From an optimization exercise on the open Yosys and OpenROAD flow, aimed at small area and a short achievable clock period; shortcuts taken in it are not production practice. At most, simulation tests tie the RTL to the original design; equivalence was not proved. The series may have gaps, and a smaller design here may also do less where the tests do not look. No functional check of the RTL was part of run 7.

**design/flow/run.sh**
```bash
#!/bin/bash
# synth_recipe.tcl (not shown) runs the flow's synth.tcl, then flattens the netlist and writes it again
# the make line also repeats each setting of config.mk as NAME=value (left out here)
make -C /OpenROAD-flow-scripts/flow DESIGN_CONFIG=/design/flow/config.mk WORK_HOME=/design/flow/orfs CLKGATE_MAP_FILE= SYNTH_SCRIPT=/design/flow/synth_recipe.tcl finish
```
**design/flow/config.mk**
```make
export PLATFORM = sky130hd
export DESIGN_NAME = cic_decim
export DESIGN_NICKNAME = cic_decim
export VERILOG_FILES = /design/flow/design.v
export SDC_FILE = /design/flow/constraint.sdc
export NUM_CORES = 4
export LEC_CHECK = 0
export CAP_MARGIN = 20
export CORE_MARGIN = 2
export CORE_UTILIZATION = 40
export SETUP_SLACK_MARGIN = 1.0
export SLEW_MARGIN = 20
```
**design/flow/constraint.sdc**
```tcl
create_clock -name core_clock -period 4.0 [get_ports {clk_i}]
set_input_delay 0.8000 -clock core_clock [delete_from_list [all_inputs] [get_ports {clk_i}]]
set_output_delay 0.8000 -clock core_clock [all_outputs]
set_load 0.01 [all_outputs]
```
**design/flow/design.v**
```verilog
module cic_slice #(parameter WS = 17)
  (
    input               clk,
    input               rst,       
    input               g,         
    input               upd,       
    input      [WS-1:0] x,         
    input      [4:0]    ki,        
    input      [4:0]    kc,        
    output     [4:0]    ko_i,      
    output     [4:0]    ko_c,      
    output     [WS-1:0] q_p2, q_p3, q_d31, q_d40, q_d41
  );
  reg  [WS-1:0] i0, i1, i2, i3, i4;
  wire [WS+1:0] si0 = {1'b0, i0, 1'b1} + {1'b0, x,  ki[0]};
  wire [WS+1:0] si1 = {1'b0, i1, 1'b1} + {1'b0, i0, ki[1]};
  wire [WS+1:0] si2 = {1'b0, i2, 1'b1} + {1'b0, i1, ki[2]};
  wire [WS+1:0] si3 = {1'b0, i3, 1'b1} + {1'b0, i2, ki[3]};
  wire [WS+1:0] si4 = {1'b0, i4, 1'b1} + {1'b0, i3, ki[4]};
  always @(posedge clk) begin
    if (rst) begin
      i0 <= 0; i1 <= 0; i2 <= 0; i3 <= 0; i4 <= 0;
    end else if (g) begin
      i0 <= si0[WS:1]; i1 <= si1[WS:1]; i2 <= si2[WS:1];
      i3 <= si3[WS:1]; i4 <= si4[WS:1];
    end
  end
  reg  [WS-1:0] d00, d01, d10, d11, d20, d21, d30, d31, d40, d41;
  reg  [WS-1:0] p0, p1, p2, p3;
  wire [WS+1:0] sc0 = {1'b0, i4, 1'b1} + {1'b0, ~d01, kc[0]};
  wire [WS+1:0] sc1 = {1'b0, p0, 1'b1} + {1'b0, ~d11, kc[1]};
  wire [WS+1:0] sc2 = {1'b0, p1, 1'b1} + {1'b0, ~d21, kc[2]};
  wire [WS+1:0] sc3 = {1'b0, p2, 1'b1} + {1'b0, ~d31, kc[3]};
  wire [WS+1:0] sc4 = {1'b0, p3, 1'b1} + {1'b0, ~d41, kc[4]};
  always @(posedge clk) begin
    if (rst) begin
      d00 <= 0; d01 <= 0; d10 <= 0; d11 <= 0; d20 <= 0;
      d21 <= 0; d30 <= 0; d31 <= 0; d40 <= 0; d41 <= 0;
      p0 <= 0; p1 <= 0; p2 <= 0; p3 <= 0;
    end else if (upd) begin
      d00 <= i4; d01 <= d00;
      d10 <= p0; d11 <= d10;
      d20 <= p1; d21 <= d20;
      d30 <= p2; d31 <= d30;
      d40 <= p3; d41 <= d40;
      p0 <= sc0[WS:1]; p1 <= sc1[WS:1];
      p2 <= sc2[WS:1]; p3 <= sc3[WS:1];
    end
  end
  assign ko_i  = {si4[WS+1], si3[WS+1], si2[WS+1], si1[WS+1], si0[WS+1]};
  assign ko_c  = {sc4[WS+1], sc3[WS+1], sc2[WS+1], sc1[WS+1], sc0[WS+1]};
  assign q_p2  = p2;
  assign q_p3  = p3;
  assign q_d31 = d31;
  assign q_d40 = d40;
  assign q_d41 = d41;
endmodule
module cic_decim
  (
    input             clk_i,
    input             rst_i,
    input             en_i,
    input      [15:0] data_i,
    output     [15:0] data_o,
    input             act_i,
    input             act_out_i,
    output            val_o
  );
  localparam WS = 17;
  wire g   = en_i & act_i;
  reg  a0, a1, a2, a3, a4;
  wire upd = en_i & act_out_i & a4;
  reg  c0, c1, c2, c3, vint;
  always @(posedge clk_i) begin
    if (rst_i) begin
      a0 <= 1'b0; a1 <= 1'b0; a2 <= 1'b0; a3 <= 1'b0; a4 <= 1'b0;
    end else if (g) begin
      a0 <= 1'b1; a1 <= a0; a2 <= a1; a3 <= a2; a4 <= a3;
    end else if (en_i & act_out_i) begin
      a4 <= 1'b0;
    end
  end
  always @(posedge clk_i) begin
    if (rst_i) begin
      c0 <= 1'b0; c1 <= 1'b0; c2 <= 1'b0; c3 <= 1'b0;
    end else if (upd) begin
      c0 <= 1'b1; c1 <= c0; c2 <= c1; c3 <= c2;
    end
  end
  always @(posedge clk_i) begin
    if (rst_i)     vint <= 1'b0;
    else if (en_i) vint <= upd & c3;
  end
  reg rst_1, g_1, upd_1, sgn_1;
  reg rst_2, g_2, upd_2, sgn_2;
  always @(posedge clk_i) begin
    rst_1 <= rst_i; g_1 <= g;   upd_1 <= upd;   sgn_1 <= data_i[15];
    rst_2 <= rst_1; g_2 <= g_1; upd_2 <= upd_1; sgn_2 <= sgn_1;
  end
  wire [4:0]    koi_a, koc_a, koi_b, koc_b, koi_c, koc_c;
  reg  [4:0]    kri_a, krc_a, kri_b, krc_b;
  wire [WS-1:0] a_p2, a_p3, a_d31, a_d40, a_d41;
  wire [WS-1:0] b_p2, b_p3, b_d31, b_d40, b_d41;
  wire [WS-1:0] c_p2, c_p3, c_d31, c_d40, c_d41;
  cic_slice #(WS) sa (
    .clk(clk_i), .rst(rst_i), .g(g), .upd(upd),
    .x({data_i[15], data_i}), .ki(5'b00000), .kc(5'b11111),
    .ko_i(koi_a), .ko_c(koc_a),
    .q_p2(a_p2), .q_p3(a_p3), .q_d31(a_d31), .q_d40(a_d40), .q_d41(a_d41));
  cic_slice #(WS) sb (
    .clk(clk_i), .rst(rst_1), .g(g_1), .upd(upd_1),
    .x({WS{sgn_1}}), .ki(kri_a), .kc(krc_a),
    .ko_i(koi_b), .ko_c(koc_b),
    .q_p2(b_p2), .q_p3(b_p3), .q_d31(b_d31), .q_d40(b_d40), .q_d41(b_d41));
  cic_slice #(WS) sc (
    .clk(clk_i), .rst(rst_2), .g(g_2), .upd(upd_2),
    .x({WS{sgn_2}}), .ki(kri_b), .kc(krc_b),
    .ko_i(koi_c), .ko_c(koc_c),
    .q_p2(c_p2), .q_p3(c_p3), .q_d31(c_d31), .q_d40(c_d40), .q_d41(c_d41));
  always @(posedge clk_i) begin
    kri_a <= koi_a; krc_a <= koc_a;
    kri_b <= koi_b; krc_b <= koc_b;
  end
  wire       kb4_now = koc_b[4];     
  wire       kb3_old = krc_b[3];     
  wire       kb4_old = krc_b[4];     
  reg  [15:0] p4c;                   
  wire [WS+1:0] z_t   = {1'b0, c_p3, 1'b1} + {1'b0, ~c_d41, kb4_old};
  wire [WS-1:0] z_sum = z_t[WS:1];
  wire [15:0]   z     = rst_2 ? 16'd0 : upd_2 ? z_sum[WS-1:1] : p4c;
  wire [WS-1:0] t_a  = c_p2;
  wire [WS-1:0] t_b  = ~c_d31;
  wire [WS-1:0] t_c  = ~c_d40;
  wire [WS-1:0] cs_s = t_a ^ t_b ^ t_c;
  wire [WS-1:0] cs_c = {(t_a[WS-2:0] & t_b[WS-2:0]) | (t_a[WS-2:0] & t_c[WS-2:0]) |
                        (t_b[WS-2:0] & t_c[WS-2:0]), kb3_old};
  wire [WS-1:0] u_a  = upd_2 ? cs_s : c_p3;
  wire [WS-1:0] u_b  = upd_2 ? cs_c : ~c_d41;
  wire [WS-1:0] y0   = u_a + u_b;
  wire [WS+1:0] y1_t = {1'b0, u_a, 1'b1} + {1'b0, u_b, 1'b1};
  wire [WS-1:0] y1   = y1_t[WS:1];
  wire [15:0]   y    = rst_2 ? 16'd0 :
                       kb4_now ? y1[WS-1:1] : y0[WS-1:1];
  wire [15:0] p4_now = rst_1 ? 16'd0 : upd_1 ? y : z;
  always @(posedge clk_i) p4c <= z;
  reg [15:0] dout;
  reg        vout;
  always @(posedge clk_i) begin
    if (rst_i) begin
      dout <= 16'd0;
      vout <= 1'b0;
    end else if (en_i) begin
      dout <= p4_now;
      vout <= vint;
    end
  end
  assign data_o = dout;
  assign val_o  = vout;
endmodule
```
==> results.txt, run 1 <==
Outcome
The run finished with no timing, DRC or antenna violations.

Hold path
The number of cells traversed by the worst hold path is 1. The startpoint identified for the worst hold timing path is rst_i.

Worst setup path
The worst setup path is captured at a register. By startpoint and endpoint, the worst setup path is classified as reg -> reg. The startpoint identified for the worst register-to-register timing path is sc.d41[0].

The most critical setup path has its endpoint at dout[15]. The data required time at the worst endpoint is about 4600 ps.

Floorplan
Measured along the x axis, the die boundary spans ~380 µm. The total die area is around 150000 µm². 38 I/O pins were placed. The area of the core is roughly 140000 µm².

From bottom edge to top edge, the die measures about 380 µm. The tap cell count is about 1900.

Finish
The final net count is roughly 7400. The non-clock buffer total of the final layout is 138. The layout cell share with drive strength beyond 1 is just under 8%. Sequential cells placed in the final layout were counted as around 1000.

The layout multi-input combinational cell count is approximately 5100. In the final layout, multi-input gates take up 53.6% of the cell area. The footprint of the flip-flops and latches is 20900 µm². Measured on the final layout, buffering overhead outside the clock network stands at approximately 2.1%. Clock tree buffers and inverters occupy under 10% of the routed design's cell area. The final core utilization is 45.6%. The filler cell count in the final layout is between 10000 and 15000.

Synth
The largest total area in the synthesized netlist belongs to sky130_fd_sc_hd__dfxtp_1. Sequential cells were found to cover roughly 36% of the synthesized design area. In the post-synthesis netlist, the biggest area contributors are sky130_fd_sc_hd__dfxtp_1, sky130_fd_sc_hd__ha_1, sky130_fd_sc_hd__mux2i_1. After synthesis the netlist holds a flip-flop and latch count of approximately 1000.

Route
In the final routing, the length of wire on met1 measures 56.2 mm. The via-per-instance ratio is slightly above 5. For this run, design rule violations remaining after detail routing come to 0. The sum of met3 wire segment lengths after detailed routing is ~3.6 mm.

GRT
The initial antenna violation count is 0. Global routing used 15.5% of the available tracks. The wire length of the first global-routing pass is roughly 200 mm.

Placed design
The final RePlAce weighted congestion is between 0.8 and 0.9.

Flow run
Across the run, the number of max-cap violations was 0.

Timing
The fmax is between 0.3 and 0.4 GHz.
[run 1: synthesized netlist by cell type (all sizes together) (22+ instances only)]
library cell  count
and2             22
nand2b           40
nor3            128
o21bai           45
dfxtp          1040
a21boi           22
nand2           845
buf              74
and3             58
nor2b            65
or3              47
mux2i           513
clkbuf          221
xor2            113
xnor2           207
nand3           115
o211ai           51
o21a             31
fa               45
o21ai           198
a211oi           60
nand4            23
a31oi            81
a21oi           616
nor2            797
a21o            142
ha              514
inv             419
[run 1: worst max-delay path, delay by kind of cell, from the launching register on]
family	cells	cell delay (ps)
compound gates	8	2000
flops	1	340
fa+ha+maj	1	220
simple gates	1	180
buf+inv	1	50
xor+xnor	1	150
[run 1: timing repair]
item                       in CTS  in global routing
cloned                          0                  1
resized for setup              58                195
pin swaps                      24                 88
buffers inserted               16                 32
setup endpoints to repair      37                 91
[run 1: through the flow]
step                cell area (µm²)
global placement              59900
CTS                           64200
finish                        65200
global route                  65200
floorplan                     57700
detailed placement            59900
[run 1: placed cells by master (no fill, tap or decap), types with 124 or more instances in the layout]
cell | netlist | routed
sky130_fd_sc_hd__a21o_1 | 141 | 141
sky130_fd_sc_hd__a21oi_1 | 615 | 584
sky130_fd_sc_hd__dfxtp_1 | 1040 | 1006
sky130_fd_sc_hd__ha_1 | 514 | 503
sky130_fd_sc_hd__inv_1 | 417 | 412
sky130_fd_sc_hd__mux2i_1 | 513 | 513
sky130_fd_sc_hd__nand2_1 | 845 | 843
sky130_fd_sc_hd__nor2_1 | 797 | 796
sky130_fd_sc_hd__nor3_1 | 128 | 124
sky130_fd_sc_hd__o21ai_0 | 196 | 154
sky130_fd_sc_hd__xnor2_1 | 207 | 206
[run 1: cells by family after synthesis]
kind of cell	count (synthesis)	synth area share [%]
AOI/OAI and AO/OA	1421	15.3
xor gates and xnor gates	320	4.87
adders and majority gates	559	12.7
buffers and inverters	717	4.68
DFF	1040	36.2
muxes	526	9.18
and+or+nand+nor	2249	17.1
### Cell sizes after repair, run 1

Bar = 100 µm.
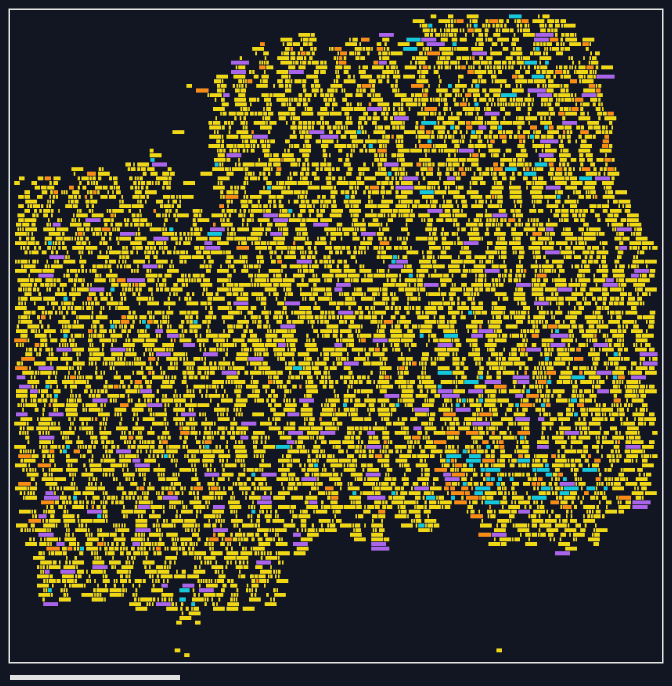
| size | color | cells | share | most used |
|---|---|---|---|---|
| drive 6 and up | purple | 183 | 2.7% | clkbuf_16 |
| drive 1 or less | yellow | 6354 | 92% | dfxtp_1 |
| drive 3 to 4 | cyan | 126 | 1.8% | buf_4 |
| drive 2 | orange | 225 | 3.3% | a21oi_2 |

### The metal 3 layer, run 1

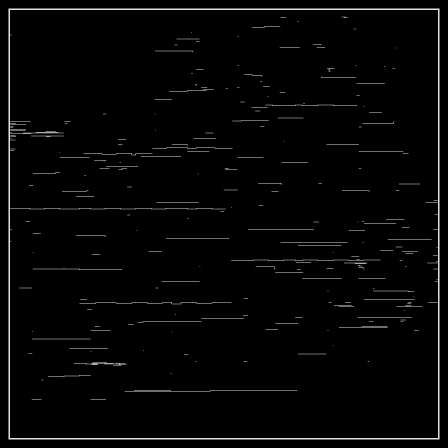
share of all routed wire: 3.1%
wire length on this layer: 3610 µm
main direction: horizontal
total wirelength of the detailed-routed design: 118 mm
GR Util met3: 2.58%
routed via count: 45200

### Clock nets, run 1

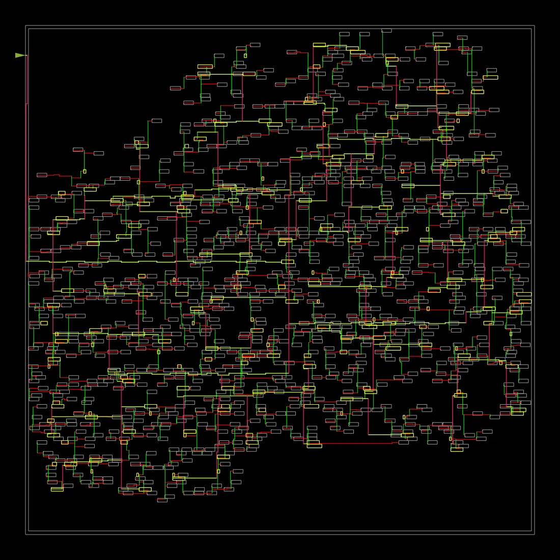
number of buffers created by CTS: 115
Post-Route Skew: 56.1 ps
source-to-sink clock delay at the later pin of the worst-skew pair: 760 ps
CTS Sinks: 1040

### Layout detail, run 1

Bar = 20 µm. Window x 71 to 121, y 71 to 121 µm. Cells in gray, sequential cells in the stronger gray; small squares are vias.
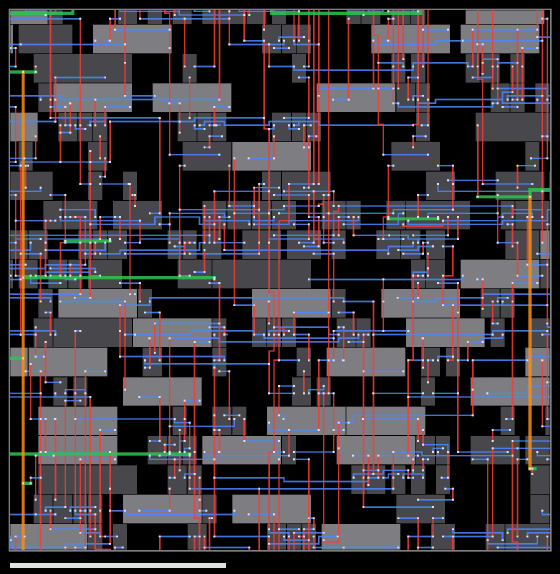
| layer | color |
|---|---|
| met4 | orange |
| met2 | red |
| met1 | blue |
| met3 | green |
cells with their middle in the window: 165
netlist names of flops here include: sa.d30 (5), sa.d31 (5), sa.p2 (5)
most frequent: nand2_1 (52), dfxtp_1 (27), a21oi_1 (25)
sequential cells in the window: 27

### Placement by cell class, run 1

Bar = 100 µm. Fill, decap, tap and diode cells in gray.
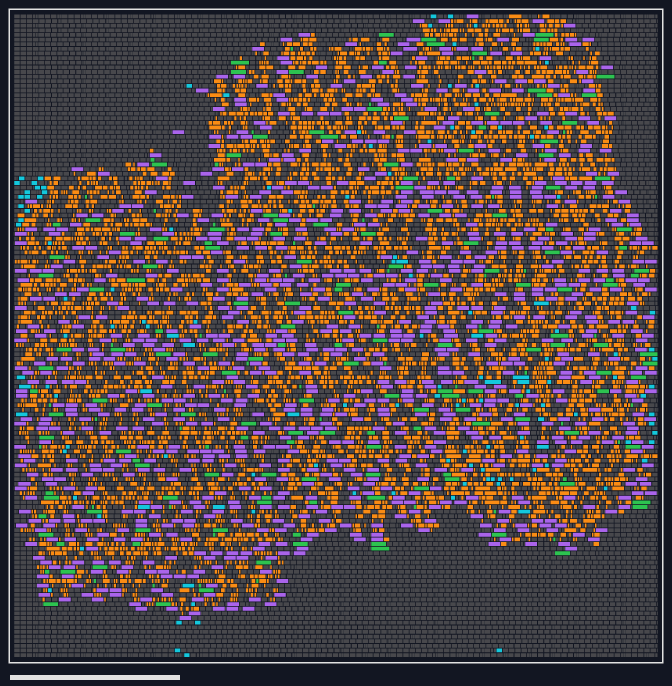

==> run 1 -> run 2 <==
--- a/design/flow/config.mk
+++ b/design/flow/config.mk
@@ -9,4 +9,3 @@
 export CORE_MARGIN = 2
 export CORE_UTILIZATION = 40
-export SETUP_SLACK_MARGIN = 1.0
 export SLEW_MARGIN = 20
### Placement by cell class, run 2

Bar = 100 µm. Fill, decap, tap and diode cells in gray.
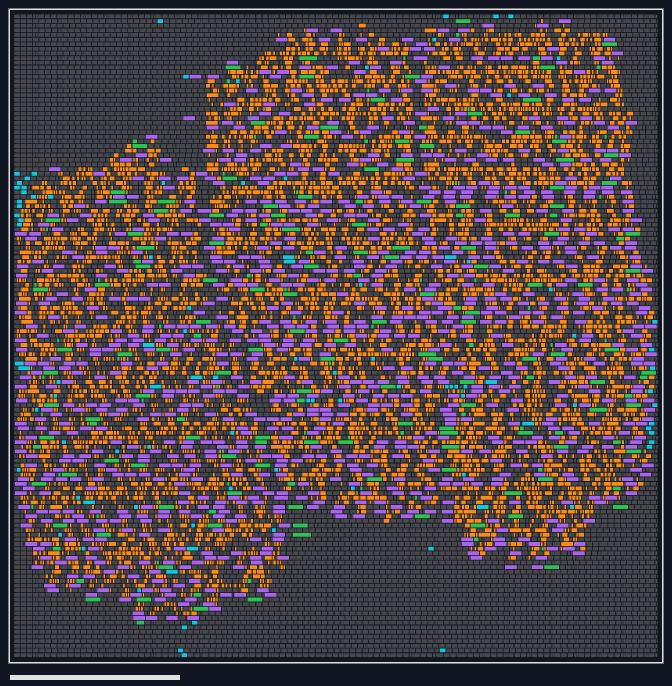
| class | color | cells |
|---|---|---|
| other buffers and delay cells | cyan | 98 |
| flip-flops | purple | 1040 |
| all other logic | orange | 5497 |
| clock drivers and dummy loads | green | 216 |

==> run 2 against run 1 <==
  * Wire length down 1.3%
  * First-iteration DRC count up 6.1%
  * Via count down 0.79%
  * Clock-buffer cell count down 7
  * Critical path type unchanged
  * Final cell count down 0.42%
  * Sequential share of layout area up 0.60 points
  * Largest cell class unchanged
  * Critical endpoint unchanged
  * Core utilization down 0.92 points
  * Global-route usage up 0.17 points
  * Synthesized area unchanged
==> results.txt, run 2 <==
Finish
The library cell used most frequently in the layout, excluding fill and tap cells, is sky130_fd_sc_hd__dfxtp_1. In the layout the commonest cells are sky130_fd_sc_hd__dfxtp_1, sky130_fd_sc_hd__nand2_1, sky130_fd_sc_hd__nor2_1. The final net count is 7330.

Route
The aggregate routed wire length is roughly 120 mm. The routed layout has about 45000 vias. The remaining routing DRC violations is 0. After detailed routing, the number of vias per cell comes to ~5. The remaining antenna violation count after routing is 0.

Worst setup path
Together, buffers and inverters on the worst path number 1. For the worst setup path, the data required time is roughly 4600 ps. The dominant delay contributor by cell family on the critical path is compound AO/OA/AOI/OAI gates.

The critical path runs through a total of 13 cells. The critical path endpoint category is a register. The worst reg-to-reg setup slack is between 400 and 500 ps.

In this run the critical register-to-register path is launched from upd_2.

GRT
The initial antenna violation count is 0. For this run, the total global-route usage over all layers was measured as around 16%. The number of global-route vias before repair came to between 40000 and 50000. The wire length of the first global-routing pass is ~200 mm.

Timing
The fmax is between 0.2 and 0.3 GHz. Setup repair after global routing left no endpoint under its margin.

Clock tree
The clock transition at the register clock pins on the worst setup and hold paths after CTS is approximately 60 ps. Once the clock tree was built, the setup fixing pass inserted 0 buffers. The insertion delay to the later sink of the worst-skew pair is approximately 760 ps. The sink count of the clock tree is between 1000 and 1500. The post-cts resize count is 0.

Placed design
The final RePlAce weighted congestion is 0.810.

Synth
Ranked by total cell area, the synthesized netlist is headed by sky130_fd_sc_hd__dfxtp_1, sky130_fd_sc_hd__ha_1, sky130_fd_sc_hd__mux2i_1. By count the netlist is led by sky130_fd_sc_hd__dfxtp_1, sky130_fd_sc_hd__nand2_1, sky130_fd_sc_hd__nor2_1. Synthesis produced a netlist whose cell count is 6832. The sequential element share of the synthesized area is around 36%.

sky130_fd_sc_hd__dfxtp_1 takes more of the synthesized area than any other cell.

Floorplan
The number of placement rows is around 140. The die covers roughly 150000 µm². The floorplan step defined a core boundary enclosing roughly 140000 µm².

The die is approximately 380 µm wide.

Outcome
The run finished with no timing, DRC or antenna violations.

Hold path
The worst hold path begins at sa.d00[14]. The number of cells traversed by the worst hold path is 2.
### Clock nets, run 2

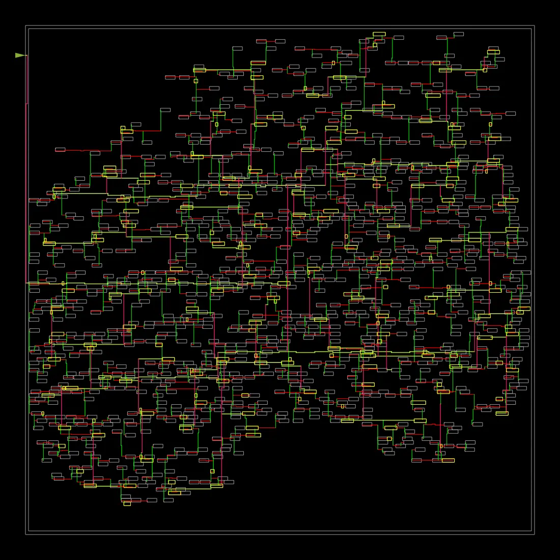
number of buffers created by CTS: 113
count of clock-net buffers in the final layout: 157
sequential cell count: 1040
Post-Route Skew: 66.1 ps

==> run 2: cell count changes in the layout (fill, tap and decap cells not counted), moves of 11 or more <==
cell / previous run / this run
sky130_fd_sc_hd__dfxtp_2: 26 / 0
sky130_fd_sc_hd__a21boi_0: 1 / 22
sky130_fd_sc_hd__ha_1: 503 / 514
sky130_fd_sc_hd__a21oi_1: 584 / 615
sky130_fd_sc_hd__a31oi_1: 66 / 81
sky130_fd_sc_hd__o21ai_0: 154 / 196
sky130_fd_sc_hd__o21ai_1: 34 / 2
sky130_fd_sc_hd__dfxtp_1: 1006 / 1034
sky130_fd_sc_hd__buf_4: 82 / 48
sky130_fd_sc_hd__a21boi_1: 11 / 0
sky130_fd_sc_hd__a21oi_2: 28 / 1
==> run 2: metrics by stage <==
step	cell area [µm²]	hold slack (ps)	instances	utilization [%]
2_1_floorplan	57500	329	6832	-
3_3_place_gp	59800	436	8538	41.8
3_5_place_dp	59800	443	8538	41.8
4_1_cts	63900	389	8754	44.6
5_1_grt	63900	420	8754	44.6
6_report	63900	408	8754	44.6
==> run 2: metal layers <==
layer | share of wire, % | GRT usage [%]
met1 | 49 | 20.2
met2 | 47 | 27.3
met3 | 2.5 | 2.31
met4 | 1.9 | 3.83
met5 | 0 | 0
==> run 2: layout make-up <==
type | instances | area [µm²]
tap | 1903 | 2380
sequential | 1040 | 20800
fill | 14100 | 79200
timing repair buffer | 98 | 996
multi-input combinational | 5075 | 34000
clock buffer | 157 | 3290
clock inverter | 59 | 749
inverter | 422 | 1590
==> run 2: cells by family after synthesis <==
kind of cell    synth area share [%]
compound gates                  15.3
buf+inv                         4.68
simple gates                    17.1
xor+xnor                        4.87
fa+ha+maj                       12.7
mux                             9.18
flops                           36.2
==> run 2: worst reg2reg max path: cells and delay by family, from the launching register on <==
kind / cells / cell delay, ps
compound gates: 6 / 1540
flops: 1 / 690
fa+ha+maj: 1 / 380
simple gates: 4 / 350
buf+inv: 1 / 320
mux: 1 / 130
==> run 2: worst max path at each step <==
stage	start	endpoint	slack, ps
2_1_floorplan	upd_2	dout[12]	100
3_3_place_gp	data_i[0]	sa.i0[14]	180
3_5_place_dp	data_i[0]	sa.i0[14]	160
4_1_cts	upd_2	dout[15]	500
5_1_grt	upd_2	dout[15]	250
6_report	upd_2	dout[15]	480
==> run 2 -> run 3 <==
--- a/design/flow/config.mk
+++ b/design/flow/config.mk
@@ -9,3 +9,4 @@
 export CORE_MARGIN = 2
 export CORE_UTILIZATION = 40
+export SETUP_SLACK_MARGIN = 1.5
 export SLEW_MARGIN = 20
==> run 3 against run 2 <==
  * Still clean on timing, DRC and antenna
  * Clock-buffer cell count down 3
  * Synthesized area unchanged
  * First-iteration DRC count down 4.3%
  * Core utilization up 4.1 points
  * Worst hold slack worse by 21 ps
  * Largest cell class unchanged
==> results.txt, run 3 <==
Timing
Setup repair after global routing could not meet its margin everywhere. The count of final max-slew check failures came to 0. The largest clock skew in the final design is around 47 ps. Static timing analysis puts the maximum clock frequency at 0.333 GHz. Final hold analysis gives a worst-case slack of between 300 and 400 ps.

Synth
After Yosys synthesis, and, or, nand and nor cells account for ~17% of the synthesized area. Of the total synthesized cell area, the portion taken by XOR and XNOR cells is between 4 and 5%. Counting every instance in the synthesized netlist gives around 6800. After synthesis, the largest family of logic cells by area is simple AND/OR/NAND/NOR gates. Sorting the synthesized cells by area gives the leading types as sky130_fd_sc_hd__dfxtp_1, sky130_fd_sc_hd__ha_1, sky130_fd_sc_hd__mux2i_1. The area share of fa/ha/maj cells after synthesis is approximately an eighth. The cell type contributing the most total cell area after synthesis is sky130_fd_sc_hd__dfxtp_1. Sorting the synthesized cells by how often they occur yields sky130_fd_sc_hd__dfxtp_1, sky130_fd_sc_hd__nand2_1, sky130_fd_sc_hd__nor2_1. Measured against the total synthesized area, the mux share comes to slightly above 9%.

The synthesis-stage register bit count is between 1000 and 1500. The sequential element share of the synthesized area is around 36%. The compound-gate portion of the synthesized area is approximately 15%. The most numerous cell in the Yosys netlist is sky130_fd_sc_hd__dfxtp_1.

GRT
The total routing usage reported by global routing is between 10% and 20%. The initial antenna violation count is 1. The first global-routing pass estimated between 200 and 250 mm of wire. In the global route stage, met2 resource usage came out at between 20% and 30%. The met3 track utilization from global routing is under 10%.

met2 is the most crowded layer. The number of global-route vias before repair is between 40000 and 50000.

Route
The aggregate routed wire length is ~120 mm. The remaining routing DRC violations is 0. The via-per-instance ratio is 5.16. The total vias in the final route is roughly 47000.

Floorplan
The number of placement rows is 139. The count of boundary I/O pins is 38. The core region is between 100000 and 150000 µm². The die boundary height is between 300 and 400 µm. The die covers around 150000 µm². The horizontal die dimension is between 300 and 400 µm.

Finish
The post-route netlist has around 17% of its cells at a drive strength greater than 1. The final net count is approximately 7600. The most common cell after layout, fill and taps aside is sky130_fd_sc_hd__dfxtp_1.

Placed design
The number of buffers inserted by port buffering is 37. At the end of routability-driven placement, the weighted congestion stood at just over 0.8.

Worst setup path
The worst reg-to-reg setup slack is a little under 1000 ps. The cell family contributing the most delay on the critical path is compound AO/OA/AOI/OAI gates. The data required time at the worst endpoint is 4630 ps. The number of buffers and inverters on the critical path is 0. The signal on the critical path passes through ha_4, a211oi_4, o21bai_2, o41a_4, a2111o_1, and4_4, o32a_4, a21oi_2, xor2_1, o21ai_1, a211o_1. The beginning of the worst register-to-register path is sc.p3[0]. The worst setup path category is reg -> reg. The critical path endpoint category is a register.

Hold path
The startpoint identified for the worst hold timing path is rst_i. The number of cells traversed by the worst hold path is 2.

Clock tree
The maximum clock insertion buffer count is 3. The clock drives ~1000 sinks.

Outcome
The run finished with no timing, DRC or antenna violations.

Flow run
The number of max-capacitance violations reported is 0.
[run 3: cell counts after synthesis]
No cell type changed its count.
[run 3: layer usage]
layer	part of all wire (%)	vias up
met5	0	-
met4	2.3	0
met3	2.8	166
met2	48	390
met1	47	22000
li1	-	24100
[run 3: how the worst max path moves through the flow]
| stage | depth (start not counted) | start | slack, ps | to |
|---|---|---|---|---|
| after floorplan | 12 | sc.d41[0] | 990 | dout[15] |
| after global placement | 14 | data_i[0] | 410 | sa.i0[14] |
| after detailed placement | 14 | data_i[0] | 430 | sa.i0[14] |
| after CTS | 12 | sc.d41[0] | 1000 | dout[15] |
| after global routing | 12 | sc.d41[0] | 870 | dout[15] |
| final | 11 | sc.p3[0] | 990 | dout[15] |
[run 3: kinds of logic (layout without fill, tap and decap cells)]
family / count (synthesis) / count (layout)
and+or+nand+nor: 2249 / 2249
AOI/OAI and AO/OA: 1421 / 1421
DFF: 1040 / 1040
buffers and inverters: 717 / 1028
adders and majority gates: 559 / 559
muxes: 526 / 526
xor gates and xnor gates: 320 / 320
[run 3: per-stage QoR]
step | utilization [%] | instances | cell area [µm²] | setup slack [ps]
final | 48.7 | 9046 | 69700 | 994
after global routing | 48.7 | 9046 | 69700 | 871
after floorplan | - | 6832 | 57900 | 993
after CTS | 46.8 | 8920 | 67000 | 996
after detailed placement | 41.9 | 8527 | 60000 | 430
after global placement | 41.9 | 8527 | 60000 | 411
[run 3: final cells by class]
class / instances / area [µm²]
repair buffers: 390 / 3390
flip-flops and latches: 1040 / 21000
fillers: 13400 / 73400
inverters: 422 / 1620
multi-input cells: 5075 / 37200
clock buffers: 154 / 3330
well taps: 1903 / 2380
clock inverters: 62 / 752
[run 3: what timing repair did]
| item | CTS | global route |
|---|---|---|
| setup buffers | 177 | 126 |
| endpoints found under the setup margin | 218 | 209 |
| gates resized for setup | 436 | 388 |
| hold endpoints to repair | 0 | 0 |
| pin swaps | 303 | 409 |
### Layout detail, run 3

Bar = 20 µm. Window x 71 to 121, y 71 to 121 µm. Cells in gray, sequential cells in the stronger gray; small squares are vias.
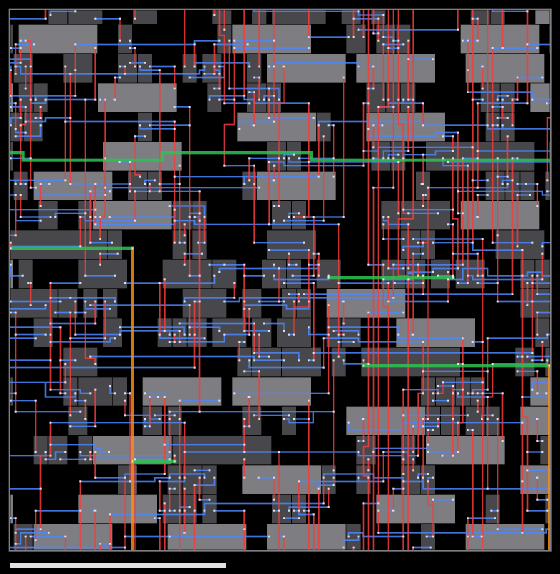
| layer | color |
|---|---|
| met1 | blue |
| met3 | green |
| met4 | orange |
| met2 | red |
cells with their middle in the window: 164
most frequent: nand2_1 (57), a21oi_1 (32), dfxtp_1 (28)
netlist names of flops here include: sa.d21 (5), sa.d31 (5), sa.p2 (5)
sequential cells in the window: 28

### Clock nets, run 3

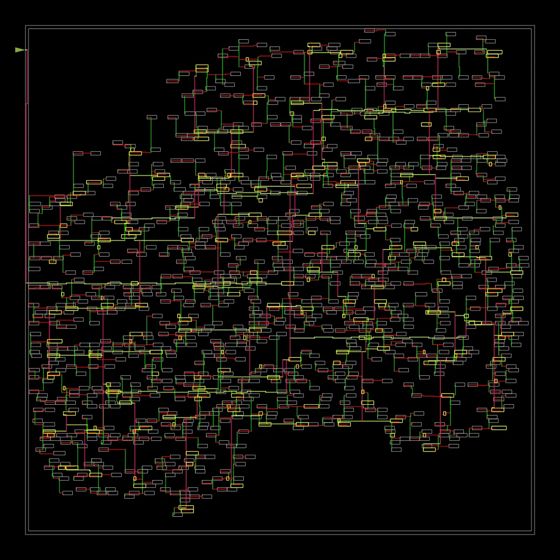
number of buffers created by CTS: 115
count of clock-net buffers in the final layout: 154
source-to-sink clock delay at the later pin of the worst-skew pair: 750 ps

### Cell sizes after repair, run 3

Bar = 100 µm.
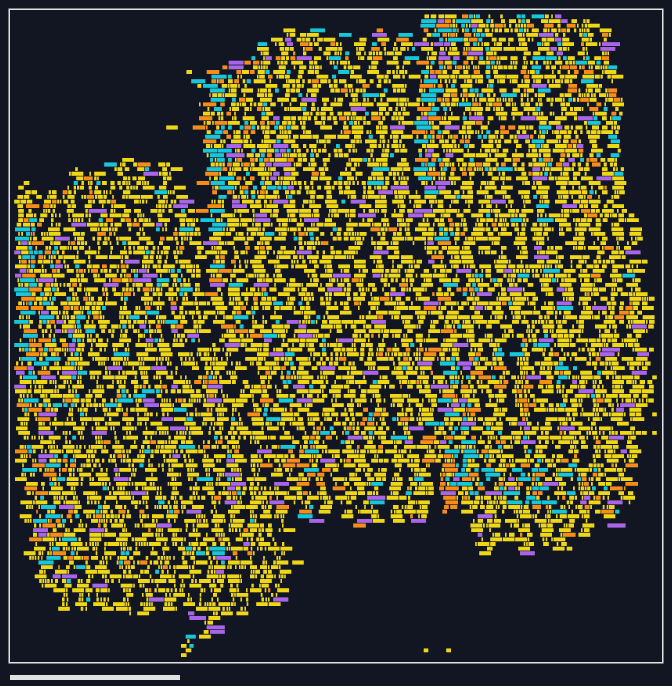

==> run 3 -> run 4 <==
--- a/design/flow/config.mk
+++ b/design/flow/config.mk
@@ -9,4 +9,4 @@
 export CORE_MARGIN = 2
 export CORE_UTILIZATION = 40
-export SETUP_SLACK_MARGIN = 1.5
+export SETUP_SLACK_MARGIN = 2.0
 export SLEW_MARGIN = 20
### Cell sizes after repair, run 4

Bar = 100 µm.
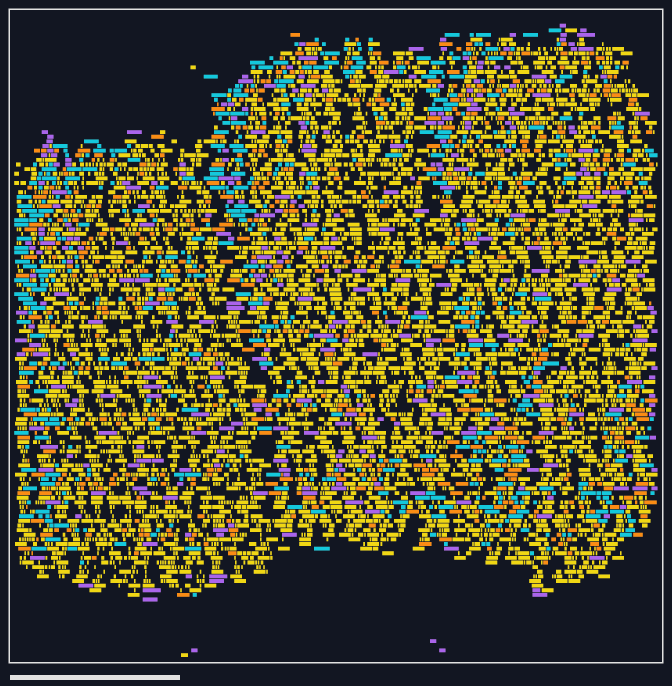
| size | color | cells | share | most used |
|---|---|---|---|---|
| drive 2 | orange | 627 | 8.6% | a21oi_2 |
| drive 3 to 4 | cyan | 589 | 8.1% | buf_4 |
| drive 6 and up | purple | 361 | 5.0% | buf_6 |
| drive 1 or less | yellow | 5701 | 78% | dfxtp_1 |
count of buffers not belonging to the clock network in the layout: 530
Post-Layout Inst Area: 72700 µm²

==> run 4 against run 3 <==
  * First-iteration DRC count down 0.87%
  * Fmax down 2.3%
  * Clock skew down 29 ps
  * Critical path depth increased by 1
  * Global-route usage grew 0.29 points
  * Flip-flop and latch count unchanged
  * Clock-buffer cell count is 12 higher
==> results.txt, run 4 <==
Outcome
The run finished with no timing, DRC or antenna violations.

Finish
After filler insertion, the fill cell instance count of the layout stands at 13200. The top cell types in the final layout, fill and taps aside, are sky130_fd_sc_hd__dfxtp_1, sky130_fd_sc_hd__nand2_1, sky130_fd_sc_hd__nor2_1. The layout cell share with drive strength beyond 1 is between 20 and 25%.

The most common cell after layout, fill and taps aside is sky130_fd_sc_hd__dfxtp_1. The footprint of the flip-flops and latches is 21100 µm².

Synth
Counting flops and latches in the post-synthesis netlist gives approximately 1000. After Yosys synthesis, full adders, half adders and majority gates account for about an eighth of the synthesized area. The cell count after synthesis is 6832. Summing the areas of all compound-gate instances in the mapped netlist gives between 10% and 20% of the synthesized area. After synthesis, the largest family of logic cells by area is simple AND/OR/NAND/NOR gates. The post-synthesis share of cell area spent on and, or, nand and nor gates is between 10% and 20%. The most numerous cell in the Yosys netlist is sky130_fd_sc_hd__dfxtp_1. The multiplexer fraction of the synthesized cell area is 9.18%.

Of the synthesized area, sequential elements account for 36.2%. The commonest cells after synthesis are sky130_fd_sc_hd__dfxtp_1, sky130_fd_sc_hd__nand2_1, sky130_fd_sc_hd__nor2_1.

Floorplan
The number of placement rows is about 140. The area of the core is between 100000 and 150000 µm². The total die area is around 150000 µm². The horizontal die dimension is approximately 380 µm. During I/O placement, the number of pins put on the boundary was 38.

Route
The via-per-instance ratio is 5.15. The total vias in the final route is ~47000. The count of nets left with antenna violations once routing finished came out at 0.

The remaining routing DRC violations is 0.

Worst setup path
The data required time at the worst endpoint is 4610 ps. The number of cells on the critical path is 12. The critical path endpoint category is a register.

The worst setup path category is reg -> reg. In this run the critical register-to-register path is launched from sc.d41[0]. The dominant delay contributor by cell family on the critical path is compound AO/OA/AOI/OAI gates.

GRT
The number of global-route vias before repair is about 45000. The initial antenna violation count is 2. The total routing usage reported by global routing is 16.5%. The wire length of the first global-routing pass is 211 mm.

Hold path
Along the worst hold path, the cell count comes to 1. The origin of the worst min-delay path is rst_i.

Placed design
At the end of routability-driven placement, the weighted congestion stood at 0.811.

Flow run
The tool flagged a number of max-cap violations equal to 0.

Timing
Setup repair after global routing could not meet its margin everywhere. For the final database, setup skew stands at 18.2 ps. The count of final max-slew check failures was 0.

Clock tree
The maximum clock insertion buffer count is 3. The clock transition at the register clock pins on the worst setup and hold paths after CTS is 60 ps. The TritonCTS buffer count is ~110. The sink count of the clock tree is between 1000 and 1500.
### Layout detail, run 4

Bar = 20 µm. Window x 71 to 121, y 71 to 121 µm. Cells in gray, sequential cells in the stronger gray; small squares are vias.
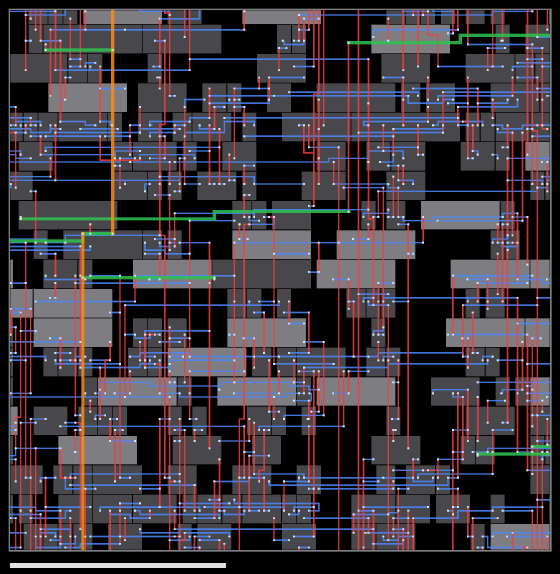
| layer | color |
|---|---|
| met1 | blue |
| met2 | red |
| met4 | orange |
| met3 | green |
netlist names of flops here include: sa.d30 (5), sa.d31 (5), sa.p2 (5)
most frequent: nand2_1 (49), dfxtp_1 (18), a21oi_1 (17)
cells with their middle in the window: 175
sequential cells in the window: 18

==> run 4: layout make-up <==
class                           instances  area share [%]
Sequential cell                      1040            29.0
Clock inverter                         45           0.876
Inverter                              422            2.26
Clock buffer                          166            4.54
Multi-Input combinational cell       5075            53.1
Tap cell                             1903            3.28
Timing Repair Buffer                  530            6.94
==> run 4: metal layers <==
metal / vias up / wire length [µm] / GRT usage, %
li1: 24400 / - / -
met4: 2 / 2880 / 4.31
met2: 400 / 63100 / 29.3
met5: - / 10 / 0
met3: 181 / 3280 / 2.40
met1: 22300 / 58100 / 20.8
==> run 4: cells by family after synthesis <==
family | after synthesis
compound gates | 1421
xor+xnor | 320
fa+ha+maj | 559
buf+inv | 717
flops | 1040
mux | 526
simple gates | 2249
==> run 4: through the flow <==
step,instances,utilization [%],area (µm²),hold slack (ps),setup WS [ps]
after floorplan,6832,-,59000,329,993
after global placement,8526,42.7,61100,429,386
after detailed placement,8526,42.7,61100,440,385
after CTS,9033,48.7,69700,331,942
after global routing,9181,50.8,72700,352,803
final,9181,50.8,72700,413,924
==> run 4: how the worst max path moves through the flow <==
| stage | start | endpoint | slack, ps |
|---|---|---|---|
| floorplan | sc.d41[0] | dout[15] | 990 |
| global placement | data_i[0] | sa.i0[14] | 390 |
| detailed placement | data_i[0] | sa.i0[14] | 380 |
| CTS | sc.d41[0] | dout[15] | 940 |
| global route | sc.p2[0] | dout[13] | 800 |
| finish | sc.d41[0] | dout[15] | 920 |
==> run 4: repair_timing <==
| action | in CTS | in global routing |
|---|---|---|
| gates cloned | 3 | 0 |
| resized for setup | 563 | 407 |
| setup endpoints to repair | 694 | 447 |
| setup buffers | 293 | 148 |
| pin swaps | 463 | 414 |
==> run 4 -> run 5 <==
--- a/design/flow/config.mk
+++ b/design/flow/config.mk
@@ -8,5 +8,5 @@
 export CAP_MARGIN = 20
 export CORE_MARGIN = 2
-export CORE_UTILIZATION = 40
-export SETUP_SLACK_MARGIN = 2.0
+export CORE_UTILIZATION = 55
+export SETUP_SLACK_MARGIN = 1.0
 export SLEW_MARGIN = 20
### Placement by cell class, run 5

Bar = 100 µm. Fill, decap, tap and diode cells in gray.
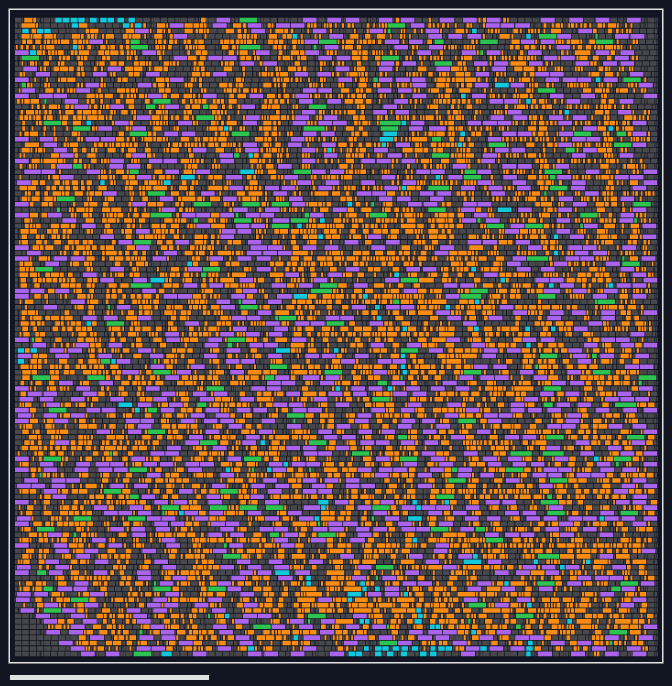
| class | color | cells |
|---|---|---|
| other buffers and delay cells | cyan | 145 |
| flip-flops | purple | 1040 |
| all other logic | orange | 5497 |
| clock drivers and dummy loads | green | 208 |
post-route core utilization: 62.3%
core area: 104000 µm²
Post-Layout Inst Area: 64500 µm²
register fraction of the total cell area: 32.4%

### Clock nets, run 5

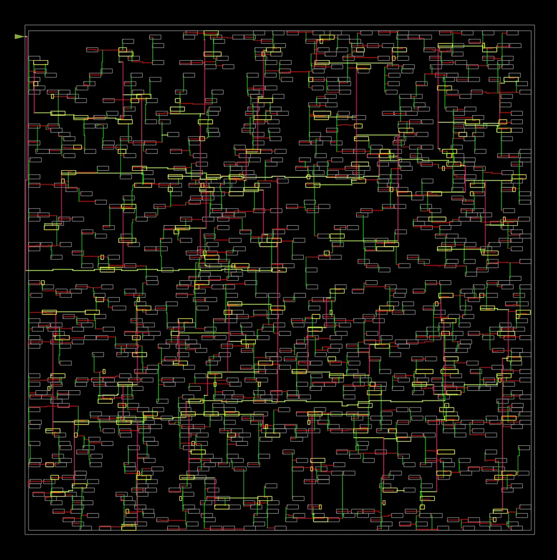
source-to-sink clock delay at the later pin of the worst-skew pair: 700 ps
Post-Route Skew: 26.4 ps
count of clock-net buffers in the final layout: 160

==> run 5 against run 4 <==
  * Final cell count shrank 9.9%
  * Critical endpoint unchanged
  * Worst hold slack gained 33 ps
  * Core utilization grew 11 points
  * Flip-flop and latch count is the same
  * Still clean on timing, DRC and antenna
  * Critical path type unchanged
  * Highest routed layer is now met4
  * Largest cell class unchanged
  * Synthesized area is the same
  * Cell area shrank 11%
  * Fmax shrank 2.8%
  * Non-clock buffer count shrank 385
==> results.txt, run 5 <==
GRT
The total routing usage reported by global routing is 21.8%. The initial antenna violation count came to 5.

Synth
The sequential element share of the synthesized area is 36.2%. After synthesis, the cell types taking the most area are sky130_fd_sc_hd__dfxtp_1, sky130_fd_sc_hd__ha_1, sky130_fd_sc_hd__mux2i_1. In this run, synthesis produced a sequential element count of between 1000 and 1500. In the synthesized netlist, the cells that appear most often are sky130_fd_sc_hd__dfxtp_1, sky130_fd_sc_hd__nand2_1, sky130_fd_sc_hd__nor2_1. Of all cell types, the one taking the most synthesized area is sky130_fd_sc_hd__dfxtp_1.

Placed design
Once placement completed, the tool counted placed cells totaling about 8000.

Clock tree
The sink count of the clock tree is around 1000. The maximum clock insertion buffer count is 3.

Worst setup path
The worst reg-to-reg setup slack is between 800 and 900 ps. The worst setup path is captured at a register. The critical path starts at sc.d41[0].

Finish
The layout cell share with drive strength beyond 1 is ~8%.

Outcome
The flow ran to the end and the layout has no timing, DRC or antenna violations.

Flow run
The tool flagged a number of max-cap violations equal to 0.

Route
In the routed design, unresolved DRC markers number 0. The detail route stage leaves a number of antenna-violating nets equal to 0.

Floorplan
From left edge to right edge, the die measures about 330 µm. The die covers 107000 µm². The count of boundary I/O pins is 38.
## run 5: cell counts after synthesis
Identical to the previous run, type by type.
## run 5: layer usage
layer / up-vias / part of all wire, % / global-route usage (%) / routed length, µm
li1: 23600 / - / - / -
met1: 20800 / 51 / 30.9 / 61300
met2: 438 / 45 / 35.3 / 54100
met3: 141 / 2.6 / 2.61 / 3080
met4: 0 / 1.7 / 4.65 / 2090
met5: - / 0 / 0 / 0
## run 5: worst max-delay path by stage
stage / slack, ps / cells after the start / to
after floorplan: 930 / 17 / dout[12]
after global placement: 280 / 14 / sa.i0[14]
after detailed placement: 310 / 14 / sa.i0[14]
after CTS: 860 / 12 / dout[15]
after global routing: 720 / 12 / dout[15]
final: 840 / 12 / dout[15]
## run 5: cell families after synthesis
| kind of cell | after synthesis | share of synthesized area [%] |
|---|---|---|
| DFF | 1040 | 36.2 |
| buffers and inverters | 717 | 4.68 |
| xor gates and xnor gates | 320 | 4.87 |
| adders and majority gates | 559 | 12.7 |
| muxes | 526 | 9.18 |
| AOI/OAI and AO/OA | 1421 | 15.3 |
| and+or+nand+nor | 2249 | 17.1 |
## run 5: repair_timing
item / CTS / global route
endpoints found under the hold margin: 0 / 0
setup buffers: 17 / 34
endpoints found under the setup margin: 45 / 98
resized for setup: 86 / 184
gates cloned: 0 / 1
pin swaps: 32 / 83
## run 5: worst max-delay path, delay by kind of cell, from the launching register on
family	cells	cell delay, ps
AOI/OAI and AO/OA	8	2050
DFF	1	340
adders and majority gates	1	220
xor gates and xnor gates	1	200
and+or+nand+nor	1	190
buffers and inverters	1	50
## run 5: area by class of cell
class / count / area [µm²]
Inverter: 422 / 1590
Clock inverter: 48 / 619
Multi-Input combinational cell: 5075 / 35000
Clock buffer: 160 / 3320
Tap cell: 1380 / 1730
Sequential cell: 1040 / 20900
Timing Repair Buffer: 145 / 1380
Fill cell: 9311 / 39100
==> run 5 -> run 6 <==
--- a/design/flow/config.mk
+++ b/design/flow/config.mk
@@ -8,5 +8,5 @@
 export CAP_MARGIN = 20
 export CORE_MARGIN = 2
-export CORE_UTILIZATION = 55
+export CORE_UTILIZATION = 70
 export SETUP_SLACK_MARGIN = 1.0
 export SLEW_MARGIN = 20
### Layout detail, run 6

Bar = 20 µm. Window x 48 to 98, y 48 to 98 µm. Cells in gray, sequential cells in the stronger gray; small squares are vias.
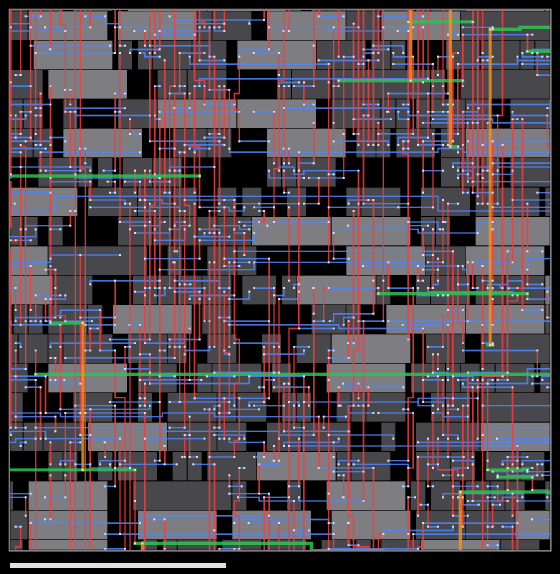
| layer | color |
|---|---|
| met3 | green |
| met4 | orange |
| met1 | blue |
| met2 | red |
sequential cells in the window: 35
most frequent: nor2_1 (35), dfxtp_1 (34), mux2i_1 (24)
netlist names of flops here include: sb.d11 (7), sb.d20 (7), sb.p1 (7)
cells with their middle in the window: 195

==> run 6 against run 5 <==
  * Fmax is 1.5% higher
  * Clock skew is 2.3 ps lower
  * First-iteration DRC count is 0.64% higher
  * Global-route usage is 6.0 points higher
  * Register-to-register slack better by 50 ps
  * Highest routed layer is now met5
  * Critical endpoint unchanged
  * Sequential share of layout area is 0.40 points higher
  * Synthesized area stayed put
==> results.txt, run 6 <==
Timing
Setup repair after global routing could not meet its margin everywhere. The count of final max-slew check failures is 0. The largest clock skew in the final design is ~24 ps. Derived from the worst setup path, the maximum achievable clock frequency is roughly 0.32 GHz. After layout, the worst setup slack is 883 ps.

The minimum hold slack is roughly 430 ps.

Floorplan
For this design the top-level I/O count stands at 38. The number of placement rows is around 110. Measured along the y axis, the die boundary spans 291 µm.

The floorplan step set the die width to 291 µm. The total die area is around 84000 µm².

Flow run
Max-cap violations in this run came to 0.

Finish
The final core utilization is 78.1%. In the final layout, the share of cells above drive strength 1 is a little under 8%. Counting the fill cells in the layout gives 5927. Registers take 20900 µm². Leaving out filler cells and counting taps, the final layout contains a little under 8000. The library cell used most frequently in the layout, excluding fill and tap cells, is sky130_fd_sc_hd__dfxtp_1.

The top cell types in the final layout, fill and taps aside, are sky130_fd_sc_hd__dfxtp_1, sky130_fd_sc_hd__nand2_1, sky130_fd_sc_hd__nor2_1. The area used by multi-input combinational logic is around 35000 µm². The final net count is roughly 7400.

Route
The remaining antenna violation count after routing is 0. The number of search-and-repair iterations in the first detailed-routing pass is 6. The total vias in the final route is 46200.

Summed over all layers, the routed wires come to 122 mm. In the routed design, unresolved DRC markers number 0. The via-per-instance ratio is between 5 and 6.

After the first detailed-routing iteration, the DRC count stood at between 2000 and 3000.

Clock tree
The maximum clock insertion buffer count is 3. The sink count of the clock tree is between 1000 and 1500. The TritonCTS buffer count is 106.

Clock latency on the worst-skew pair, taken at its later pin, is between 600 and 700 ps. The clock transition at the register clock pins on the worst setup and hold paths after CTS is 60 ps.

Worst setup path
The worst reg-to-reg setup slack is around 900 ps. The critical path endpoint category is a register. By startpoint and endpoint, the worst setup path is classified as reg -> reg.

The first element of the critical path is sc.p3[0]. Data on the critical path is required at its endpoint by approximately 4600 ps. The beginning of the worst register-to-register path is sc.p3[0].

Synth
Sequential elements use between 30% and 40% of the synthesized area. Counting flops with an async set or reset pin after synthesis yields a share of 0%. Yosys instantiated no cell more often than sky130_fd_sc_hd__dfxtp_1. Of all cell types, the one taking the most synthesized area is sky130_fd_sc_hd__dfxtp_1.

By count the netlist is led by sky130_fd_sc_hd__dfxtp_1, sky130_fd_sc_hd__nand2_1, sky130_fd_sc_hd__nor2_1. After synthesis, the cell types taking the most area are sky130_fd_sc_hd__dfxtp_1, sky130_fd_sc_hd__ha_1, sky130_fd_sc_hd__mux2i_1. The cell count after synthesis is roughly 6800. The synthesis-stage register bit count is around 1000.

GRT
The met1 track utilization from global routing is a little under two fifths. The met2 track utilization from global routing is 47.5%. The number of global-route vias before repair is ~43000. The initial antenna violation count was 6. The largest net degree at the start of global routing is 160.

In this run the most used layer during global routing was met2.

Placed design
Once placement completed, the tool counted placed cells totaling ~7700. The congestion estimate from routability-driven global placement came to between 0.8 and 0.9. The instance area after placement is around 59000 µm². The number of buffers inserted by port buffering is 37.

Outcome
The run finished with no timing, DRC or antenna violations.
### Placement by cell class, run 6

Bar = 100 µm. Fill, decap, tap and diode cells in gray.
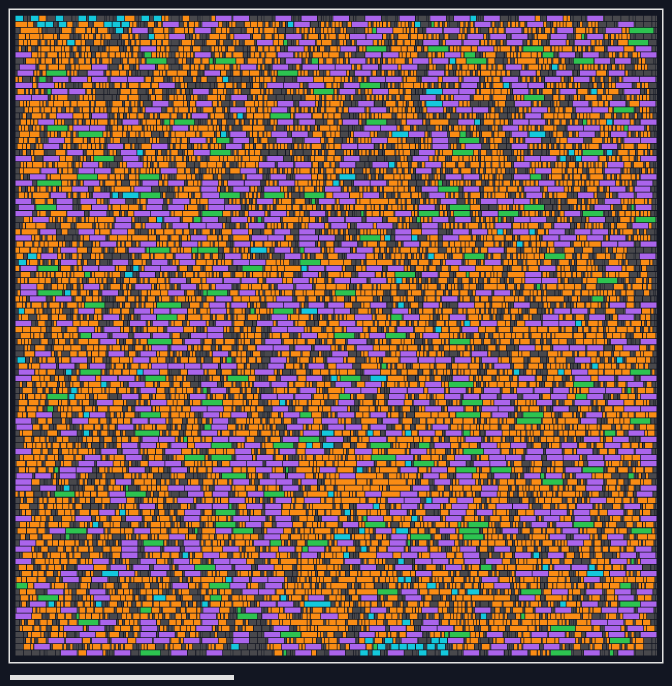
| class | color | cells |
|---|---|---|
| flip-flops | purple | 1040 |
| all other logic | orange | 5497 |
| other buffers and delay cells | cyan | 138 |
| clock drivers and dummy loads | green | 198 |
register fraction of the total cell area: 32.8%
core area: 81700 µm²
Post-Layout Inst Area: 63800 µm²

-- run 6: cell counts after synthesis --
Identical to the previous run, type by type.
-- run 6: layout make-up --
| type | instances | share of cell area, % |
|---|---|---|
| diodes | 1 | 0.00392 |
| well taps | 1070 | 2.10 |
| flip-flops and latches | 1040 | 32.8 |
| clock inverters | 56 | 1.06 |
| inverters | 422 | 2.49 |
| clock buffers | 142 | 4.74 |
| repair buffers | 138 | 2.11 |
| multi-input cells | 5075 | 54.7 |
-- run 6: logic make-up after synthesis --
logic type                 after synthesis  share of synthesized area, %
AOI/OAI and AO/OA                     1421                          15.3
xor gates and xnor gates               320                          4.87
adders and majority gates              559                          12.7
buffers and inverters                  717                          4.68
DFF                                   1040                          36.2
muxes                                  526                          9.18
and+or+nand+nor                       2249                          17.1
-- run 6: worst min-delay path by stage --
stage               startpoint         end  slack [ps]  cells after the start
floorplan                  g_1         g_2         330                      0
CTS                 sa.d40[13]  sa.d41[13]         430                      2
detailed placement  sa.d30[16]  sa.d31[16]         440                      2
global route         sa.d20[2]   sa.d21[2]         450                      2
global placement    sa.d40[10]  sa.d41[10]         440                      2
finish              sa.d40[13]  sa.d41[13]         430                      2
-- run 6: worst max-delay path, stage by stage, from the launching register on --
cell,delay [ps]
sky130_fd_sc_hd__dfxtp_2,410
sky130_fd_sc_hd__ha_4,230
sky130_fd_sc_hd__a211oi_4,210
sky130_fd_sc_hd__o21bai_2,120
sky130_fd_sc_hd__o41a_4,380
sky130_fd_sc_hd__a2111o_1,440
sky130_fd_sc_hd__and4_4,190
sky130_fd_sc_hd__o32a_4,320
sky130_fd_sc_hd__a21oi_2,130
sky130_fd_sc_hd__xor2_1,200
sky130_fd_sc_hd__o21ai_2,90
sky130_fd_sc_hd__a211o_1,270
-- run 6: what timing repair did --
| item | 4_1_cts | 5_1_grt |
|---|---|---|
| gates cloned | 1 | 0 |
| hold buffers | 0 | 0 |
| setup endpoints to repair | 53 | 92 |
| buffers inserted | 15 | 28 |
| resized for setup | 80 | 197 |
| pin swaps | 33 | 92 |
-- run 6: metal layers --
metal	wire, µm	vias up
met5	56	-
li1	-	23600
met1	56500	21800
met4	2520	8
met3	4820	175
met2	58300	653
==> run 6 -> run 7 <==
--- a/design/flow/design.v
+++ b/design/flow/design.v
@@ -126,7 +126,8 @@
   wire       kb4_old = krc_b[4];     
   reg  [15:0] p4c;                   
-  wire [WS+1:0] z_t   = {1'b0, c_p3, 1'b1} + {1'b0, ~c_d41, kb4_old};
-  wire [WS-1:0] z_sum = z_t[WS:1];
-  wire [15:0]   z     = rst_2 ? 16'd0 : upd_2 ? z_sum[WS-1:1] : p4c;
+  wire [WS+1:0] a0_t = {1'b0, c_p3, 1'b1} + {1'b0, ~c_d41, 1'b0};
+  wire [WS+1:0] a1_t = {1'b0, c_p3, 1'b1} + {1'b0, ~c_d41, 1'b1};
+  wire [15:0]   ra0   = a0_t[WS:2];
+  wire [15:0]   ra1   = a1_t[WS:2];
   wire [WS-1:0] t_a  = c_p2;
   wire [WS-1:0] t_b  = ~c_d31;
@@ -135,11 +136,11 @@
   wire [WS-1:0] cs_c = {(t_a[WS-2:0] & t_b[WS-2:0]) | (t_a[WS-2:0] & t_c[WS-2:0]) |
                         (t_b[WS-2:0] & t_c[WS-2:0]), kb3_old};
-  wire [WS-1:0] u_a  = upd_2 ? cs_s : c_p3;
-  wire [WS-1:0] u_b  = upd_2 ? cs_c : ~c_d41;
-  wire [WS-1:0] y0   = u_a + u_b;
-  wire [WS+1:0] y1_t = {1'b0, u_a, 1'b1} + {1'b0, u_b, 1'b1};
-  wire [WS-1:0] y1   = y1_t[WS:1];
+  wire [WS+1:0] b0_t = {1'b0, cs_s, 1'b1} + {1'b0, cs_c, 1'b0};
+  wire [WS+1:0] b1_t = {1'b0, cs_s, 1'b1} + {1'b0, cs_c, 1'b1};
+  wire [15:0]   rb0   = b0_t[WS:2];
+  wire [15:0]   rb1   = b1_t[WS:2];
+  wire [15:0]   z    = rst_2 ? 16'd0 : upd_2 ? (kb4_old ? ra1 : ra0) : p4c;
   wire [15:0]   y    = rst_2 ? 16'd0 :
-                       kb4_now ? y1[WS-1:1] : y0[WS-1:1];
+                       upd_2 ? (kb4_now ? rb1 : rb0) : (kb4_now ? ra1 : ra0);
   wire [15:0] p4_now = rst_1 ? 16'd0 : upd_1 ? y : z;
   always @(posedge clk_i) p4c <= z;
--- a/design/flow/config.mk
+++ b/design/flow/config.mk
@@ -8,5 +8,5 @@
 export CAP_MARGIN = 20
 export CORE_MARGIN = 2
-export CORE_UTILIZATION = 70
-export SETUP_SLACK_MARGIN = 1.0
+export CORE_UTILIZATION = 40
+export SETUP_SLACK_MARGIN = 1.2
 export SLEW_MARGIN = 20
### Cell sizes after repair, run 7

Bar = 100 µm.
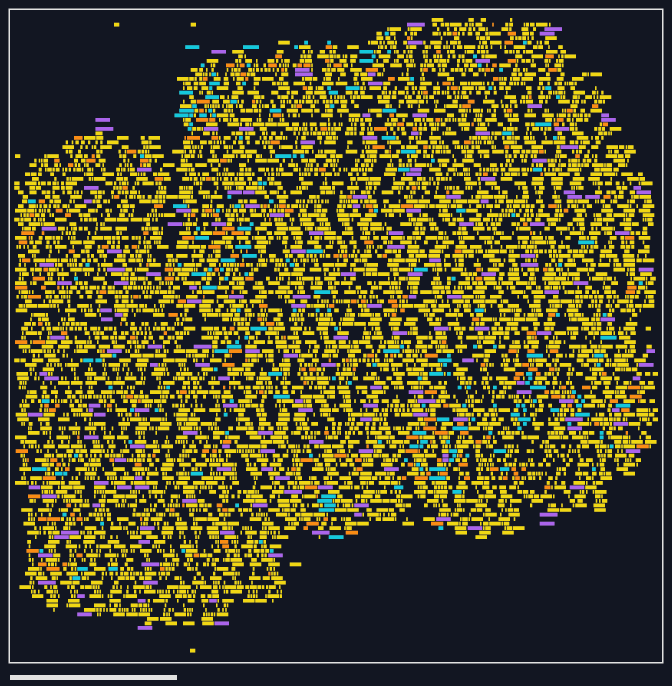
| size | color | cells | share | most used |
|---|---|---|---|---|
| drive 2 | orange | 303 | 4.2% | dfxtp_2 |
| drive 6 and up | purple | 178 | 2.5% | clkbuf_16 |
| drive 1 or less | yellow | 6569 | 90% | dfxtp_1 |
| drive 3 to 4 | cyan | 211 | 2.9% | buf_4 |

==> run 7 against run 6 <==
  * First-iteration DRC count decreased by 7.0%
  * Worst setup slack better by 170 ps
  * Via count increased by 5.3%
  * Clock skew rose by 42 ps
  * Synthesized cell count grew 5.4%
  * Worst hold slack got worse by 160 ps
  * Final cell count grew 16%
  * Die area grew 81%
  * Register-to-register slack gained 170 ps
  * Clock-buffer cell count grew 17
  * Critical path type unchanged
==> results.txt, run 7 <==
Timing
Setup repair after global routing could not meet its margin everywhere. The count of final max-slew check failures came to 0.

Synth
The async set-reset flop share out of synthesis is 0%. In this run, synthesis produced a sequential element count of 1040. Sequential elements use 34.8% of the synthesized area.

Worst setup path
The data required time at the worst endpoint is approximately 4600 ps. The worst reg-to-reg setup slack is 1050 ps. In this run the critical register-to-register path is launched from sc.p2[0]. Traced cell by cell, the critical path runs through inv_2, fa_1, nand2b_4, fa_2, nor2b_4, a41o_1, a311oi_4, nor3_4, nand3b_1, mux2_4, o211ai_1. The worst setup path is captured at a register.

Finish
The area used by multi-input combinational logic is ~38000 µm². The antenna diode instance count is 0. The library cell used most frequently in the layout, excluding fill and tap cells, is sky130_fd_sc_hd__dfxtp_1.

The footprint of the flip-flops and latches is ~21000 µm². The summed area of non-filler cells in the final layout is 68400 µm².

Flow run
The number of max-capacitance violations reported is 0.

Clock tree
The TritonCTS buffer count is 115. The clock passes through at most 3 buffers.

GRT
The number of global-route vias before repair is between 40000 and 50000. The first global-routing pass estimated ~220 mm of wire. The total routing usage reported by global routing is ~17%. The initial antenna violation count is 1. The largest net degree at the start of global routing is 184.

Floorplan
After floorplanning, the core was sized to cover around 150000 µm². The number of placement rows is 141.

Route
The number of search-and-repair iterations in the first detailed-routing pass is 6. The aggregate routed wire length is roughly 130 mm. After the first detailed-routing iteration, the DRC count stood at between 2000 and 2500.

The total vias in the final route is around 50000. The remaining antenna violation count after routing is 0. The via-per-instance ratio is between 5 and 6.

Outcome
The run finished with no timing, DRC or antenna violations.

Placed design
After detailed placement, the total cell area comes to 62000 µm².

Hold path
Along the worst hold path, the cell count comes to 1. The origin of the worst min-delay path is rst_i.
### Clock nets, run 7

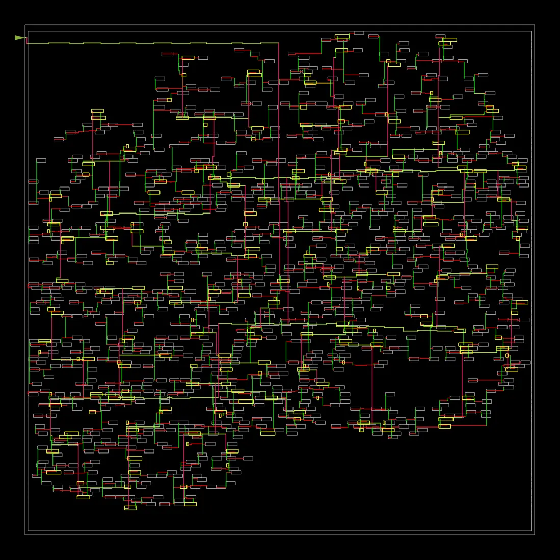
Post-Route Skew: 66.2 ps
source-to-sink clock delay at the later pin of the worst-skew pair: 770 ps
count of clock-net buffers in the final layout: 159

-- run 7: repair_timing --
item | in CTS | in global routing
pin swaps | 78 | 151
endpoints found under the hold margin | 0 | 0
gates resized for setup | 153 | 258
hold buffers | 0 | 0
buffers inserted | 33 | 47
setup endpoints to repair | 63 | 118
gates cloned | 0 | 0
-- run 7: stage by stage --
step           worst slack [ps]  util [%]  instances
6_report                   1050      46.1       9191
5_1_grt                     917      46.1       9191
4_1_cts                     977      45.2       9143
3_5_place_dp                474      41.8       8893
3_3_place_gp                485      41.8       8893
2_1_floorplan              1120         -       7201
-- run 7: worst max-delay path by stage --
stage	depth (start not counted)	start	slack, ps	endpoint
6_report	11	sc.p2[0]	1050	dout[9]
5_1_grt	11	sb.d41[15]	920	dout[11]
4_1_cts	11	sc.p2[0]	980	dout[9]
3_5_place_dp	13	data_i[0]	470	sa.i0[16]
3_3_place_gp	13	data_i[0]	490	sa.i0[16]
2_1_floorplan	11	sgn_1	1120	sb.i0[15]
-- run 7: final cells by class --
class	instances	share of cell area, %
clock buffer	159	4.83
clock inverter	58	1.23
inverter	430	2.38
multi-input combinational	5414	55.3
sequential	1040	30.6
tap	1930	3.53
timing repair buffer	160	2.14
-- run 7: cells by family after synthesis --
kind of cell / synth area share [%]
xor+xnor: 4.55
fa+ha+maj: 12.3
compound gates: 17.0
buf+inv: 4.69
mux: 8.63
simple gates: 18.0
flops: 34.8
-- run 7: layer usage --
layer  vias to the layer above  wire, µm  track usage (%)
met5                         -         0                0
met4                         0      2890             4.44
met3                       190      3990             2.51
met2                       535     60400             27.5
met1                     22800     64500             22.6
li1                      25200         -                -
### The metal 3 layer, run 7

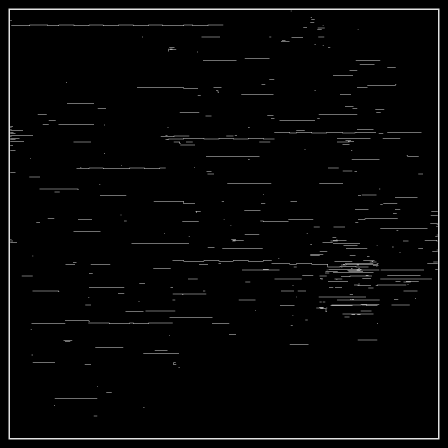

==> run 7 -> run 8 <==
--- a/design/flow/design.v
+++ b/design/flow/design.v
@@ -10,4 +10,5 @@
     output     [4:0]    ko_i,      
     output     [4:0]    ko_c,      
+    output     [WS-1:0] q_p1, q_d21, q_d30,
     output     [WS-1:0] q_p2, q_p3, q_d31, q_d40, q_d41
   );
@@ -50,4 +51,7 @@
   assign ko_i  = {si4[WS+1], si3[WS+1], si2[WS+1], si1[WS+1], si0[WS+1]};
   assign ko_c  = {sc4[WS+1], sc3[WS+1], sc2[WS+1], sc1[WS+1], sc0[WS+1]};
+  assign q_p1  = p1;
+  assign q_d21 = d21;
+  assign q_d30 = d30;
   assign q_p2  = p2;
   assign q_p3  = p3;
@@ -103,8 +107,10 @@
   wire [WS-1:0] b_p2, b_p3, b_d31, b_d40, b_d41;
   wire [WS-1:0] c_p2, c_p3, c_d31, c_d40, c_d41;
+  wire [WS-1:0] a_p1, a_d21, a_d30, b_p1, b_d21, b_d30, c_p1, c_d21, c_d30;
   cic_slice #(WS) sa (
     .clk(clk_i), .rst(rst_i), .g(g), .upd(upd),
     .x({data_i[15], data_i}), .ki(5'b00000), .kc(5'b11111),
     .ko_i(koi_a), .ko_c(koc_a),
+    .q_p1(a_p1), .q_d21(a_d21), .q_d30(a_d30),
     .q_p2(a_p2), .q_p3(a_p3), .q_d31(a_d31), .q_d40(a_d40), .q_d41(a_d41));
   cic_slice #(WS) sb (
@@ -112,4 +118,5 @@
     .x({WS{sgn_1}}), .ki(kri_a), .kc(krc_a),
     .ko_i(koi_b), .ko_c(koc_b),
+    .q_p1(b_p1), .q_d21(b_d21), .q_d30(b_d30),
     .q_p2(b_p2), .q_p3(b_p3), .q_d31(b_d31), .q_d40(b_d40), .q_d41(b_d41));
   cic_slice #(WS) sc (
@@ -117,4 +124,5 @@
     .x({WS{sgn_2}}), .ki(kri_b), .kc(krc_b),
     .ko_i(koi_c), .ko_c(koc_c),
+    .q_p1(c_p1), .q_d21(c_d21), .q_d30(c_d30),
     .q_p2(c_p2), .q_p3(c_p3), .q_d31(c_d31), .q_d40(c_d40), .q_d41(c_d41));
   always @(posedge clk_i) begin
@@ -130,10 +138,36 @@
   wire [15:0]   ra0   = a0_t[WS:2];
   wire [15:0]   ra1   = a1_t[WS:2];
-  wire [WS-1:0] t_a  = c_p2;
-  wire [WS-1:0] t_b  = ~c_d31;
-  wire [WS-1:0] t_c  = ~c_d40;
-  wire [WS-1:0] cs_s = t_a ^ t_b ^ t_c;
-  wire [WS-1:0] cs_c = {(t_a[WS-2:0] & t_b[WS-2:0]) | (t_a[WS-2:0] & t_c[WS-2:0]) |
-                        (t_b[WS-2:0] & t_c[WS-2:0]), kb3_old};
+  wire          kc2   = krc_b[2];      
+  wire [WS-1:0] f_a   = c_p1;
+  wire [WS-1:0] f_b   = ~c_d21;
+  wire [WS-1:0] f_c   = ~c_d30;
+  wire [WS-1:0] f_d   = ~c_p3;
+  wire [WS-1:0] f1_s  = f_a ^ f_b ^ f_c;
+  wire [WS-1:0] f1_m  = {(f_a[WS-2:0] & f_b[WS-2:0]) | (f_a[WS-2:0] & f_c[WS-2:0]) |
+                         (f_b[WS-2:0] & f_c[WS-2:0]), kc2};
+  wire [WS-1:0] f2_s  = f1_s ^ f1_m ^ f_d;
+  wire [WS-2:0] f2_m  = (f1_s[WS-2:0] & f1_m[WS-2:0]) | (f1_s[WS-2:0] & f_d[WS-2:0]) |
+                        (f1_m[WS-2:0] & f_d[WS-2:0]);
+  wire [WS-1:0] t_a   = c_p2;
+  wire [WS-1:0] t_b   = ~c_d31;
+  wire [WS-1:0] t_c   = ~c_d40;
+  wire [WS-1:0] t_s   = t_a ^ t_b ^ t_c;
+  wire [WS-2:0] t_m   = (t_a[WS-2:0] & t_b[WS-2:0]) | (t_a[WS-2:0] & t_c[WS-2:0]) |
+                        (t_b[WS-2:0] & t_c[WS-2:0]);
+  reg  [WS-1:0] cs_s;
+  reg  [WS-2:0] cs_m;
+  always @(posedge clk_i) begin
+    if (rst_2) begin
+      cs_s <= {WS{1'b0}};
+      cs_m <= {(WS-1){1'b1}};
+    end else if (upd_2) begin
+      cs_s <= f2_s;
+      cs_m <= f2_m;
+    end else begin
+      cs_s <= t_s;
+      cs_m <= t_m;
+    end
+  end
+  wire [WS-1:0] cs_c = {cs_m, kb3_old};
   wire [WS+1:0] b0_t = {1'b0, cs_s, 1'b1} + {1'b0, cs_c, 1'b0};
   wire [WS+1:0] b1_t = {1'b0, cs_s, 1'b1} + {1'b0, cs_c, 1'b1};
--- a/design/flow/config.mk
+++ b/design/flow/config.mk
@@ -9,4 +9,4 @@
 export CORE_MARGIN = 2
 export CORE_UTILIZATION = 40
-export SETUP_SLACK_MARGIN = 1.2
+export SETUP_SLACK_MARGIN = 1.0
 export SLEW_MARGIN = 20
### The metal 3 layer, run 8

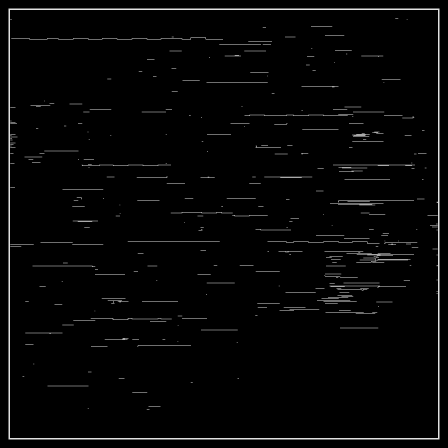
nets with wire on the layer: 187
longest straight run: 84.6 µm
main direction: horizontal
share of all routed wire: 3.2%
wire length on this layer: 4340 µm
routed via count: 49200
GR Util met3: 2.35%
total wirelength of the detailed-routed design: 135 mm

==> run 8 against run 7 <==
  * Still clean
  * Fmax decreased by 6.3%
  * Synthesized area increased by 2.2%
  * Register-to-register slack got worse by 200 ps
  * Clock skew decreased by 35 ps
  * Sequential share of layout area increased by 0.64 points
  * Worst setup slack got worse by 200 ps
  * Flip-flop and latch count increased by 33
  * Final cell count increased by 2.7%
  * Cell area increased by 0.83%
==> results.txt, run 8 <==
Synth
Summed over all instances, the cell type with the most area after synthesis is sky130_fd_sc_hd__dfxtp_1. The sequential element share of the synthesized area is about a third. The async set-reset flop share out of synthesis is 0%.

Yosys attributes the largest share of cell area to sky130_fd_sc_hd__dfxtp_1, sky130_fd_sc_hd__ha_1, sky130_fd_sc_hd__mux2i_1. The synthesis-stage register bit count is between 1000 and 1500. The cell count after synthesis is approximately 7400.

Ranked by instance count, the synthesized netlist is headed by sky130_fd_sc_hd__dfxtp_1, sky130_fd_sc_hd__nor2_1, sky130_fd_sc_hd__nand2_1. sky130_fd_sc_hd__dfxtp_1 is the most common cell in the netlist.

Clock tree
The post-cts resize count is slightly below 90. The post-CTS setup-driven buffer insertion count is 14. The sink count of the clock tree is between 1000 and 1500. Clock-pin slew was measured on the worst setup and hold paths at about 60 ps. The number of hold buffers added after CTS is 0. The maximum clock insertion buffer count is 3.

In this run, CTS created clock tree buffers numbering roughly 120.

Finish
Once layout is complete, the utilization of the core stands at approximately 45%. The top cell types in the final layout, fill and taps aside, are sky130_fd_sc_hd__dfxtp_1, sky130_fd_sc_hd__nor2_1, sky130_fd_sc_hd__nand2_1. The most common cell after layout, fill and taps aside is sky130_fd_sc_hd__dfxtp_1. The final net count is between 7000 and 8000. Cells with a size suffix above 1 make up around 7.5% of the layout.

Worst setup path
STA classifies the critical path endpoint as a register. Among all stages on the critical path, the largest delay is contributed by sky130_fd_sc_hd__or4_4. The worst setup path category is reg -> reg. The critical path goes through inv_1, ha_4, and4_1, a21o_1, o21ai_2, o211ai_4, buf_4, o2111ai_2, a31oi_2, or4_4, a31oi_4, o41ai_1, or3_1.

Route
The remaining antenna violation count after routing is 0. In the final routing, the length of wire on met1 measures between 60 and 70 mm. The remaining routing DRC violations is 0. The violation count after the first detailed-routing iteration is ~2600.

The pre-antenna-repair detailed-routing pass consisted of 6 iterations. The sum of met3 wire segment lengths after detailed routing is roughly 4.3 mm. In this run the top signal layer used is met4.

The met2 wirelength from detailed routing is about 64 mm.

Flow run
Across the run, the number of max-cap violations was 0.

Timing
The count of final max-slew check failures is 0. The fmax is between 0.3 and 0.4 GHz.

Outcome
The run finished with no timing, DRC or antenna violations.

GRT
The first global-routing pass estimated approximately 230 mm of wire. The met2 track utilization from global routing is between 20 and 30%. For met1 alone, demand over resource in global routing was 22.2%. The number of global-route vias before repair is roughly 47000. For this run, the total global-route usage over all layers was measured as between 15 and 20%. The initial antenna violation count was 0.

met2 is the most crowded layer. The largest net degree at the start of global routing is 180.

Floorplan
The die is 395 µm wide. The number of placement rows is between 100 and 150. The die boundary height is ~400 µm. The count of boundary I/O pins is 38. The total die area is approximately 160000 µm². The core region is ~150000 µm².

Placed design
The worst slack after detailed placement is between 200 and 250 ps. Routability-driven placement finished with a final weighted congestion of 0.869.

Hold path
The number of cells traversed by the worst hold path is 2.
### Cell sizes after repair, run 8

Bar = 100 µm.
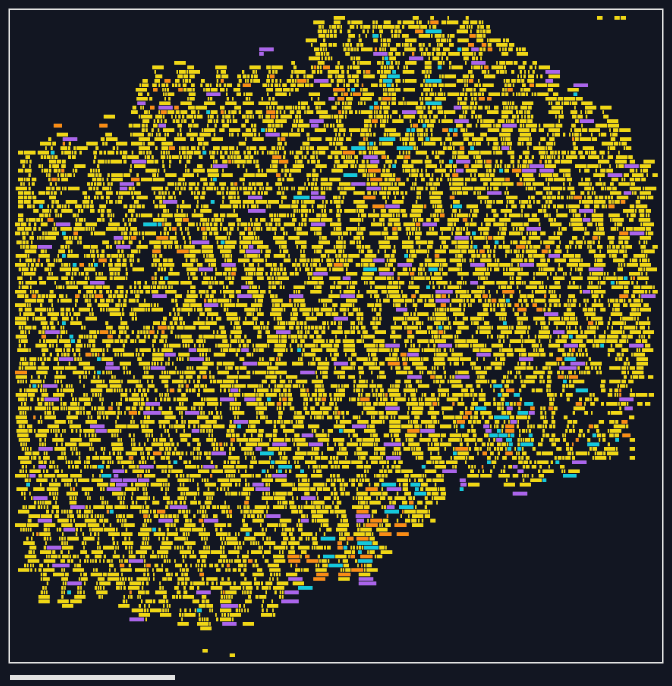
| size | color | cells | share | most used |
|---|---|---|---|---|
| drive 1 or less | yellow | 6851 | 92% | dfxtp_1 |
| drive 2 | orange | 232 | 3.1% | a21oi_2 |
| drive 3 to 4 | cyan | 134 | 1.8% | buf_4 |
| drive 6 and up | purple | 192 | 2.6% | clkbuf_16 |
count of buffers not belonging to the clock network in the layout: 146
Post-Layout Inst Area: 68900 µm²

## run 8: cell types whose count changed in the layout (fill, tap and decap cells not counted), moves of 27 or more
cell and delta:
sky130_fd_sc_hd__nand3_1 +43, sky130_fd_sc_hd__dfxtp_1 +47, sky130_fd_sc_hd__inv_1 +98, sky130_fd_sc_hd__buf_4 -27, sky130_fd_sc_hd__a21o_1 +29, sky130_fd_sc_hd__o21a_1 -37, sky130_fd_sc_hd__fa_1 +43, sky130_fd_sc_hd__a21oi_1 +51
sky130_fd_sc_hd__o21ai_0 +32, sky130_fd_sc_hd__a211oi_1 -43
## run 8: logic make-up (layout without fill, tap and decap cells)
family	after synthesis	after routing	synth area share (%)
AO/OA/AOI/OAI	1610	1610	16.7
AND/OR/NAND/NOR	2461	2461	17.6
XOR/XNOR	289	289	4.14
buffers and inverters	852	886	5.24
flip-flops	1073	1073	35.1
multiplexers	497	497	8.18
adder cells (fa/ha/maj)	593	593	13.1
## run 8: final cells by class
| class | instances | area, µm² |
|---|---|---|
| Tap cell | 2030 | 2540 |
| Timing Repair Buffer | 146 | 1430 |
| Sequential cell | 1073 | 21500 |
| Inverter | 519 | 1950 |
| Clock inverter | 52 | 609 |
| Fill cell | 14900 | 83000 |
| Clock buffer | 169 | 3450 |
| Multi-Input combinational cell | 5450 | 37400 |
## run 8: final timing paths
check	startpoint	to	slack [ps]
setup / recovery	sb.d41[12]	dout[10]	850
hold / removal	sa.d30[9]	sa.d31[9]	440
setup reg to reg	sb.d41[12]	dout[10]	850
hold reg to reg	sa.d30[9]	sa.d31[9]	440
## run 8: worst max-delay path: cells and delay by family, from the launching register on
kind | cells | cell delay, ps
flip-flops | 1 | 320
buffers and inverters | 2 | 250
AO/OA/AOI/OAI | 7 | 1230
AND/OR/NAND/NOR | 3 | 1000
adder cells (fa/ha/maj) | 1 | 220
## run 8: per-stage QoR
stage | cell area, µm² | hold WS (ps) | std cells
global route | 68900 | 409 | 9439
floorplan | 61200 | 350 | 7375
detailed placement | 63600 | 445 | 9175
global placement | 63600 | 435 | 9175
finish | 68900 | 441 | 9439
CTS | 68100 | 372 | 9410
==> run 8 -> run 9 <==
--- a/design/flow/config.mk
+++ b/design/flow/config.mk
@@ -9,4 +9,4 @@
 export CORE_MARGIN = 2
 export CORE_UTILIZATION = 40
-export SETUP_SLACK_MARGIN = 1.0
+export SETUP_SLACK_MARGIN = 1.3
 export SLEW_MARGIN = 20
### Clock nets, run 9

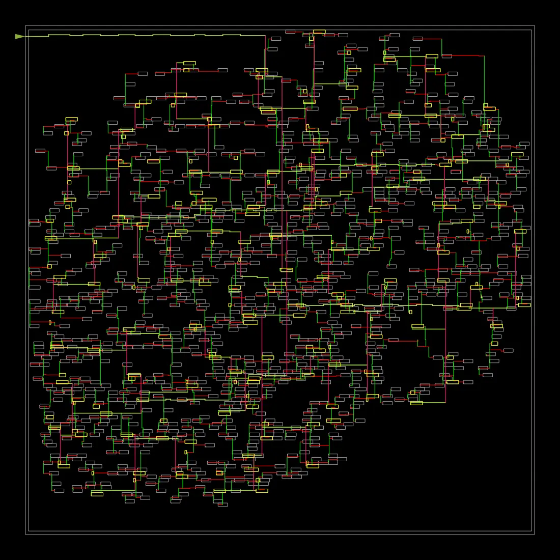
CTS Sinks: 1073
source-to-sink clock delay at the later pin of the worst-skew pair: 750 ps
number of buffers created by CTS: 121
count of clock-net buffers in the final layout: 165
Post-Route Skew: 54.4 ps

==> run 9 against run 8 <==
  * Clock-buffer cell count decreased by 4
  * Largest cell class unchanged
  * Highest routed layer unchanged
  * Worst hold slack got worse by 49 ps
  * Fmax decreased by 0.25%
  * Synthesized area unchanged
==> results.txt, run 9 <==
Outcome
The flow ran to the end and the layout has no timing, DRC or antenna violations.

Synth
The number of synthesized flops with an enable pin is 0. After technology mapping, the gate count stands at about 7400. Summed over all instances, the cell type with the most area after synthesis is sky130_fd_sc_hd__dfxtp_1. The async set-reset flop share out of synthesis is 0%. In this run, synthesis produced a sequential element count of 1073. Summing the sequential cell areas from Yosys gives between 30% and 40% of the chip area. By count the netlist is led by sky130_fd_sc_hd__dfxtp_1, sky130_fd_sc_hd__nor2_1, sky130_fd_sc_hd__nand2_1.

The count of warnings emitted by yosys is 2.

Route
The violation count after the first detailed-routing iteration is between 2000 and 2500. The remaining antenna violation count after routing is 0. The total vias in the final route is between 50000 and 60000. The first detailed-routing pass took 7 iterations.

The aggregate routed wire length is roughly 140 mm. The via-per-instance ratio is about 5.2. The remaining routing DRC violations is 0.

Finish
The most common cell after layout, fill and taps aside is sky130_fd_sc_hd__dfxtp_1. Leaving out fill and tap cells, the most frequent cells in the layout are sky130_fd_sc_hd__dfxtp_1, sky130_fd_sc_hd__nor2_1, sky130_fd_sc_hd__nand2_1. The layout cell share with drive strength beyond 1 is around 13%. After the last flow step, the layout net total stands at 8084.

Worst setup path
Data on the critical path is required at its endpoint by about 4700 ps. The arrival time reported for the critical path endpoint is 3810 ps. Together, buffers and inverters on the worst path number 3.

The most used cell along the critical path is sky130_fd_sc_hd__a211oi_4. On the critical path, the stage with the largest delay is an instance of sky130_fd_sc_hd__or4_1. The critical path goes through inv_2, ha_4, a21oi_1, o21ai_1, a211oi_4, o211ai_4, buf_12, buf_6, a211oi_4, o21ba_4, a311o_2, o22ai_4, or4_1, nand3_1. The largest incremental delay on the critical path is approximately 480 ps.

GRT
The number of global-route vias before repair is around 48000. The largest net degree at the start of global routing is roughly 180. In the global route stage, overall resource usage came out at around 17%. The wire length of the first global-routing pass is between 200 and 250 mm. The initial antenna violation count is 1.

Timing
The count of final max-slew check failures is 0. Setup repair after global routing could not meet its margin everywhere. Dividing the final minimum period by the clock period gives 78.9%. Static timing analysis puts the maximum clock frequency at ~0.32 GHz.

Floorplan
The die is around 400 µm wide. The total area inside the core boundary comes to approximately 150000 µm². The total die area is around 160000 µm². 38 I/O pins were placed. The number of placement rows is roughly 140. In this run the vertical extent of the chip is 395 µm.

Placed design
The worst slack after detailed placement is between 200 and 300 ps. The final RePlAce weighted congestion is slightly below 0.9. The count of buffers added on input and output ports is 37.

Clock tree
Clock-pin slew was measured on the worst setup and hold paths at 60 ps. The number of hold buffers added after CTS is 0.

Flow run
Max-cap violations in this run came to 0.
### Cell sizes after repair, run 9

Bar = 100 µm.
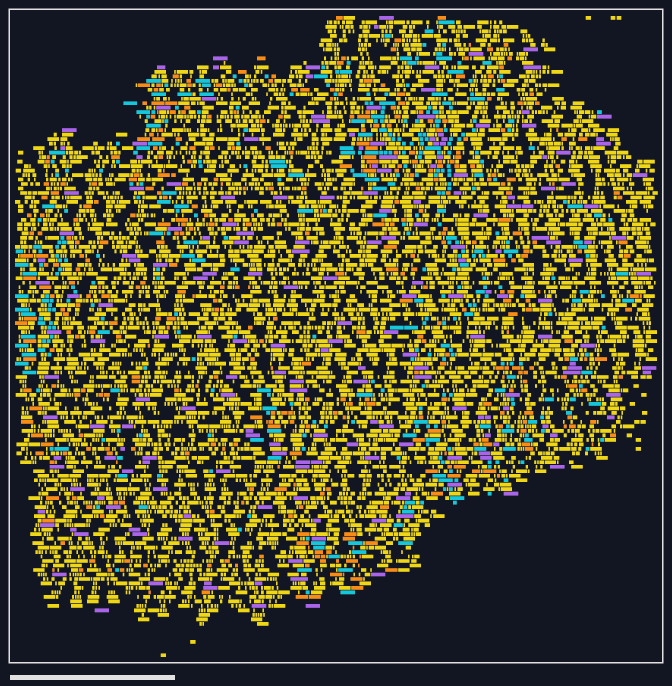
| size | color | cells | share | most used |
|---|---|---|---|---|
| drive 6 and up | purple | 205 | 2.7% | clkbuf_16 |
| drive 2 | orange | 418 | 5.5% | a21oi_2 |
| drive 3 to 4 | cyan | 390 | 5.1% | buf_4 |
| drive 1 or less | yellow | 6560 | 87% | dfxtp_1 |
Post-Layout Inst Area: 71900 µm²
area delta synth->final: 17.5%
worst path setup slack after routing: 844 ps
count of buffers not belonging to the clock network in the layout: 306

run 9: cell counts after synthesis:
Identical to the previous run, type by type.
run 9: layout make-up:
type | instances | area [µm²]
Antenna cell | 3 | 7.51
Clock buffer | 165 | 3480
Clock inverter | 60 | 689
Fill cell | 14500 | 80000
Inverter | 519 | 1970
Multi-Input combinational cell | 5450 | 38900
Sequential cell | 1073 | 21600
Tap cell | 2030 | 2540
Timing Repair Buffer | 306 | 2680
run 9: metrics by stage:
stage	instance area (µm²)	hold slack [ps]	cells	utilization [%]
after floorplan	61300	350	7375	-
after global placement	63600	435	9167	41.8
after detailed placement	63600	444	9167	41.8
after CTS	70000	319	9535	46.1
after global routing	71900	349	9604	47.3
final	71900	391	9606	47.3
run 9: final timing paths:
| check | from | end | slack, ps | cells past startpoint |
|---|---|---|---|---|
| max reg2reg | sb.d41[6] | dout[13] | 840 | 14 |
| max | sb.d41[6] | dout[13] | 840 | 14 |
| min reg2reg | sa.d10[1] | sa.d11[1] | 450 | 2 |
| min | rst_i | dout[5] | 390 | 2 |
run 9: logic make-up after synthesis:
kind of cell | Yosys count | share of synthesized area, %
AO/OA/AOI/OAI | 1610 | 16.7
XOR/XNOR | 289 | 4.14
adder cells (fa/ha/maj) | 593 | 13.1
buffers and inverters | 852 | 5.24
flip-flops | 1073 | 35.1
multiplexers | 497 | 8.18
AND/OR/NAND/NOR | 2461 | 17.6
run 9: per-layer routing:
| layer | share of wire (%) | track usage, % | up-vias |
|---|---|---|---|
| li1 | - | - | 25800 |
| met1 | 46 | 22.3 | 23900 |
| met2 | 49 | 30.3 | 552 |
| met3 | 2.9 | 2.43 | 179 |
| met4 | 1.9 | 3.92 | 0 |
| met5 | 0 | 0 | - |
run 9: what timing repair did:
action                                  CTS  global route
buffers inserted                        143            68
endpoints found under the setup margin  174           190
gates resized for setup                 358           362
pin swaps                               187           310
### Layout detail, run 9

Bar = 20 µm. Window x 74 to 124, y 74 to 124 µm. Cells in gray, sequential cells in the stronger gray; small squares are vias.
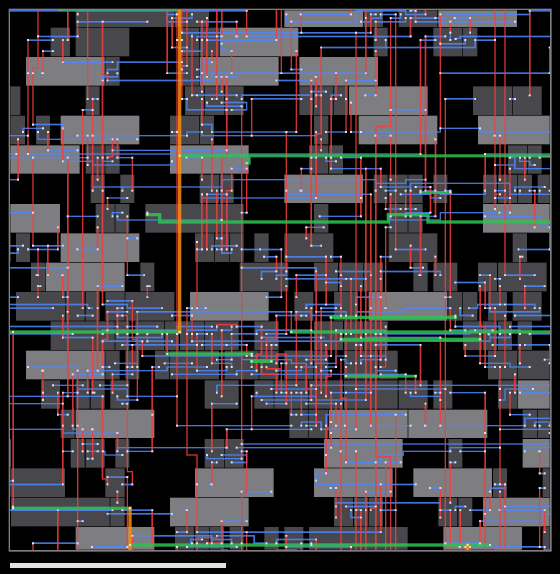

==> run 9 -> run 10 <==
==> design/flow/flow/run.sh (new file) <==
#!/bin/bash
# The standard layout (standard.sh), except that synthesis maps the logic with
# ABC under a delay target (flow/abc_map.script) instead of ORFS's default ABC
# script.  Everything else in synthesis is the standard script
# (synth_recipe.tcl: synth -nofsm -noshare, flatten, renames), so the registers
# are the standard synthesis's.
set -euo pipefail
here=$(pwd)
export MY_ABC_SCRIPT=$here/flow/abc_map.script

# ORFS's synth.tcl with only the abc call's script changed (and its -D dropped)
sed 's|log_cmd abc {\*}\$abc_args$|set abc_args [lreplace $abc_args 1 1 $::env(MY_ABC_SCRIPT)]; set di [lsearch $abc_args -D]; if {$di >= 0} { set abc_args [lreplace $abc_args $di [expr {$di+1}]] }; log_cmd abc {*}$abc_args|' \
  "$FLOW_HOME/scripts/synth.tcl" > my_orfs_synth.tcl
grep -q MY_ABC_SCRIPT my_orfs_synth.tcl

# The standard flow's synthesis script, sourcing the changed synth.tcl
sed "s|source \$::env(SCRIPTS_DIR)/synth.tcl|source $here/my_orfs_synth.tcl|" synth_recipe.tcl > my_synth.tcl
grep -q my_orfs_synth.tcl my_synth.tcl

# The standard layout, with that synthesis script
sed "s|SYNTH_SCRIPT=[^ ]*|SYNTH_SCRIPT=$here/my_synth.tcl|" standard.sh > my_standard.sh
grep -q my_synth.tcl my_standard.sh

bash my_standard.sh > make.log 2>&1
==> design/flow/flow/abc_map.script (new file) <==
strash
dch -f
map -D 1200
topo
buffer -p
upsize -D 1200
dnsize -D 1200
stime -p
==> design/flow/standard.sh (new file) <==
#!/bin/bash
# synth_recipe.tcl (not shown) runs the flow's synth.tcl, then flattens the netlist and writes it again
# the make line also repeats each setting of config.mk as NAME=value (left out here)
make -C /OpenROAD-flow-scripts/flow DESIGN_CONFIG=/design/flow/config.mk WORK_HOME=/design/flow/orfs CLKGATE_MAP_FILE= SYNTH_SCRIPT=/design/flow/synth_recipe.tcl "${@:-finish}"
--- a/design/flow/config.mk
+++ b/design/flow/config.mk
@@ -9,4 +9,4 @@
 export CORE_MARGIN = 2
 export CORE_UTILIZATION = 40
-export SETUP_SLACK_MARGIN = 1.3
+export SETUP_SLACK_MARGIN = 1.0
 export SLEW_MARGIN = 20
removed: design/flow/run.sh
### Layout detail, run 10

Bar = 20 µm. Window x 72 to 122, y 72 to 122 µm. Cells in gray, sequential cells in the stronger gray; small squares are vias.
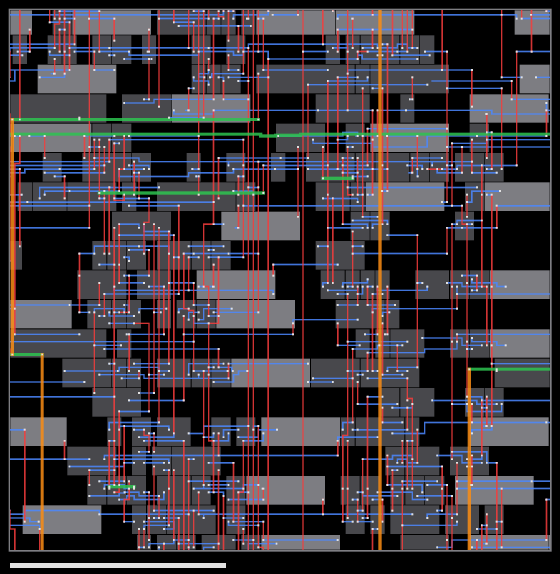
| layer | color |
|---|---|
| met2 | red |
| met1 | blue |
| met3 | green |
| met4 | orange |
netlist names of flops here include: sc.i1 (8), sc.i2 (8), sa.d40 (3)
most frequent: a21oi_1 (29), o21ai_0 (25), dfxtp_1 (25)
cells with their middle in the window: 172
sequential cells in the window: 25

==> run 10 against run 9 <==
  * Still clean on timing, DRC and antenna
  * Critical path depth shrank 2
  * Worst setup slack improved by 310 ps
  * Global-route usage shrank 0.25 points
  * Die area is 3.7% lower
==> results.txt, run 10 <==
Finish
The layout cell share with drive strength beyond 1 is under 10%. The post-layout instance count excluding filler cells is about 9400. The antenna diode instance count is 0. In the final design database the tool counted around 8000 nets. From synthesis to final layout, the design area changed by 9.70%.

Timing
Setup repair after global routing left no endpoint under its margin. Setup slack on the critical path of the routed design comes to between 1000 and 1500 ps. The fmax is roughly 0.35 GHz. Dividing the final minimum period by the clock period gives 71.2%. The count of final max-slew check failures is 0.

Clock skew on the completed layout was measured at between 20 and 30 ps.

Placed design
The total instance count after detailed placement is roughly 9000. The final RePlAce weighted congestion is between 0.8 and 0.9. During placement, the flow inserted port buffers numbering 37. OpenSTA, run right after detailed placement, puts the worst setup slack at about 700 ps.

Worst setup path
The arrival time reported for the critical path endpoint is between 3000 and 4000 ps. The number of cells traversed by the worst register-to-register path is 12. The cell family contributing the most delay on the critical path is compound AO/OA/AOI/OAI gates. Counting both buffers and inverters, the worst setup path holds a total of 0. By startpoint and endpoint, the worst setup path is classified as reg -> reg. The critical register-to-register path endpoint is dout[10].

The largest incremental delay on the critical path is 440 ps. The worst reg-to-reg setup slack is 1150 ps.

Synth
Summing the sequential cell areas from Yosys gives roughly 36% of the chip area. The cell count after synthesis is about 7500. The count of warnings emitted by yosys is 2. The cell type contributing the most total cell area after synthesis is sky130_fd_sc_hd__dfxtp_1. The commonest cells after synthesis are sky130_fd_sc_hd__a21oi_1, sky130_fd_sc_hd__dfxtp_1, sky130_fd_sc_hd__o21ai_0.

Yosys mapped a number of flops with a built-in enable equal to 0. Sorting the synthesized cells by area gives the leading types as sky130_fd_sc_hd__dfxtp_1, sky130_fd_sc_hd__a21oi_1, sky130_fd_sc_hd__ha_1. By instance count, the leading cell after synthesis is sky130_fd_sc_hd__a21oi_1.

The synthesis-stage register bit count is roughly 1100.

Clock tree
Clock tree synthesis found a total of 1073 sinks. The number of hold buffers added after CTS is 0. The maximum clock insertion buffer count is 3. After clock tree synthesis, the clock-pin slew on the worst setup and hold paths is about 60 ps.

Floorplan
The die boundary height is 388 µm. The floorplan step defined a die boundary enclosing approximately 150000 µm². Measured along the x axis, the die boundary spans ~390 µm.

Hold path
The startpoint identified for the worst hold timing path is sa.d30[0]. The path with the worst hold slack has its endpoint at sa.d30[0]. The number of cells traversed by the worst hold path is 2.

Outcome
The run finished with no timing, DRC or antenna violations.

GRT
The first global-routing pass estimated between 200 and 250 mm of wire. The total routing usage reported by global routing is between 15 and 20%. Entering global routing, the biggest net connects 260 pins.

The initial antenna violation count is 0.

Flow run
The number of max-capacitance violations reported is 0.

Route
The violation count after the first detailed-routing iteration is ~2600. The number of search-and-repair iterations in the first detailed-routing pass is 5.
### The metal 3 layer, run 10

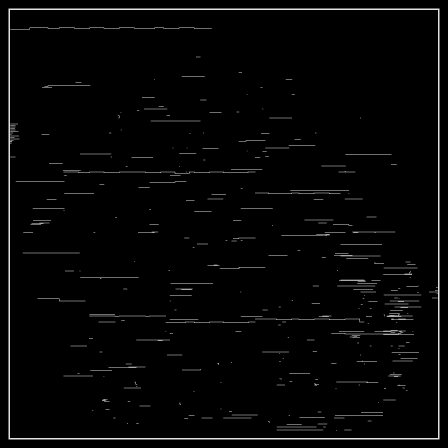
nets with wire on the layer: 173
main direction: horizontal
wire length on this layer: 4000 µm
routed via count: 48300
total wirelength of the detailed-routed design: 131 mm
GR Util met3: 2.27%

==> run 10: tightest hold or removal path, stage by stage, from the launching register on <==
cell and delay (ps):
sky130_fd_sc_hd__dfxtp_1 290, sky130_fd_sc_hd__inv_1 60, sky130_fd_sc_hd__a21oi_1 50
==> run 10: timing repair <==
action | in CTS | in global routing
endpoints found under the hold margin | 0 | 0
setup endpoints to repair | 9 | 9
pin swaps | 0 | 1
setup buffers | 0 | 4
resized for setup | 1 | 2
==> run 10: cells by family (layout without fill, tap and decap cells) <==
logic type | count (synthesis) | count (layout) | synth area share [%]
AO/OA/AOI/OAI | 2827 | 2827 | 26.4
XOR/XNOR | 383 | 383 | 5.69
adder cells (fa/ha/maj) | 592 | 592 | 13.6
buffers and inverters | 1120 | 1048 | 7.24
flip-flops | 1073 | 1073 | 36.5
AND/OR/NAND/NOR | 1535 | 1535 | 10.6
==> run 10: how the worst max path moves through the flow <==
| stage | depth (start not counted) | start | slack (ps) | end |
|---|---|---|---|---|
| global route | 12 | sc.p3[6] | 1030 | dout[10] |
| CTS | 13 | sb.d41[4] | 1160 | dout[11] |
| detailed placement | 13 | data_i[0] | 700 | sa.i0[16] |
| global placement | 13 | data_i[0] | 690 | sa.i0[16] |
| finish | 12 | sc.p3[6] | 1150 | dout[10] |
| floorplan | 12 | data_i[0] | 1380 | sa.i0[16] |
==> run 10: metal layers <==
metal	global-route usage, %	vias to the layer above	routed length [µm]
li1	-	25500	-
met1	22.8	22000	63700
met2	28.5	541	59800
met3	2.27	215	4000
met4	4.86	0	3250
met5	0	-	0
==> run 10: stage by stage <==
stage / hold slack (ps) / cell area, µm²
2_1_floorplan: 329 / 58900
3_3_place_gp: 438 / 60800
3_5_place_dp: 447 / 60800
4_1_cts: 456 / 64600
5_1_grt: 469 / 64600
6_report: 452 / 64600
==> run 10: final cells by class <==
type	instances	area, µm²
Inverter	762	2900
Clock inverter	36	363
Timing Repair Buffer	79	843
Multi-Input combinational cell	5337	33200
Tap cell	1917	2400
Fill cell	14500	81300
Clock buffer	171	3430
Sequential cell	1073	21500
==> run 10 -> run 11 <==
--- a/design/flow/config.mk
+++ b/design/flow/config.mk
@@ -9,4 +9,4 @@
 export CORE_MARGIN = 2
 export CORE_UTILIZATION = 40
-export SETUP_SLACK_MARGIN = 1.0
+export SETUP_SLACK_MARGIN = 1.9
 export SLEW_MARGIN = 20
### The metal 3 layer, run 11

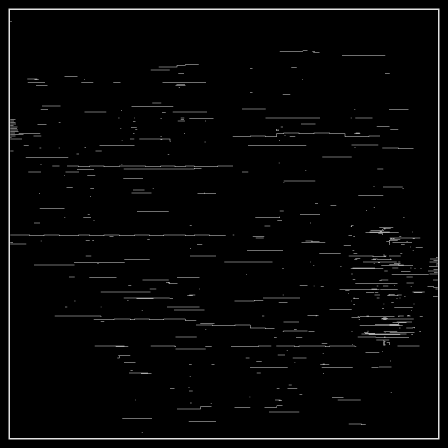
longest straight run: 63.7 µm
wire length on this layer: 4630 µm
nets with wire on the layer: 223
main direction: horizontal

==> run 11 against run 10 <==
  * Sequential share of layout area down 3.9 points
  * Synthesized cell count unchanged
  * Still clean
  * Register-to-register slack better by 510 ps
  * Critical path depth is 3 higher
  * Cell area up 15%
  * Non-clock buffer count is 399 higher
  * First-iteration DRC count shrank 3.0%
  * Via count is 6.2% higher
  * Highest routed layer unchanged
  * Global-route usage grew 0.98 points
  * Fmax is 22% higher
==> results.txt, run 11 <==
GRT
The wire length of the first global-routing pass is roughly 230 mm. Across every metal layer, demand over resource in global routing totals about 18%. The initial antenna violation count was 2.

Worst setup path
The largest incremental delay on the critical path is between 300 and 400 ps. The critical path goes through ha_4, nand2_4, nor3_4, nand2_2, buf_6, a31o_4, buf_12, nand2_8, buf_4, nand3_2, nand3_2, nand2_2, o21ai_2, nand2_1, a21oi_2. The arrival time reported for the critical path endpoint is 3030 ps. At the worst endpoint, the required time is between 4000 and 5000 ps. The worst setup path category is reg -> reg.

Clock tree
Buffers inserted during clock tree synthesis total approximately 120. Clock-pin slew was measured on the worst setup and hold paths at roughly 70 ps. Clock latency on the worst-skew pair, taken at its later pin, is around 750 ps.

Finish
The most common cell after layout, fill and taps aside is sky130_fd_sc_hd__a21oi_1. In the final layout, the share of cells above drive strength 1 is between 20% and 30%. Compared with the post-synthesis result, the final layout area differs by 26.5%.

Synth
Counting instances in the post-synthesis netlist gives the leading cell types as sky130_fd_sc_hd__a21oi_1, sky130_fd_sc_hd__dfxtp_1, sky130_fd_sc_hd__o21ai_0. The cell type contributing the most total cell area after synthesis is sky130_fd_sc_hd__dfxtp_1. For this run, asynchronously set or reset flops after synthesis account for 0%. The area share of fa/ha/maj cells after synthesis is between 10 and 15%.

The multiplexer fraction of the synthesized cell area is 0%. Yosys instantiated no cell more often than sky130_fd_sc_hd__a21oi_1. After Yosys synthesis, and, or, nand and nor cells account for 10.6% of the synthesized area. The cell count after synthesis came out at roughly 7500.

Timing
The minimum setup slack in the final design is ~1700 ps. Setup repair after global routing could not meet its margin everywhere. Static timing analysis puts the maximum clock frequency at between 0.4 and 0.5 GHz.

Outcome
The flow ran to the end and the layout has no timing, DRC or antenna violations.

Route
Using the TritonRoute via totals, the vias-per-cell ratio works out to approximately 5.2. Before antenna repair, the detailed router went through 6 iterations.

Placed design
The worst slack after detailed placement is slightly above 800 ps.

Floorplan
Measured along the y axis, the die boundary spans around 390 µm.
### Placement by cell class, run 11

Bar = 100 µm. Fill, decap, tap and diode cells in gray.
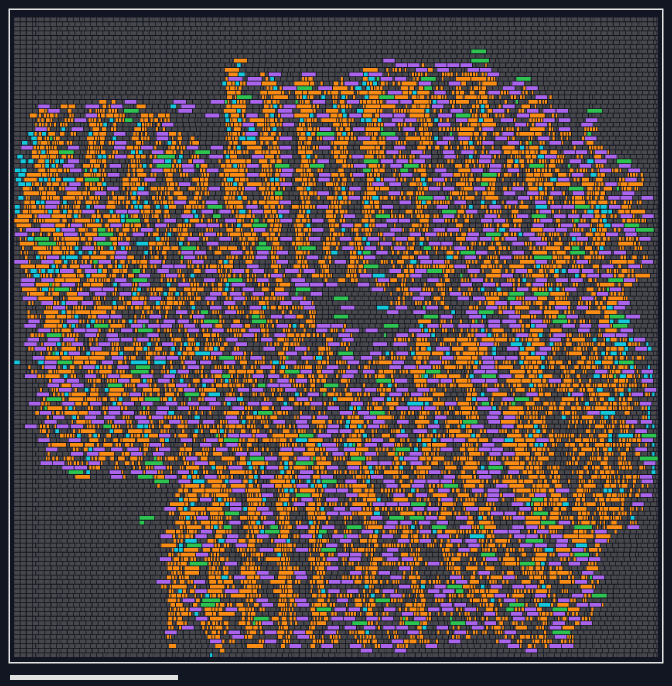
| class | color | cells |
|---|---|---|
| all other logic | orange | 6103 |
| flip-flops | purple | 1073 |
| clock drivers and dummy loads | green | 212 |
| other buffers and delay cells | cyan | 478 |
Post-Layout Inst Area: 74600 µm²
number of placement rows: 140

## run 11: what timing repair did
item | in CTS | in global routing
resized for setup | 896 | 619
buffers inserted | 230 | 174
endpoints found under the setup margin | 235 | 474
cloned | 5 | 4
hold buffers | 0 | 0
pin swaps | 333 | 467
## run 11: path summary, 6_finish.rpt
kind | from | end | slack, ps | cells past startpoint
worst max-delay path | sb.p3[3] | dout[12] | 1660 | 15
worst max register to register | sb.p3[3] | dout[12] | 1660 | 15
worst min-delay path | sc.d00[16] | sc.d01[16] | 440 | 2
worst min register to register | sc.d00[16] | sc.d01[16] | 440 | 2
## run 11: per-stage QoR
stage	instances	hold slack (ps)	util [%]	cell area (µm²)
floorplan	7530	329	-	59100
global placement	9158	439	41.8	60900
detailed placement	9158	448	41.8	60900
CTS	9605	450	48.3	70400
global route	9783	467	51.1	74600
finish	9784	439	51.1	74600
## run 11: logic make-up (layout without fill, tap and decap cells)
kind of cell,count (synthesis),count (layout)
adders and majority gates,592,592
xor gates and xnor gates,383,383
AOI/OAI and AO/OA,2827,2827
buffers and inverters,1120,1452
other,0,1
DFF,1073,1073
and+or+nand+nor,1535,1539
## run 11: metal layers
metal  part of all wire [%]  global-route usage, %  vias to the layer above
met5                      0                      0                        -
met4                    2.6                   5.19                        0
met3                    3.2                   2.44                      264
met2                     49                   31.6                      673
met1                     46                   22.9                    24000
li1                       -                      -                    26300
## run 11: final cells by class
class / instances / area (µm²) / share of cell area [%]
Clock buffer: 173 / 3440 / 4.62
Timing Repair Buffer: 478 / 4110 / 5.51
Sequential cell: 1073 / 21900 / 29.3
Inverter: 762 / 2960 / 3.97
Multi-Input combinational cell: 5341 / 39200 / 52.5
Clock inverter: 39 / 609 / 0.817
Antenna cell: 1 / 2.50 / 0.00336
Tap cell: 1917 / 2400 / 3.22
## run 11: worst min-delay path, cell delays in order (launching register included)
cell	delay (ps)
sky130_fd_sc_hd__dfxtp_1	310
sky130_fd_sc_hd__nand2_1	50
sky130_fd_sc_hd__a21oi_1	60
==> run 11 -> run 12 <==
--- a/design/flow/config.mk
+++ b/design/flow/config.mk
@@ -9,4 +9,4 @@
 export CORE_MARGIN = 2
 export CORE_UTILIZATION = 40
-export SETUP_SLACK_MARGIN = 1.9
+export SETUP_SLACK_MARGIN = 1.5
 export SLEW_MARGIN = 20
### Cell sizes after repair, run 12

Bar = 100 µm.
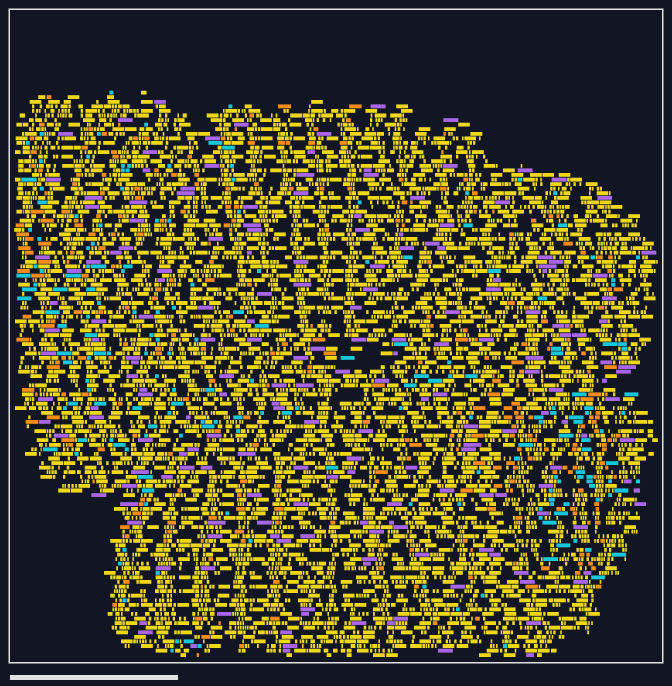
| size | color | cells | share | most used |
|---|---|---|---|---|
| drive 1 or less | yellow | 6860 | 91% | a21oi_1 |
| drive 3 to 4 | cyan | 188 | 2.5% | buf_4 |
| drive 2 | orange | 309 | 4.1% | o21ai_2 |
| drive 6 and up | purple | 194 | 2.6% | clkbuf_16 |
worst path setup slack after routing: 1570 ps
Post-Layout Inst Area: 66900 µm²
count of buffers not belonging to the clock network in the layout: 155
area delta synth->final: 13.5%

### The metal 3 layer, run 12

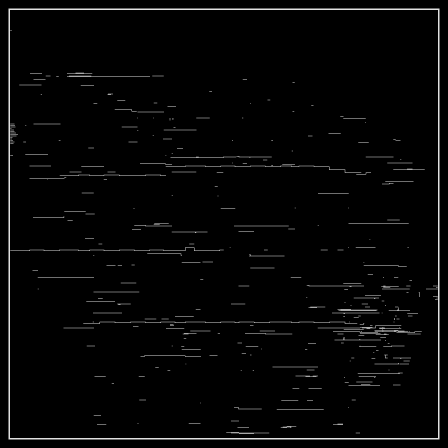
nets with wire on the layer: 172
main direction: horizontal
share of all routed wire: 3.1%
wire length on this layer: 4110 µm
longest straight run: 75.0 µm
total wirelength of the detailed-routed design: 133 mm
routed via count: 48900
GR Util met3: 2.35%

==> run 12 against run 11 <==
  * Synthesized area stayed put
  * Worst setup slack lost 88 ps
  * First-iteration DRC count fell by 0.27%
  * Fmax down 3.6%
  * Clock-buffer cell count shrank 10
  * Non-clock buffer count shrank 323
  * Synthesized cell count unchanged
  * Die area unchanged
  * Register-to-register slack worse by 90 ps
  * Largest cell class unchanged
  * Highest routed layer unchanged
==> results.txt, run 12 <==
Outcome
The flow ran to the end and the layout has no timing, DRC or antenna violations.

Worst setup path
On the critical path, the stage with the largest delay is an instance of sky130_fd_sc_hd__dfxtp_1. The buffer and inverter count on the worst path is 2. Walking the worst path, the cells encountered are inv_2, nor2_2, fa_2, inv_1, o211ai_1, nand2_1, nand3_1, nand2_1, nand3_1, nand3_1, nand3_1, o22ai_1, a22oi_1, nor2_1. The number of cells on the critical path is 14. The worst setup path category is reg -> reg. The dominant delay contributor by cell family on the critical path is simple AND/OR/NAND/NOR gates.

The beginning of the worst register-to-register path is sc.p3[0].

Timing
The portion of the clock cycle consumed by the worst path in the final layout is about three fifths. The minimum hold slack is ~450 ps. Setup repair after global routing could not meet its margin everywhere. The count of final max-slew check failures is 0.

Floorplan
Measured along the x axis, the die boundary spans 388 µm. The die boundary height is 388 µm. The total die area is 150000 µm².

Placed design
The number of buffers inserted by port buffering is 37. The total instance count after detailed placement is between 9000 and 10000. The final RePlAce weighted congestion is just under 0.9.

GRT
The wire length of the first global-routing pass is approximately 220 mm. The largest net degree at the start of global routing is 260.

Flow run
The tool flagged a number of max-cap violations equal to 0.

Route
The number of search-and-repair iterations in the first detailed-routing pass is 6. The remaining routing DRC violations is 0. The remaining antenna violation count after routing is 0. The detailed router finished its first iteration with around 2500 violations.

Clock tree
Clock latency on the worst-skew pair, taken at its later pin, is about 740 ps. After clock tree synthesis, the clock-pin slew on the worst setup and hold paths is 60 ps.

Finish
Counting the fill cells in the layout gives between 10000 and 15000. The layout cell share with drive strength beyond 1 is 9.15%. The library cell used most frequently in the layout, excluding fill and tap cells, is sky130_fd_sc_hd__a21oi_1. In the layout the commonest cells are sky130_fd_sc_hd__a21oi_1, sky130_fd_sc_hd__dfxtp_1, sky130_fd_sc_hd__o21ai_0.

Synth
Counting every instance in the synthesized netlist gives roughly 7500. The Yosys step of the flow raised 2 warnings. By area, the combinational part of the netlist is dominated by compound AO/OA/AOI/OAI gates.

Hold path
The worst hold path was traced through 2 stages.
==> run 12: cell type report <==
type | instances | area (µm²) | area share [%]
multi-input combinational | 5341 | 34400 | 51.5
sequential | 1073 | 21600 | 32.2
clock buffer | 163 | 3390 | 5.07
inverter | 762 | 2900 | 4.33
tap | 1917 | 2400 | 3.59
timing repair buffer | 155 | 1470 | 2.20
clock inverter | 57 | 727 | 1.09
antenna | 1 | 2.50 | 0.00374
==> run 12: path summary, 6_finish.rpt <==
kind / to / slack (ps)
max: dout[13] / 1570
min reg2reg: sa.d41[13] / 450
min: sa.d41[13] / 450
max reg2reg: dout[13] / 1570
==> run 12: logic make-up after synthesis <==
logic type,after synthesis
buffers and inverters,1120
flip-flops,1073
adder cells (fa/ha/maj),592
AO/OA/AOI/OAI,2827
AND/OR/NAND/NOR,1535
XOR/XNOR,383
==> run 12: repair_timing <==
action                     in CTS  in global routing
setup endpoints to repair      52                101
pin swaps                      19                104
setup buffers                  18                 64
resized for setup              76                237
gates cloned                    2                  2
==> run 12: metal layers <==
metal	track usage [%]	share of wire (%)
met5	0	0
met4	4.38	2.2
met3	2.35	3.1
met2	29.0	47
met1	22.7	48
==> run 12: worst reg2reg max path: stages, from the launching register on <==
cell and delay [ps]:
sky130_fd_sc_hd__dfxtp_1 400, sky130_fd_sc_hd__inv_2 100, sky130_fd_sc_hd__nor2_2 170, sky130_fd_sc_hd__fa_2 270, sky130_fd_sc_hd__inv_1 90, sky130_fd_sc_hd__o211ai_1 340
sky130_fd_sc_hd__nand2_1 160, sky130_fd_sc_hd__nand3_1 100, sky130_fd_sc_hd__nand2_1 70, sky130_fd_sc_hd__nand3_1 70, sky130_fd_sc_hd__nand3_1 120, sky130_fd_sc_hd__nand3_1 100
sky130_fd_sc_hd__o22ai_1 90, sky130_fd_sc_hd__a22oi_1 150, sky130_fd_sc_hd__nor2_1 50
==> run 12 -> run 13 <==
--- a/design/flow/config.mk
+++ b/design/flow/config.mk
@@ -9,4 +9,6 @@
 export CORE_MARGIN = 2
 export CORE_UTILIZATION = 40
+export CTS_CLUSTER_DIAMETER = 80
+export CTS_CLUSTER_SIZE = 24
 export SETUP_SLACK_MARGIN = 1.5
 export SLEW_MARGIN = 20
### The metal 3 layer, run 13

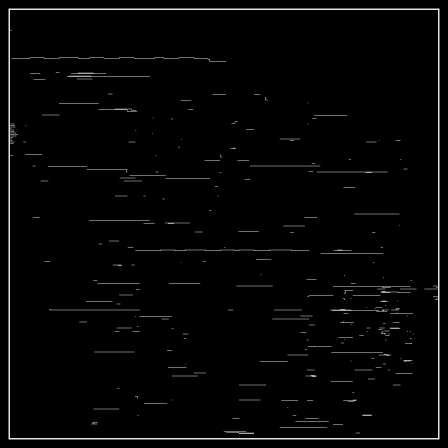
longest straight run: 81.0 µm
nets with wire on the layer: 156
share of all routed wire: 2.4%

==> run 13 against run 12 <==
  * Fmax down 0.86%
  * Non-clock buffer count decreased by 4
  * Sequential share of layout area increased by 1.1 points
  * Clock-buffer cell count shrank 91
  * Worst hold slack better by 4.4 ps
  * Core utilization fell by 1.5 points
  * Worst setup slack got worse by 21 ps
  * Critical path depth decreased by 3
  * Wire length shrank 1.3%
  * Final cell count decreased by 1.4%
==> results.txt, run 13 <==
Synth
The cell count after synthesis is roughly 7500. In this run, synthesis produced a sequential element count of around 1100. The async set-reset flop share out of synthesis is 0%. The commonest cells after synthesis are sky130_fd_sc_hd__a21oi_1, sky130_fd_sc_hd__dfxtp_1, sky130_fd_sc_hd__o21ai_0. In the post-synthesis netlist, the biggest area contributors are sky130_fd_sc_hd__dfxtp_1, sky130_fd_sc_hd__a21oi_1, sky130_fd_sc_hd__ha_1. Counting flops with a built-in enable in the synthesized netlist gives 0. The cell type contributing the most total cell area after synthesis is sky130_fd_sc_hd__dfxtp_1.

Hold path
The startpoint identified for the worst hold timing path is sa.d41[13]. The worst hold path terminates at sa.d41[13]. The worst hold path passes through 2 cells.

Worst setup path
For the worst setup path, the data arrival time is ~3000 ps. The worst setup path category is reg -> reg. The largest incremental delay on the critical path is ~400 ps. The worst-path cell with the longest stage delay is sky130_fd_sc_hd__ha_1. The worst reg-to-reg setup slack is roughly 1600 ps.

The dominant delay contributor by cell family on the critical path is compound AO/OA/AOI/OAI gates. Traced cell by cell, the critical path runs through ha_1, nand2_1, o21ai_1, o21bai_1, nand2_1, a21oi_1, o21ai_0, a21oi_1, o22ai_1, a22oi_1, nor2_1. The critical register-to-register path endpoint is dout[13]. Together, buffers and inverters on the worst path number 0.

Clock tree
The number of clock buffers added by TritonCTS is 58. The clock transition at the register clock pins on the worst setup and hold paths after CTS is 90 ps. The sink count of the clock tree is roughly 1100. The insertion delay to the later sink of the worst-skew pair is 700 ps. The maximum clock insertion buffer count is 3.

GRT
The first global-routing pass estimated ~220 mm of wire. The number of global-route vias before repair came to 45400. Global routing consumed, over all layers together, between 10% and 20% of the routing resources. The largest net degree at the start of global routing is 260.

The initial antenna violation count is 6.

Route
The violation count after the first detailed-routing iteration is roughly 2600. The remaining routing DRC violations is 0.

Timing
Setup repair after global routing could not meet its margin everywhere. The portion of the clock cycle consumed by the worst path in the final layout is about three fifths. The clock arrives with between 20 and 30 ps of skew.

The fmax is 0.408 GHz. The count of final max-slew check failures is 0. After layout, the worst setup slack is between 1500 and 2000 ps.

Floorplan
Row generation in the floorplan step produced 140 rows. The total die area is approximately 150000 µm². The horizontal die dimension is a little under 400 µm. 38 I/O pins were placed.

The die is between 300 and 400 µm tall.

Flow run
The number of max-capacitance violations reported is 0.

Placed design
The congestion estimate from routability-driven global placement came to between 0.8 and 0.9. Input and output buffers added on the ports amount to 37. The worst slack after detailed placement is roughly 800 ps.

Finish
The final core utilization is 44.3%. Cells with a size suffix above 1 make up slightly below 8% of the layout. The post-synthesis to final-layout area growth is 9.68%. In the layout the commonest cells are sky130_fd_sc_hd__a21oi_1, sky130_fd_sc_hd__dfxtp_1, sky130_fd_sc_hd__o21ai_0. The filler cell count in the final layout is ~14000.

Outcome
The flow ran to the end and the layout has no timing, DRC or antenna violations.
### Placement by cell class, run 13

Bar = 100 µm. Fill, decap, tap and diode cells in gray.
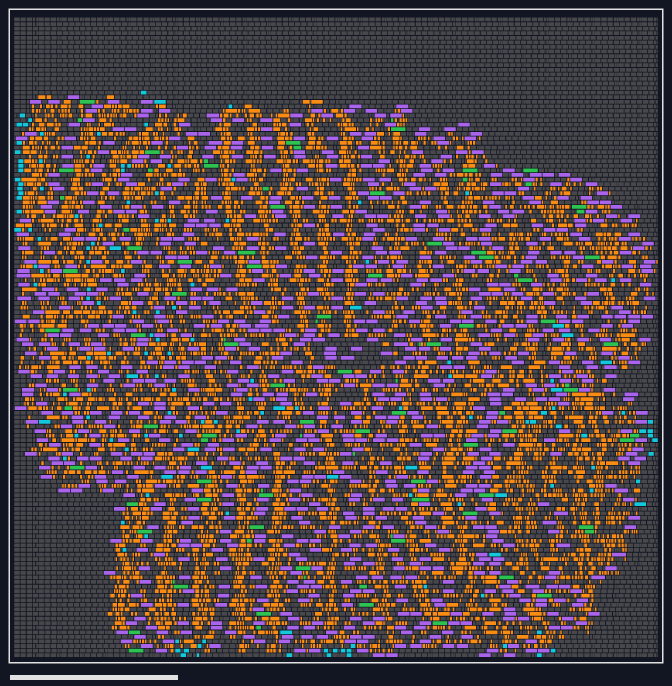
| class | color | cells |
|---|---|---|
| flip-flops | purple | 1073 |
| all other logic | orange | 6101 |
| other buffers and delay cells | cyan | 151 |
| clock drivers and dummy loads | green | 96 |

run 13: cell counts after synthesis:
Identical to the previous run, type by type.
run 13: worst max path at each step:
| stage | cells past startpoint | from | end | slack, ps |
|---|---|---|---|---|
| finish | 11 | cs_m[4] | dout[13] | 1550 |
| global route | 12 | sc.p3[9] | dout[9] | 1390 |
| CTS | 1 | dout[1] | data_o[1] | 1500 |
| detailed placement | 13 | data_i[0] | sa.i0[16] | 800 |
| global placement | 13 | data_i[0] | sa.i0[16] | 790 |
| floorplan | 12 | data_i[0] | sa.i0[16] | 1480 |
run 13: stage by stage:
stage | area, µm² | hold slack, ps | instances
2_1_floorplan | 58900 | 329 | 7530
3_3_place_gp | 60800 | 438 | 9162
3_5_place_dp | 60800 | 448 | 9162
4_1_cts | 63100 | 463 | 9281
5_1_grt | 64600 | 472 | 9338
6_report | 64600 | 457 | 9339
run 13: repair_timing:
action                                  4_1_cts  5_1_grt
pin swaps                                    21       93
gates cloned                                  2        0
endpoints found under the setup margin       52      102
resized for setup                            74      251
setup buffers                                21       57
run 13: worst min-delay path: cells and delay by family (launching register included):
| kind | cells | cell delay, ps |
|---|---|---|
| compound gates | 1 | 50 |
| buf+inv | 1 | 60 |
| flops | 1 | 310 |
run 13: per-layer routing:
metal	global-route usage, %	wire (µm)	up-vias
met5	0	0	-
met4	3.88	2380	0
met3	1.58	3110	147
met2	29.1	61800	444
met1	22.5	64200	22300
li1	-	-	25500
run 13: logic make-up after synthesis:
family	share of synthesized area [%]
AO/OA/AOI/OAI	26.4
flip-flops	36.5
buffers and inverters	7.24
AND/OR/NAND/NOR	10.6
XOR/XNOR	5.69
adder cells (fa/ha/maj)	13.6
run 13: cell type report:
cell class	instances	area (µm²)	area share, %
Clock buffer	72	1620	2.50
Sequential cell	1073	21600	33.4
Tap cell	1917	2400	3.71
Multi-Input combinational cell	5339	34400	53.2
Timing Repair Buffer	151	1470	2.27
Antenna cell	1	2.50	0.00387
Inverter	762	2900	4.49
Clock inverter	24	282	0.436

-- what the ideal ports hide --
Ports are ideal in the flow. The routed layouts listed here were re-timed in OpenROAD. Step 1, drivers: a clkbuf_16 drives clk_i and a buf_2 each remaining input, both assumed. Step 2 moves the port delays by t, midway between the first and last clock arrival at a register: inputs arrive t later, outputs are due t later. That takes back most of the time a late clock gives input paths. a / b / c = ideal ports / drivers / drivers and shift; a / b = the first two.
| run | t, ns | setup slack, ns | hold WS [ns] | worst register clock-pin slew, ns | pins driven straight from the clock port |
|---|---|---|---|---|---|
| run 1 | 0.802 | 0.966 / 0.966 / 0.343 | 0.358 / 0.332 / 0.414 | 0.06 / 0.06 | 1 |
| run 2 | 0.796 | 0.484 / 0.484 / 0.095 | 0.408 / 0.405 / 0.408 | 0.07 / 0.07 | 1 |
| run 3 | 0.798 | 0.994 / 0.994 / 0.807 | 0.387 / 0.355 / 0.423 | 0.07 / 0.07 | 1 |
| run 4 | 0.788 | 0.924 / 0.924 / 0.753 | 0.413 / 0.380 / 0.447 | 0.06 / 0.06 | 1 |
| run 5 | 0.758 | 0.836 / 0.836 / 0.409 | 0.446 / 0.446 / 0.446 | 0.06 / 0.06 | 1 |
| run 6 | 0.726 | 0.883 / 0.883 / 0.487 | 0.428 / 0.428 / 0.428 | 0.07 / 0.07 | 1 |
| run 7 | 0.813 | 1.051 / 1.051 / 0.605 | 0.268 / 0.233 / 0.436 | 0.07 / 0.07 | 1 |
| run 8 | 0.801 | 0.852 / 0.852 / 0.367 | 0.441 / 0.441 / 0.441 | 0.06 / 0.06 | 1 |
| run 9 | 0.809 | 0.844 / 0.844 / 0.672 | 0.391 / 0.383 / 0.445 | 0.07 / 0.07 | 1 |
| run 10 | 0.790 | 1.151 / 1.151 / 0.725 | 0.452 / 0.452 / 0.452 | 0.06 / 0.06 | 1 |
| run 11 | 0.810 | 1.660 / 1.660 / 1.023 | 0.439 / 0.439 / 0.439 | 0.07 / 0.07 | 1 |
| run 12 | 0.796 | 1.572 / 1.517 / 0.875 | 0.452 / 0.443 / 0.452 | 0.07 / 0.07 | 1 |
| run 13 | 0.764 | 1.551 / 1.545 / 0.853 | 0.457 / 0.457 / 0.457 | 0.10 / 0.10 | 1 |
After both steps setup and hold are still met in every run listed. The setup slack of run 13, which loses most, moves by -0.006 ns with the drivers and by -0.698 ns with both steps.
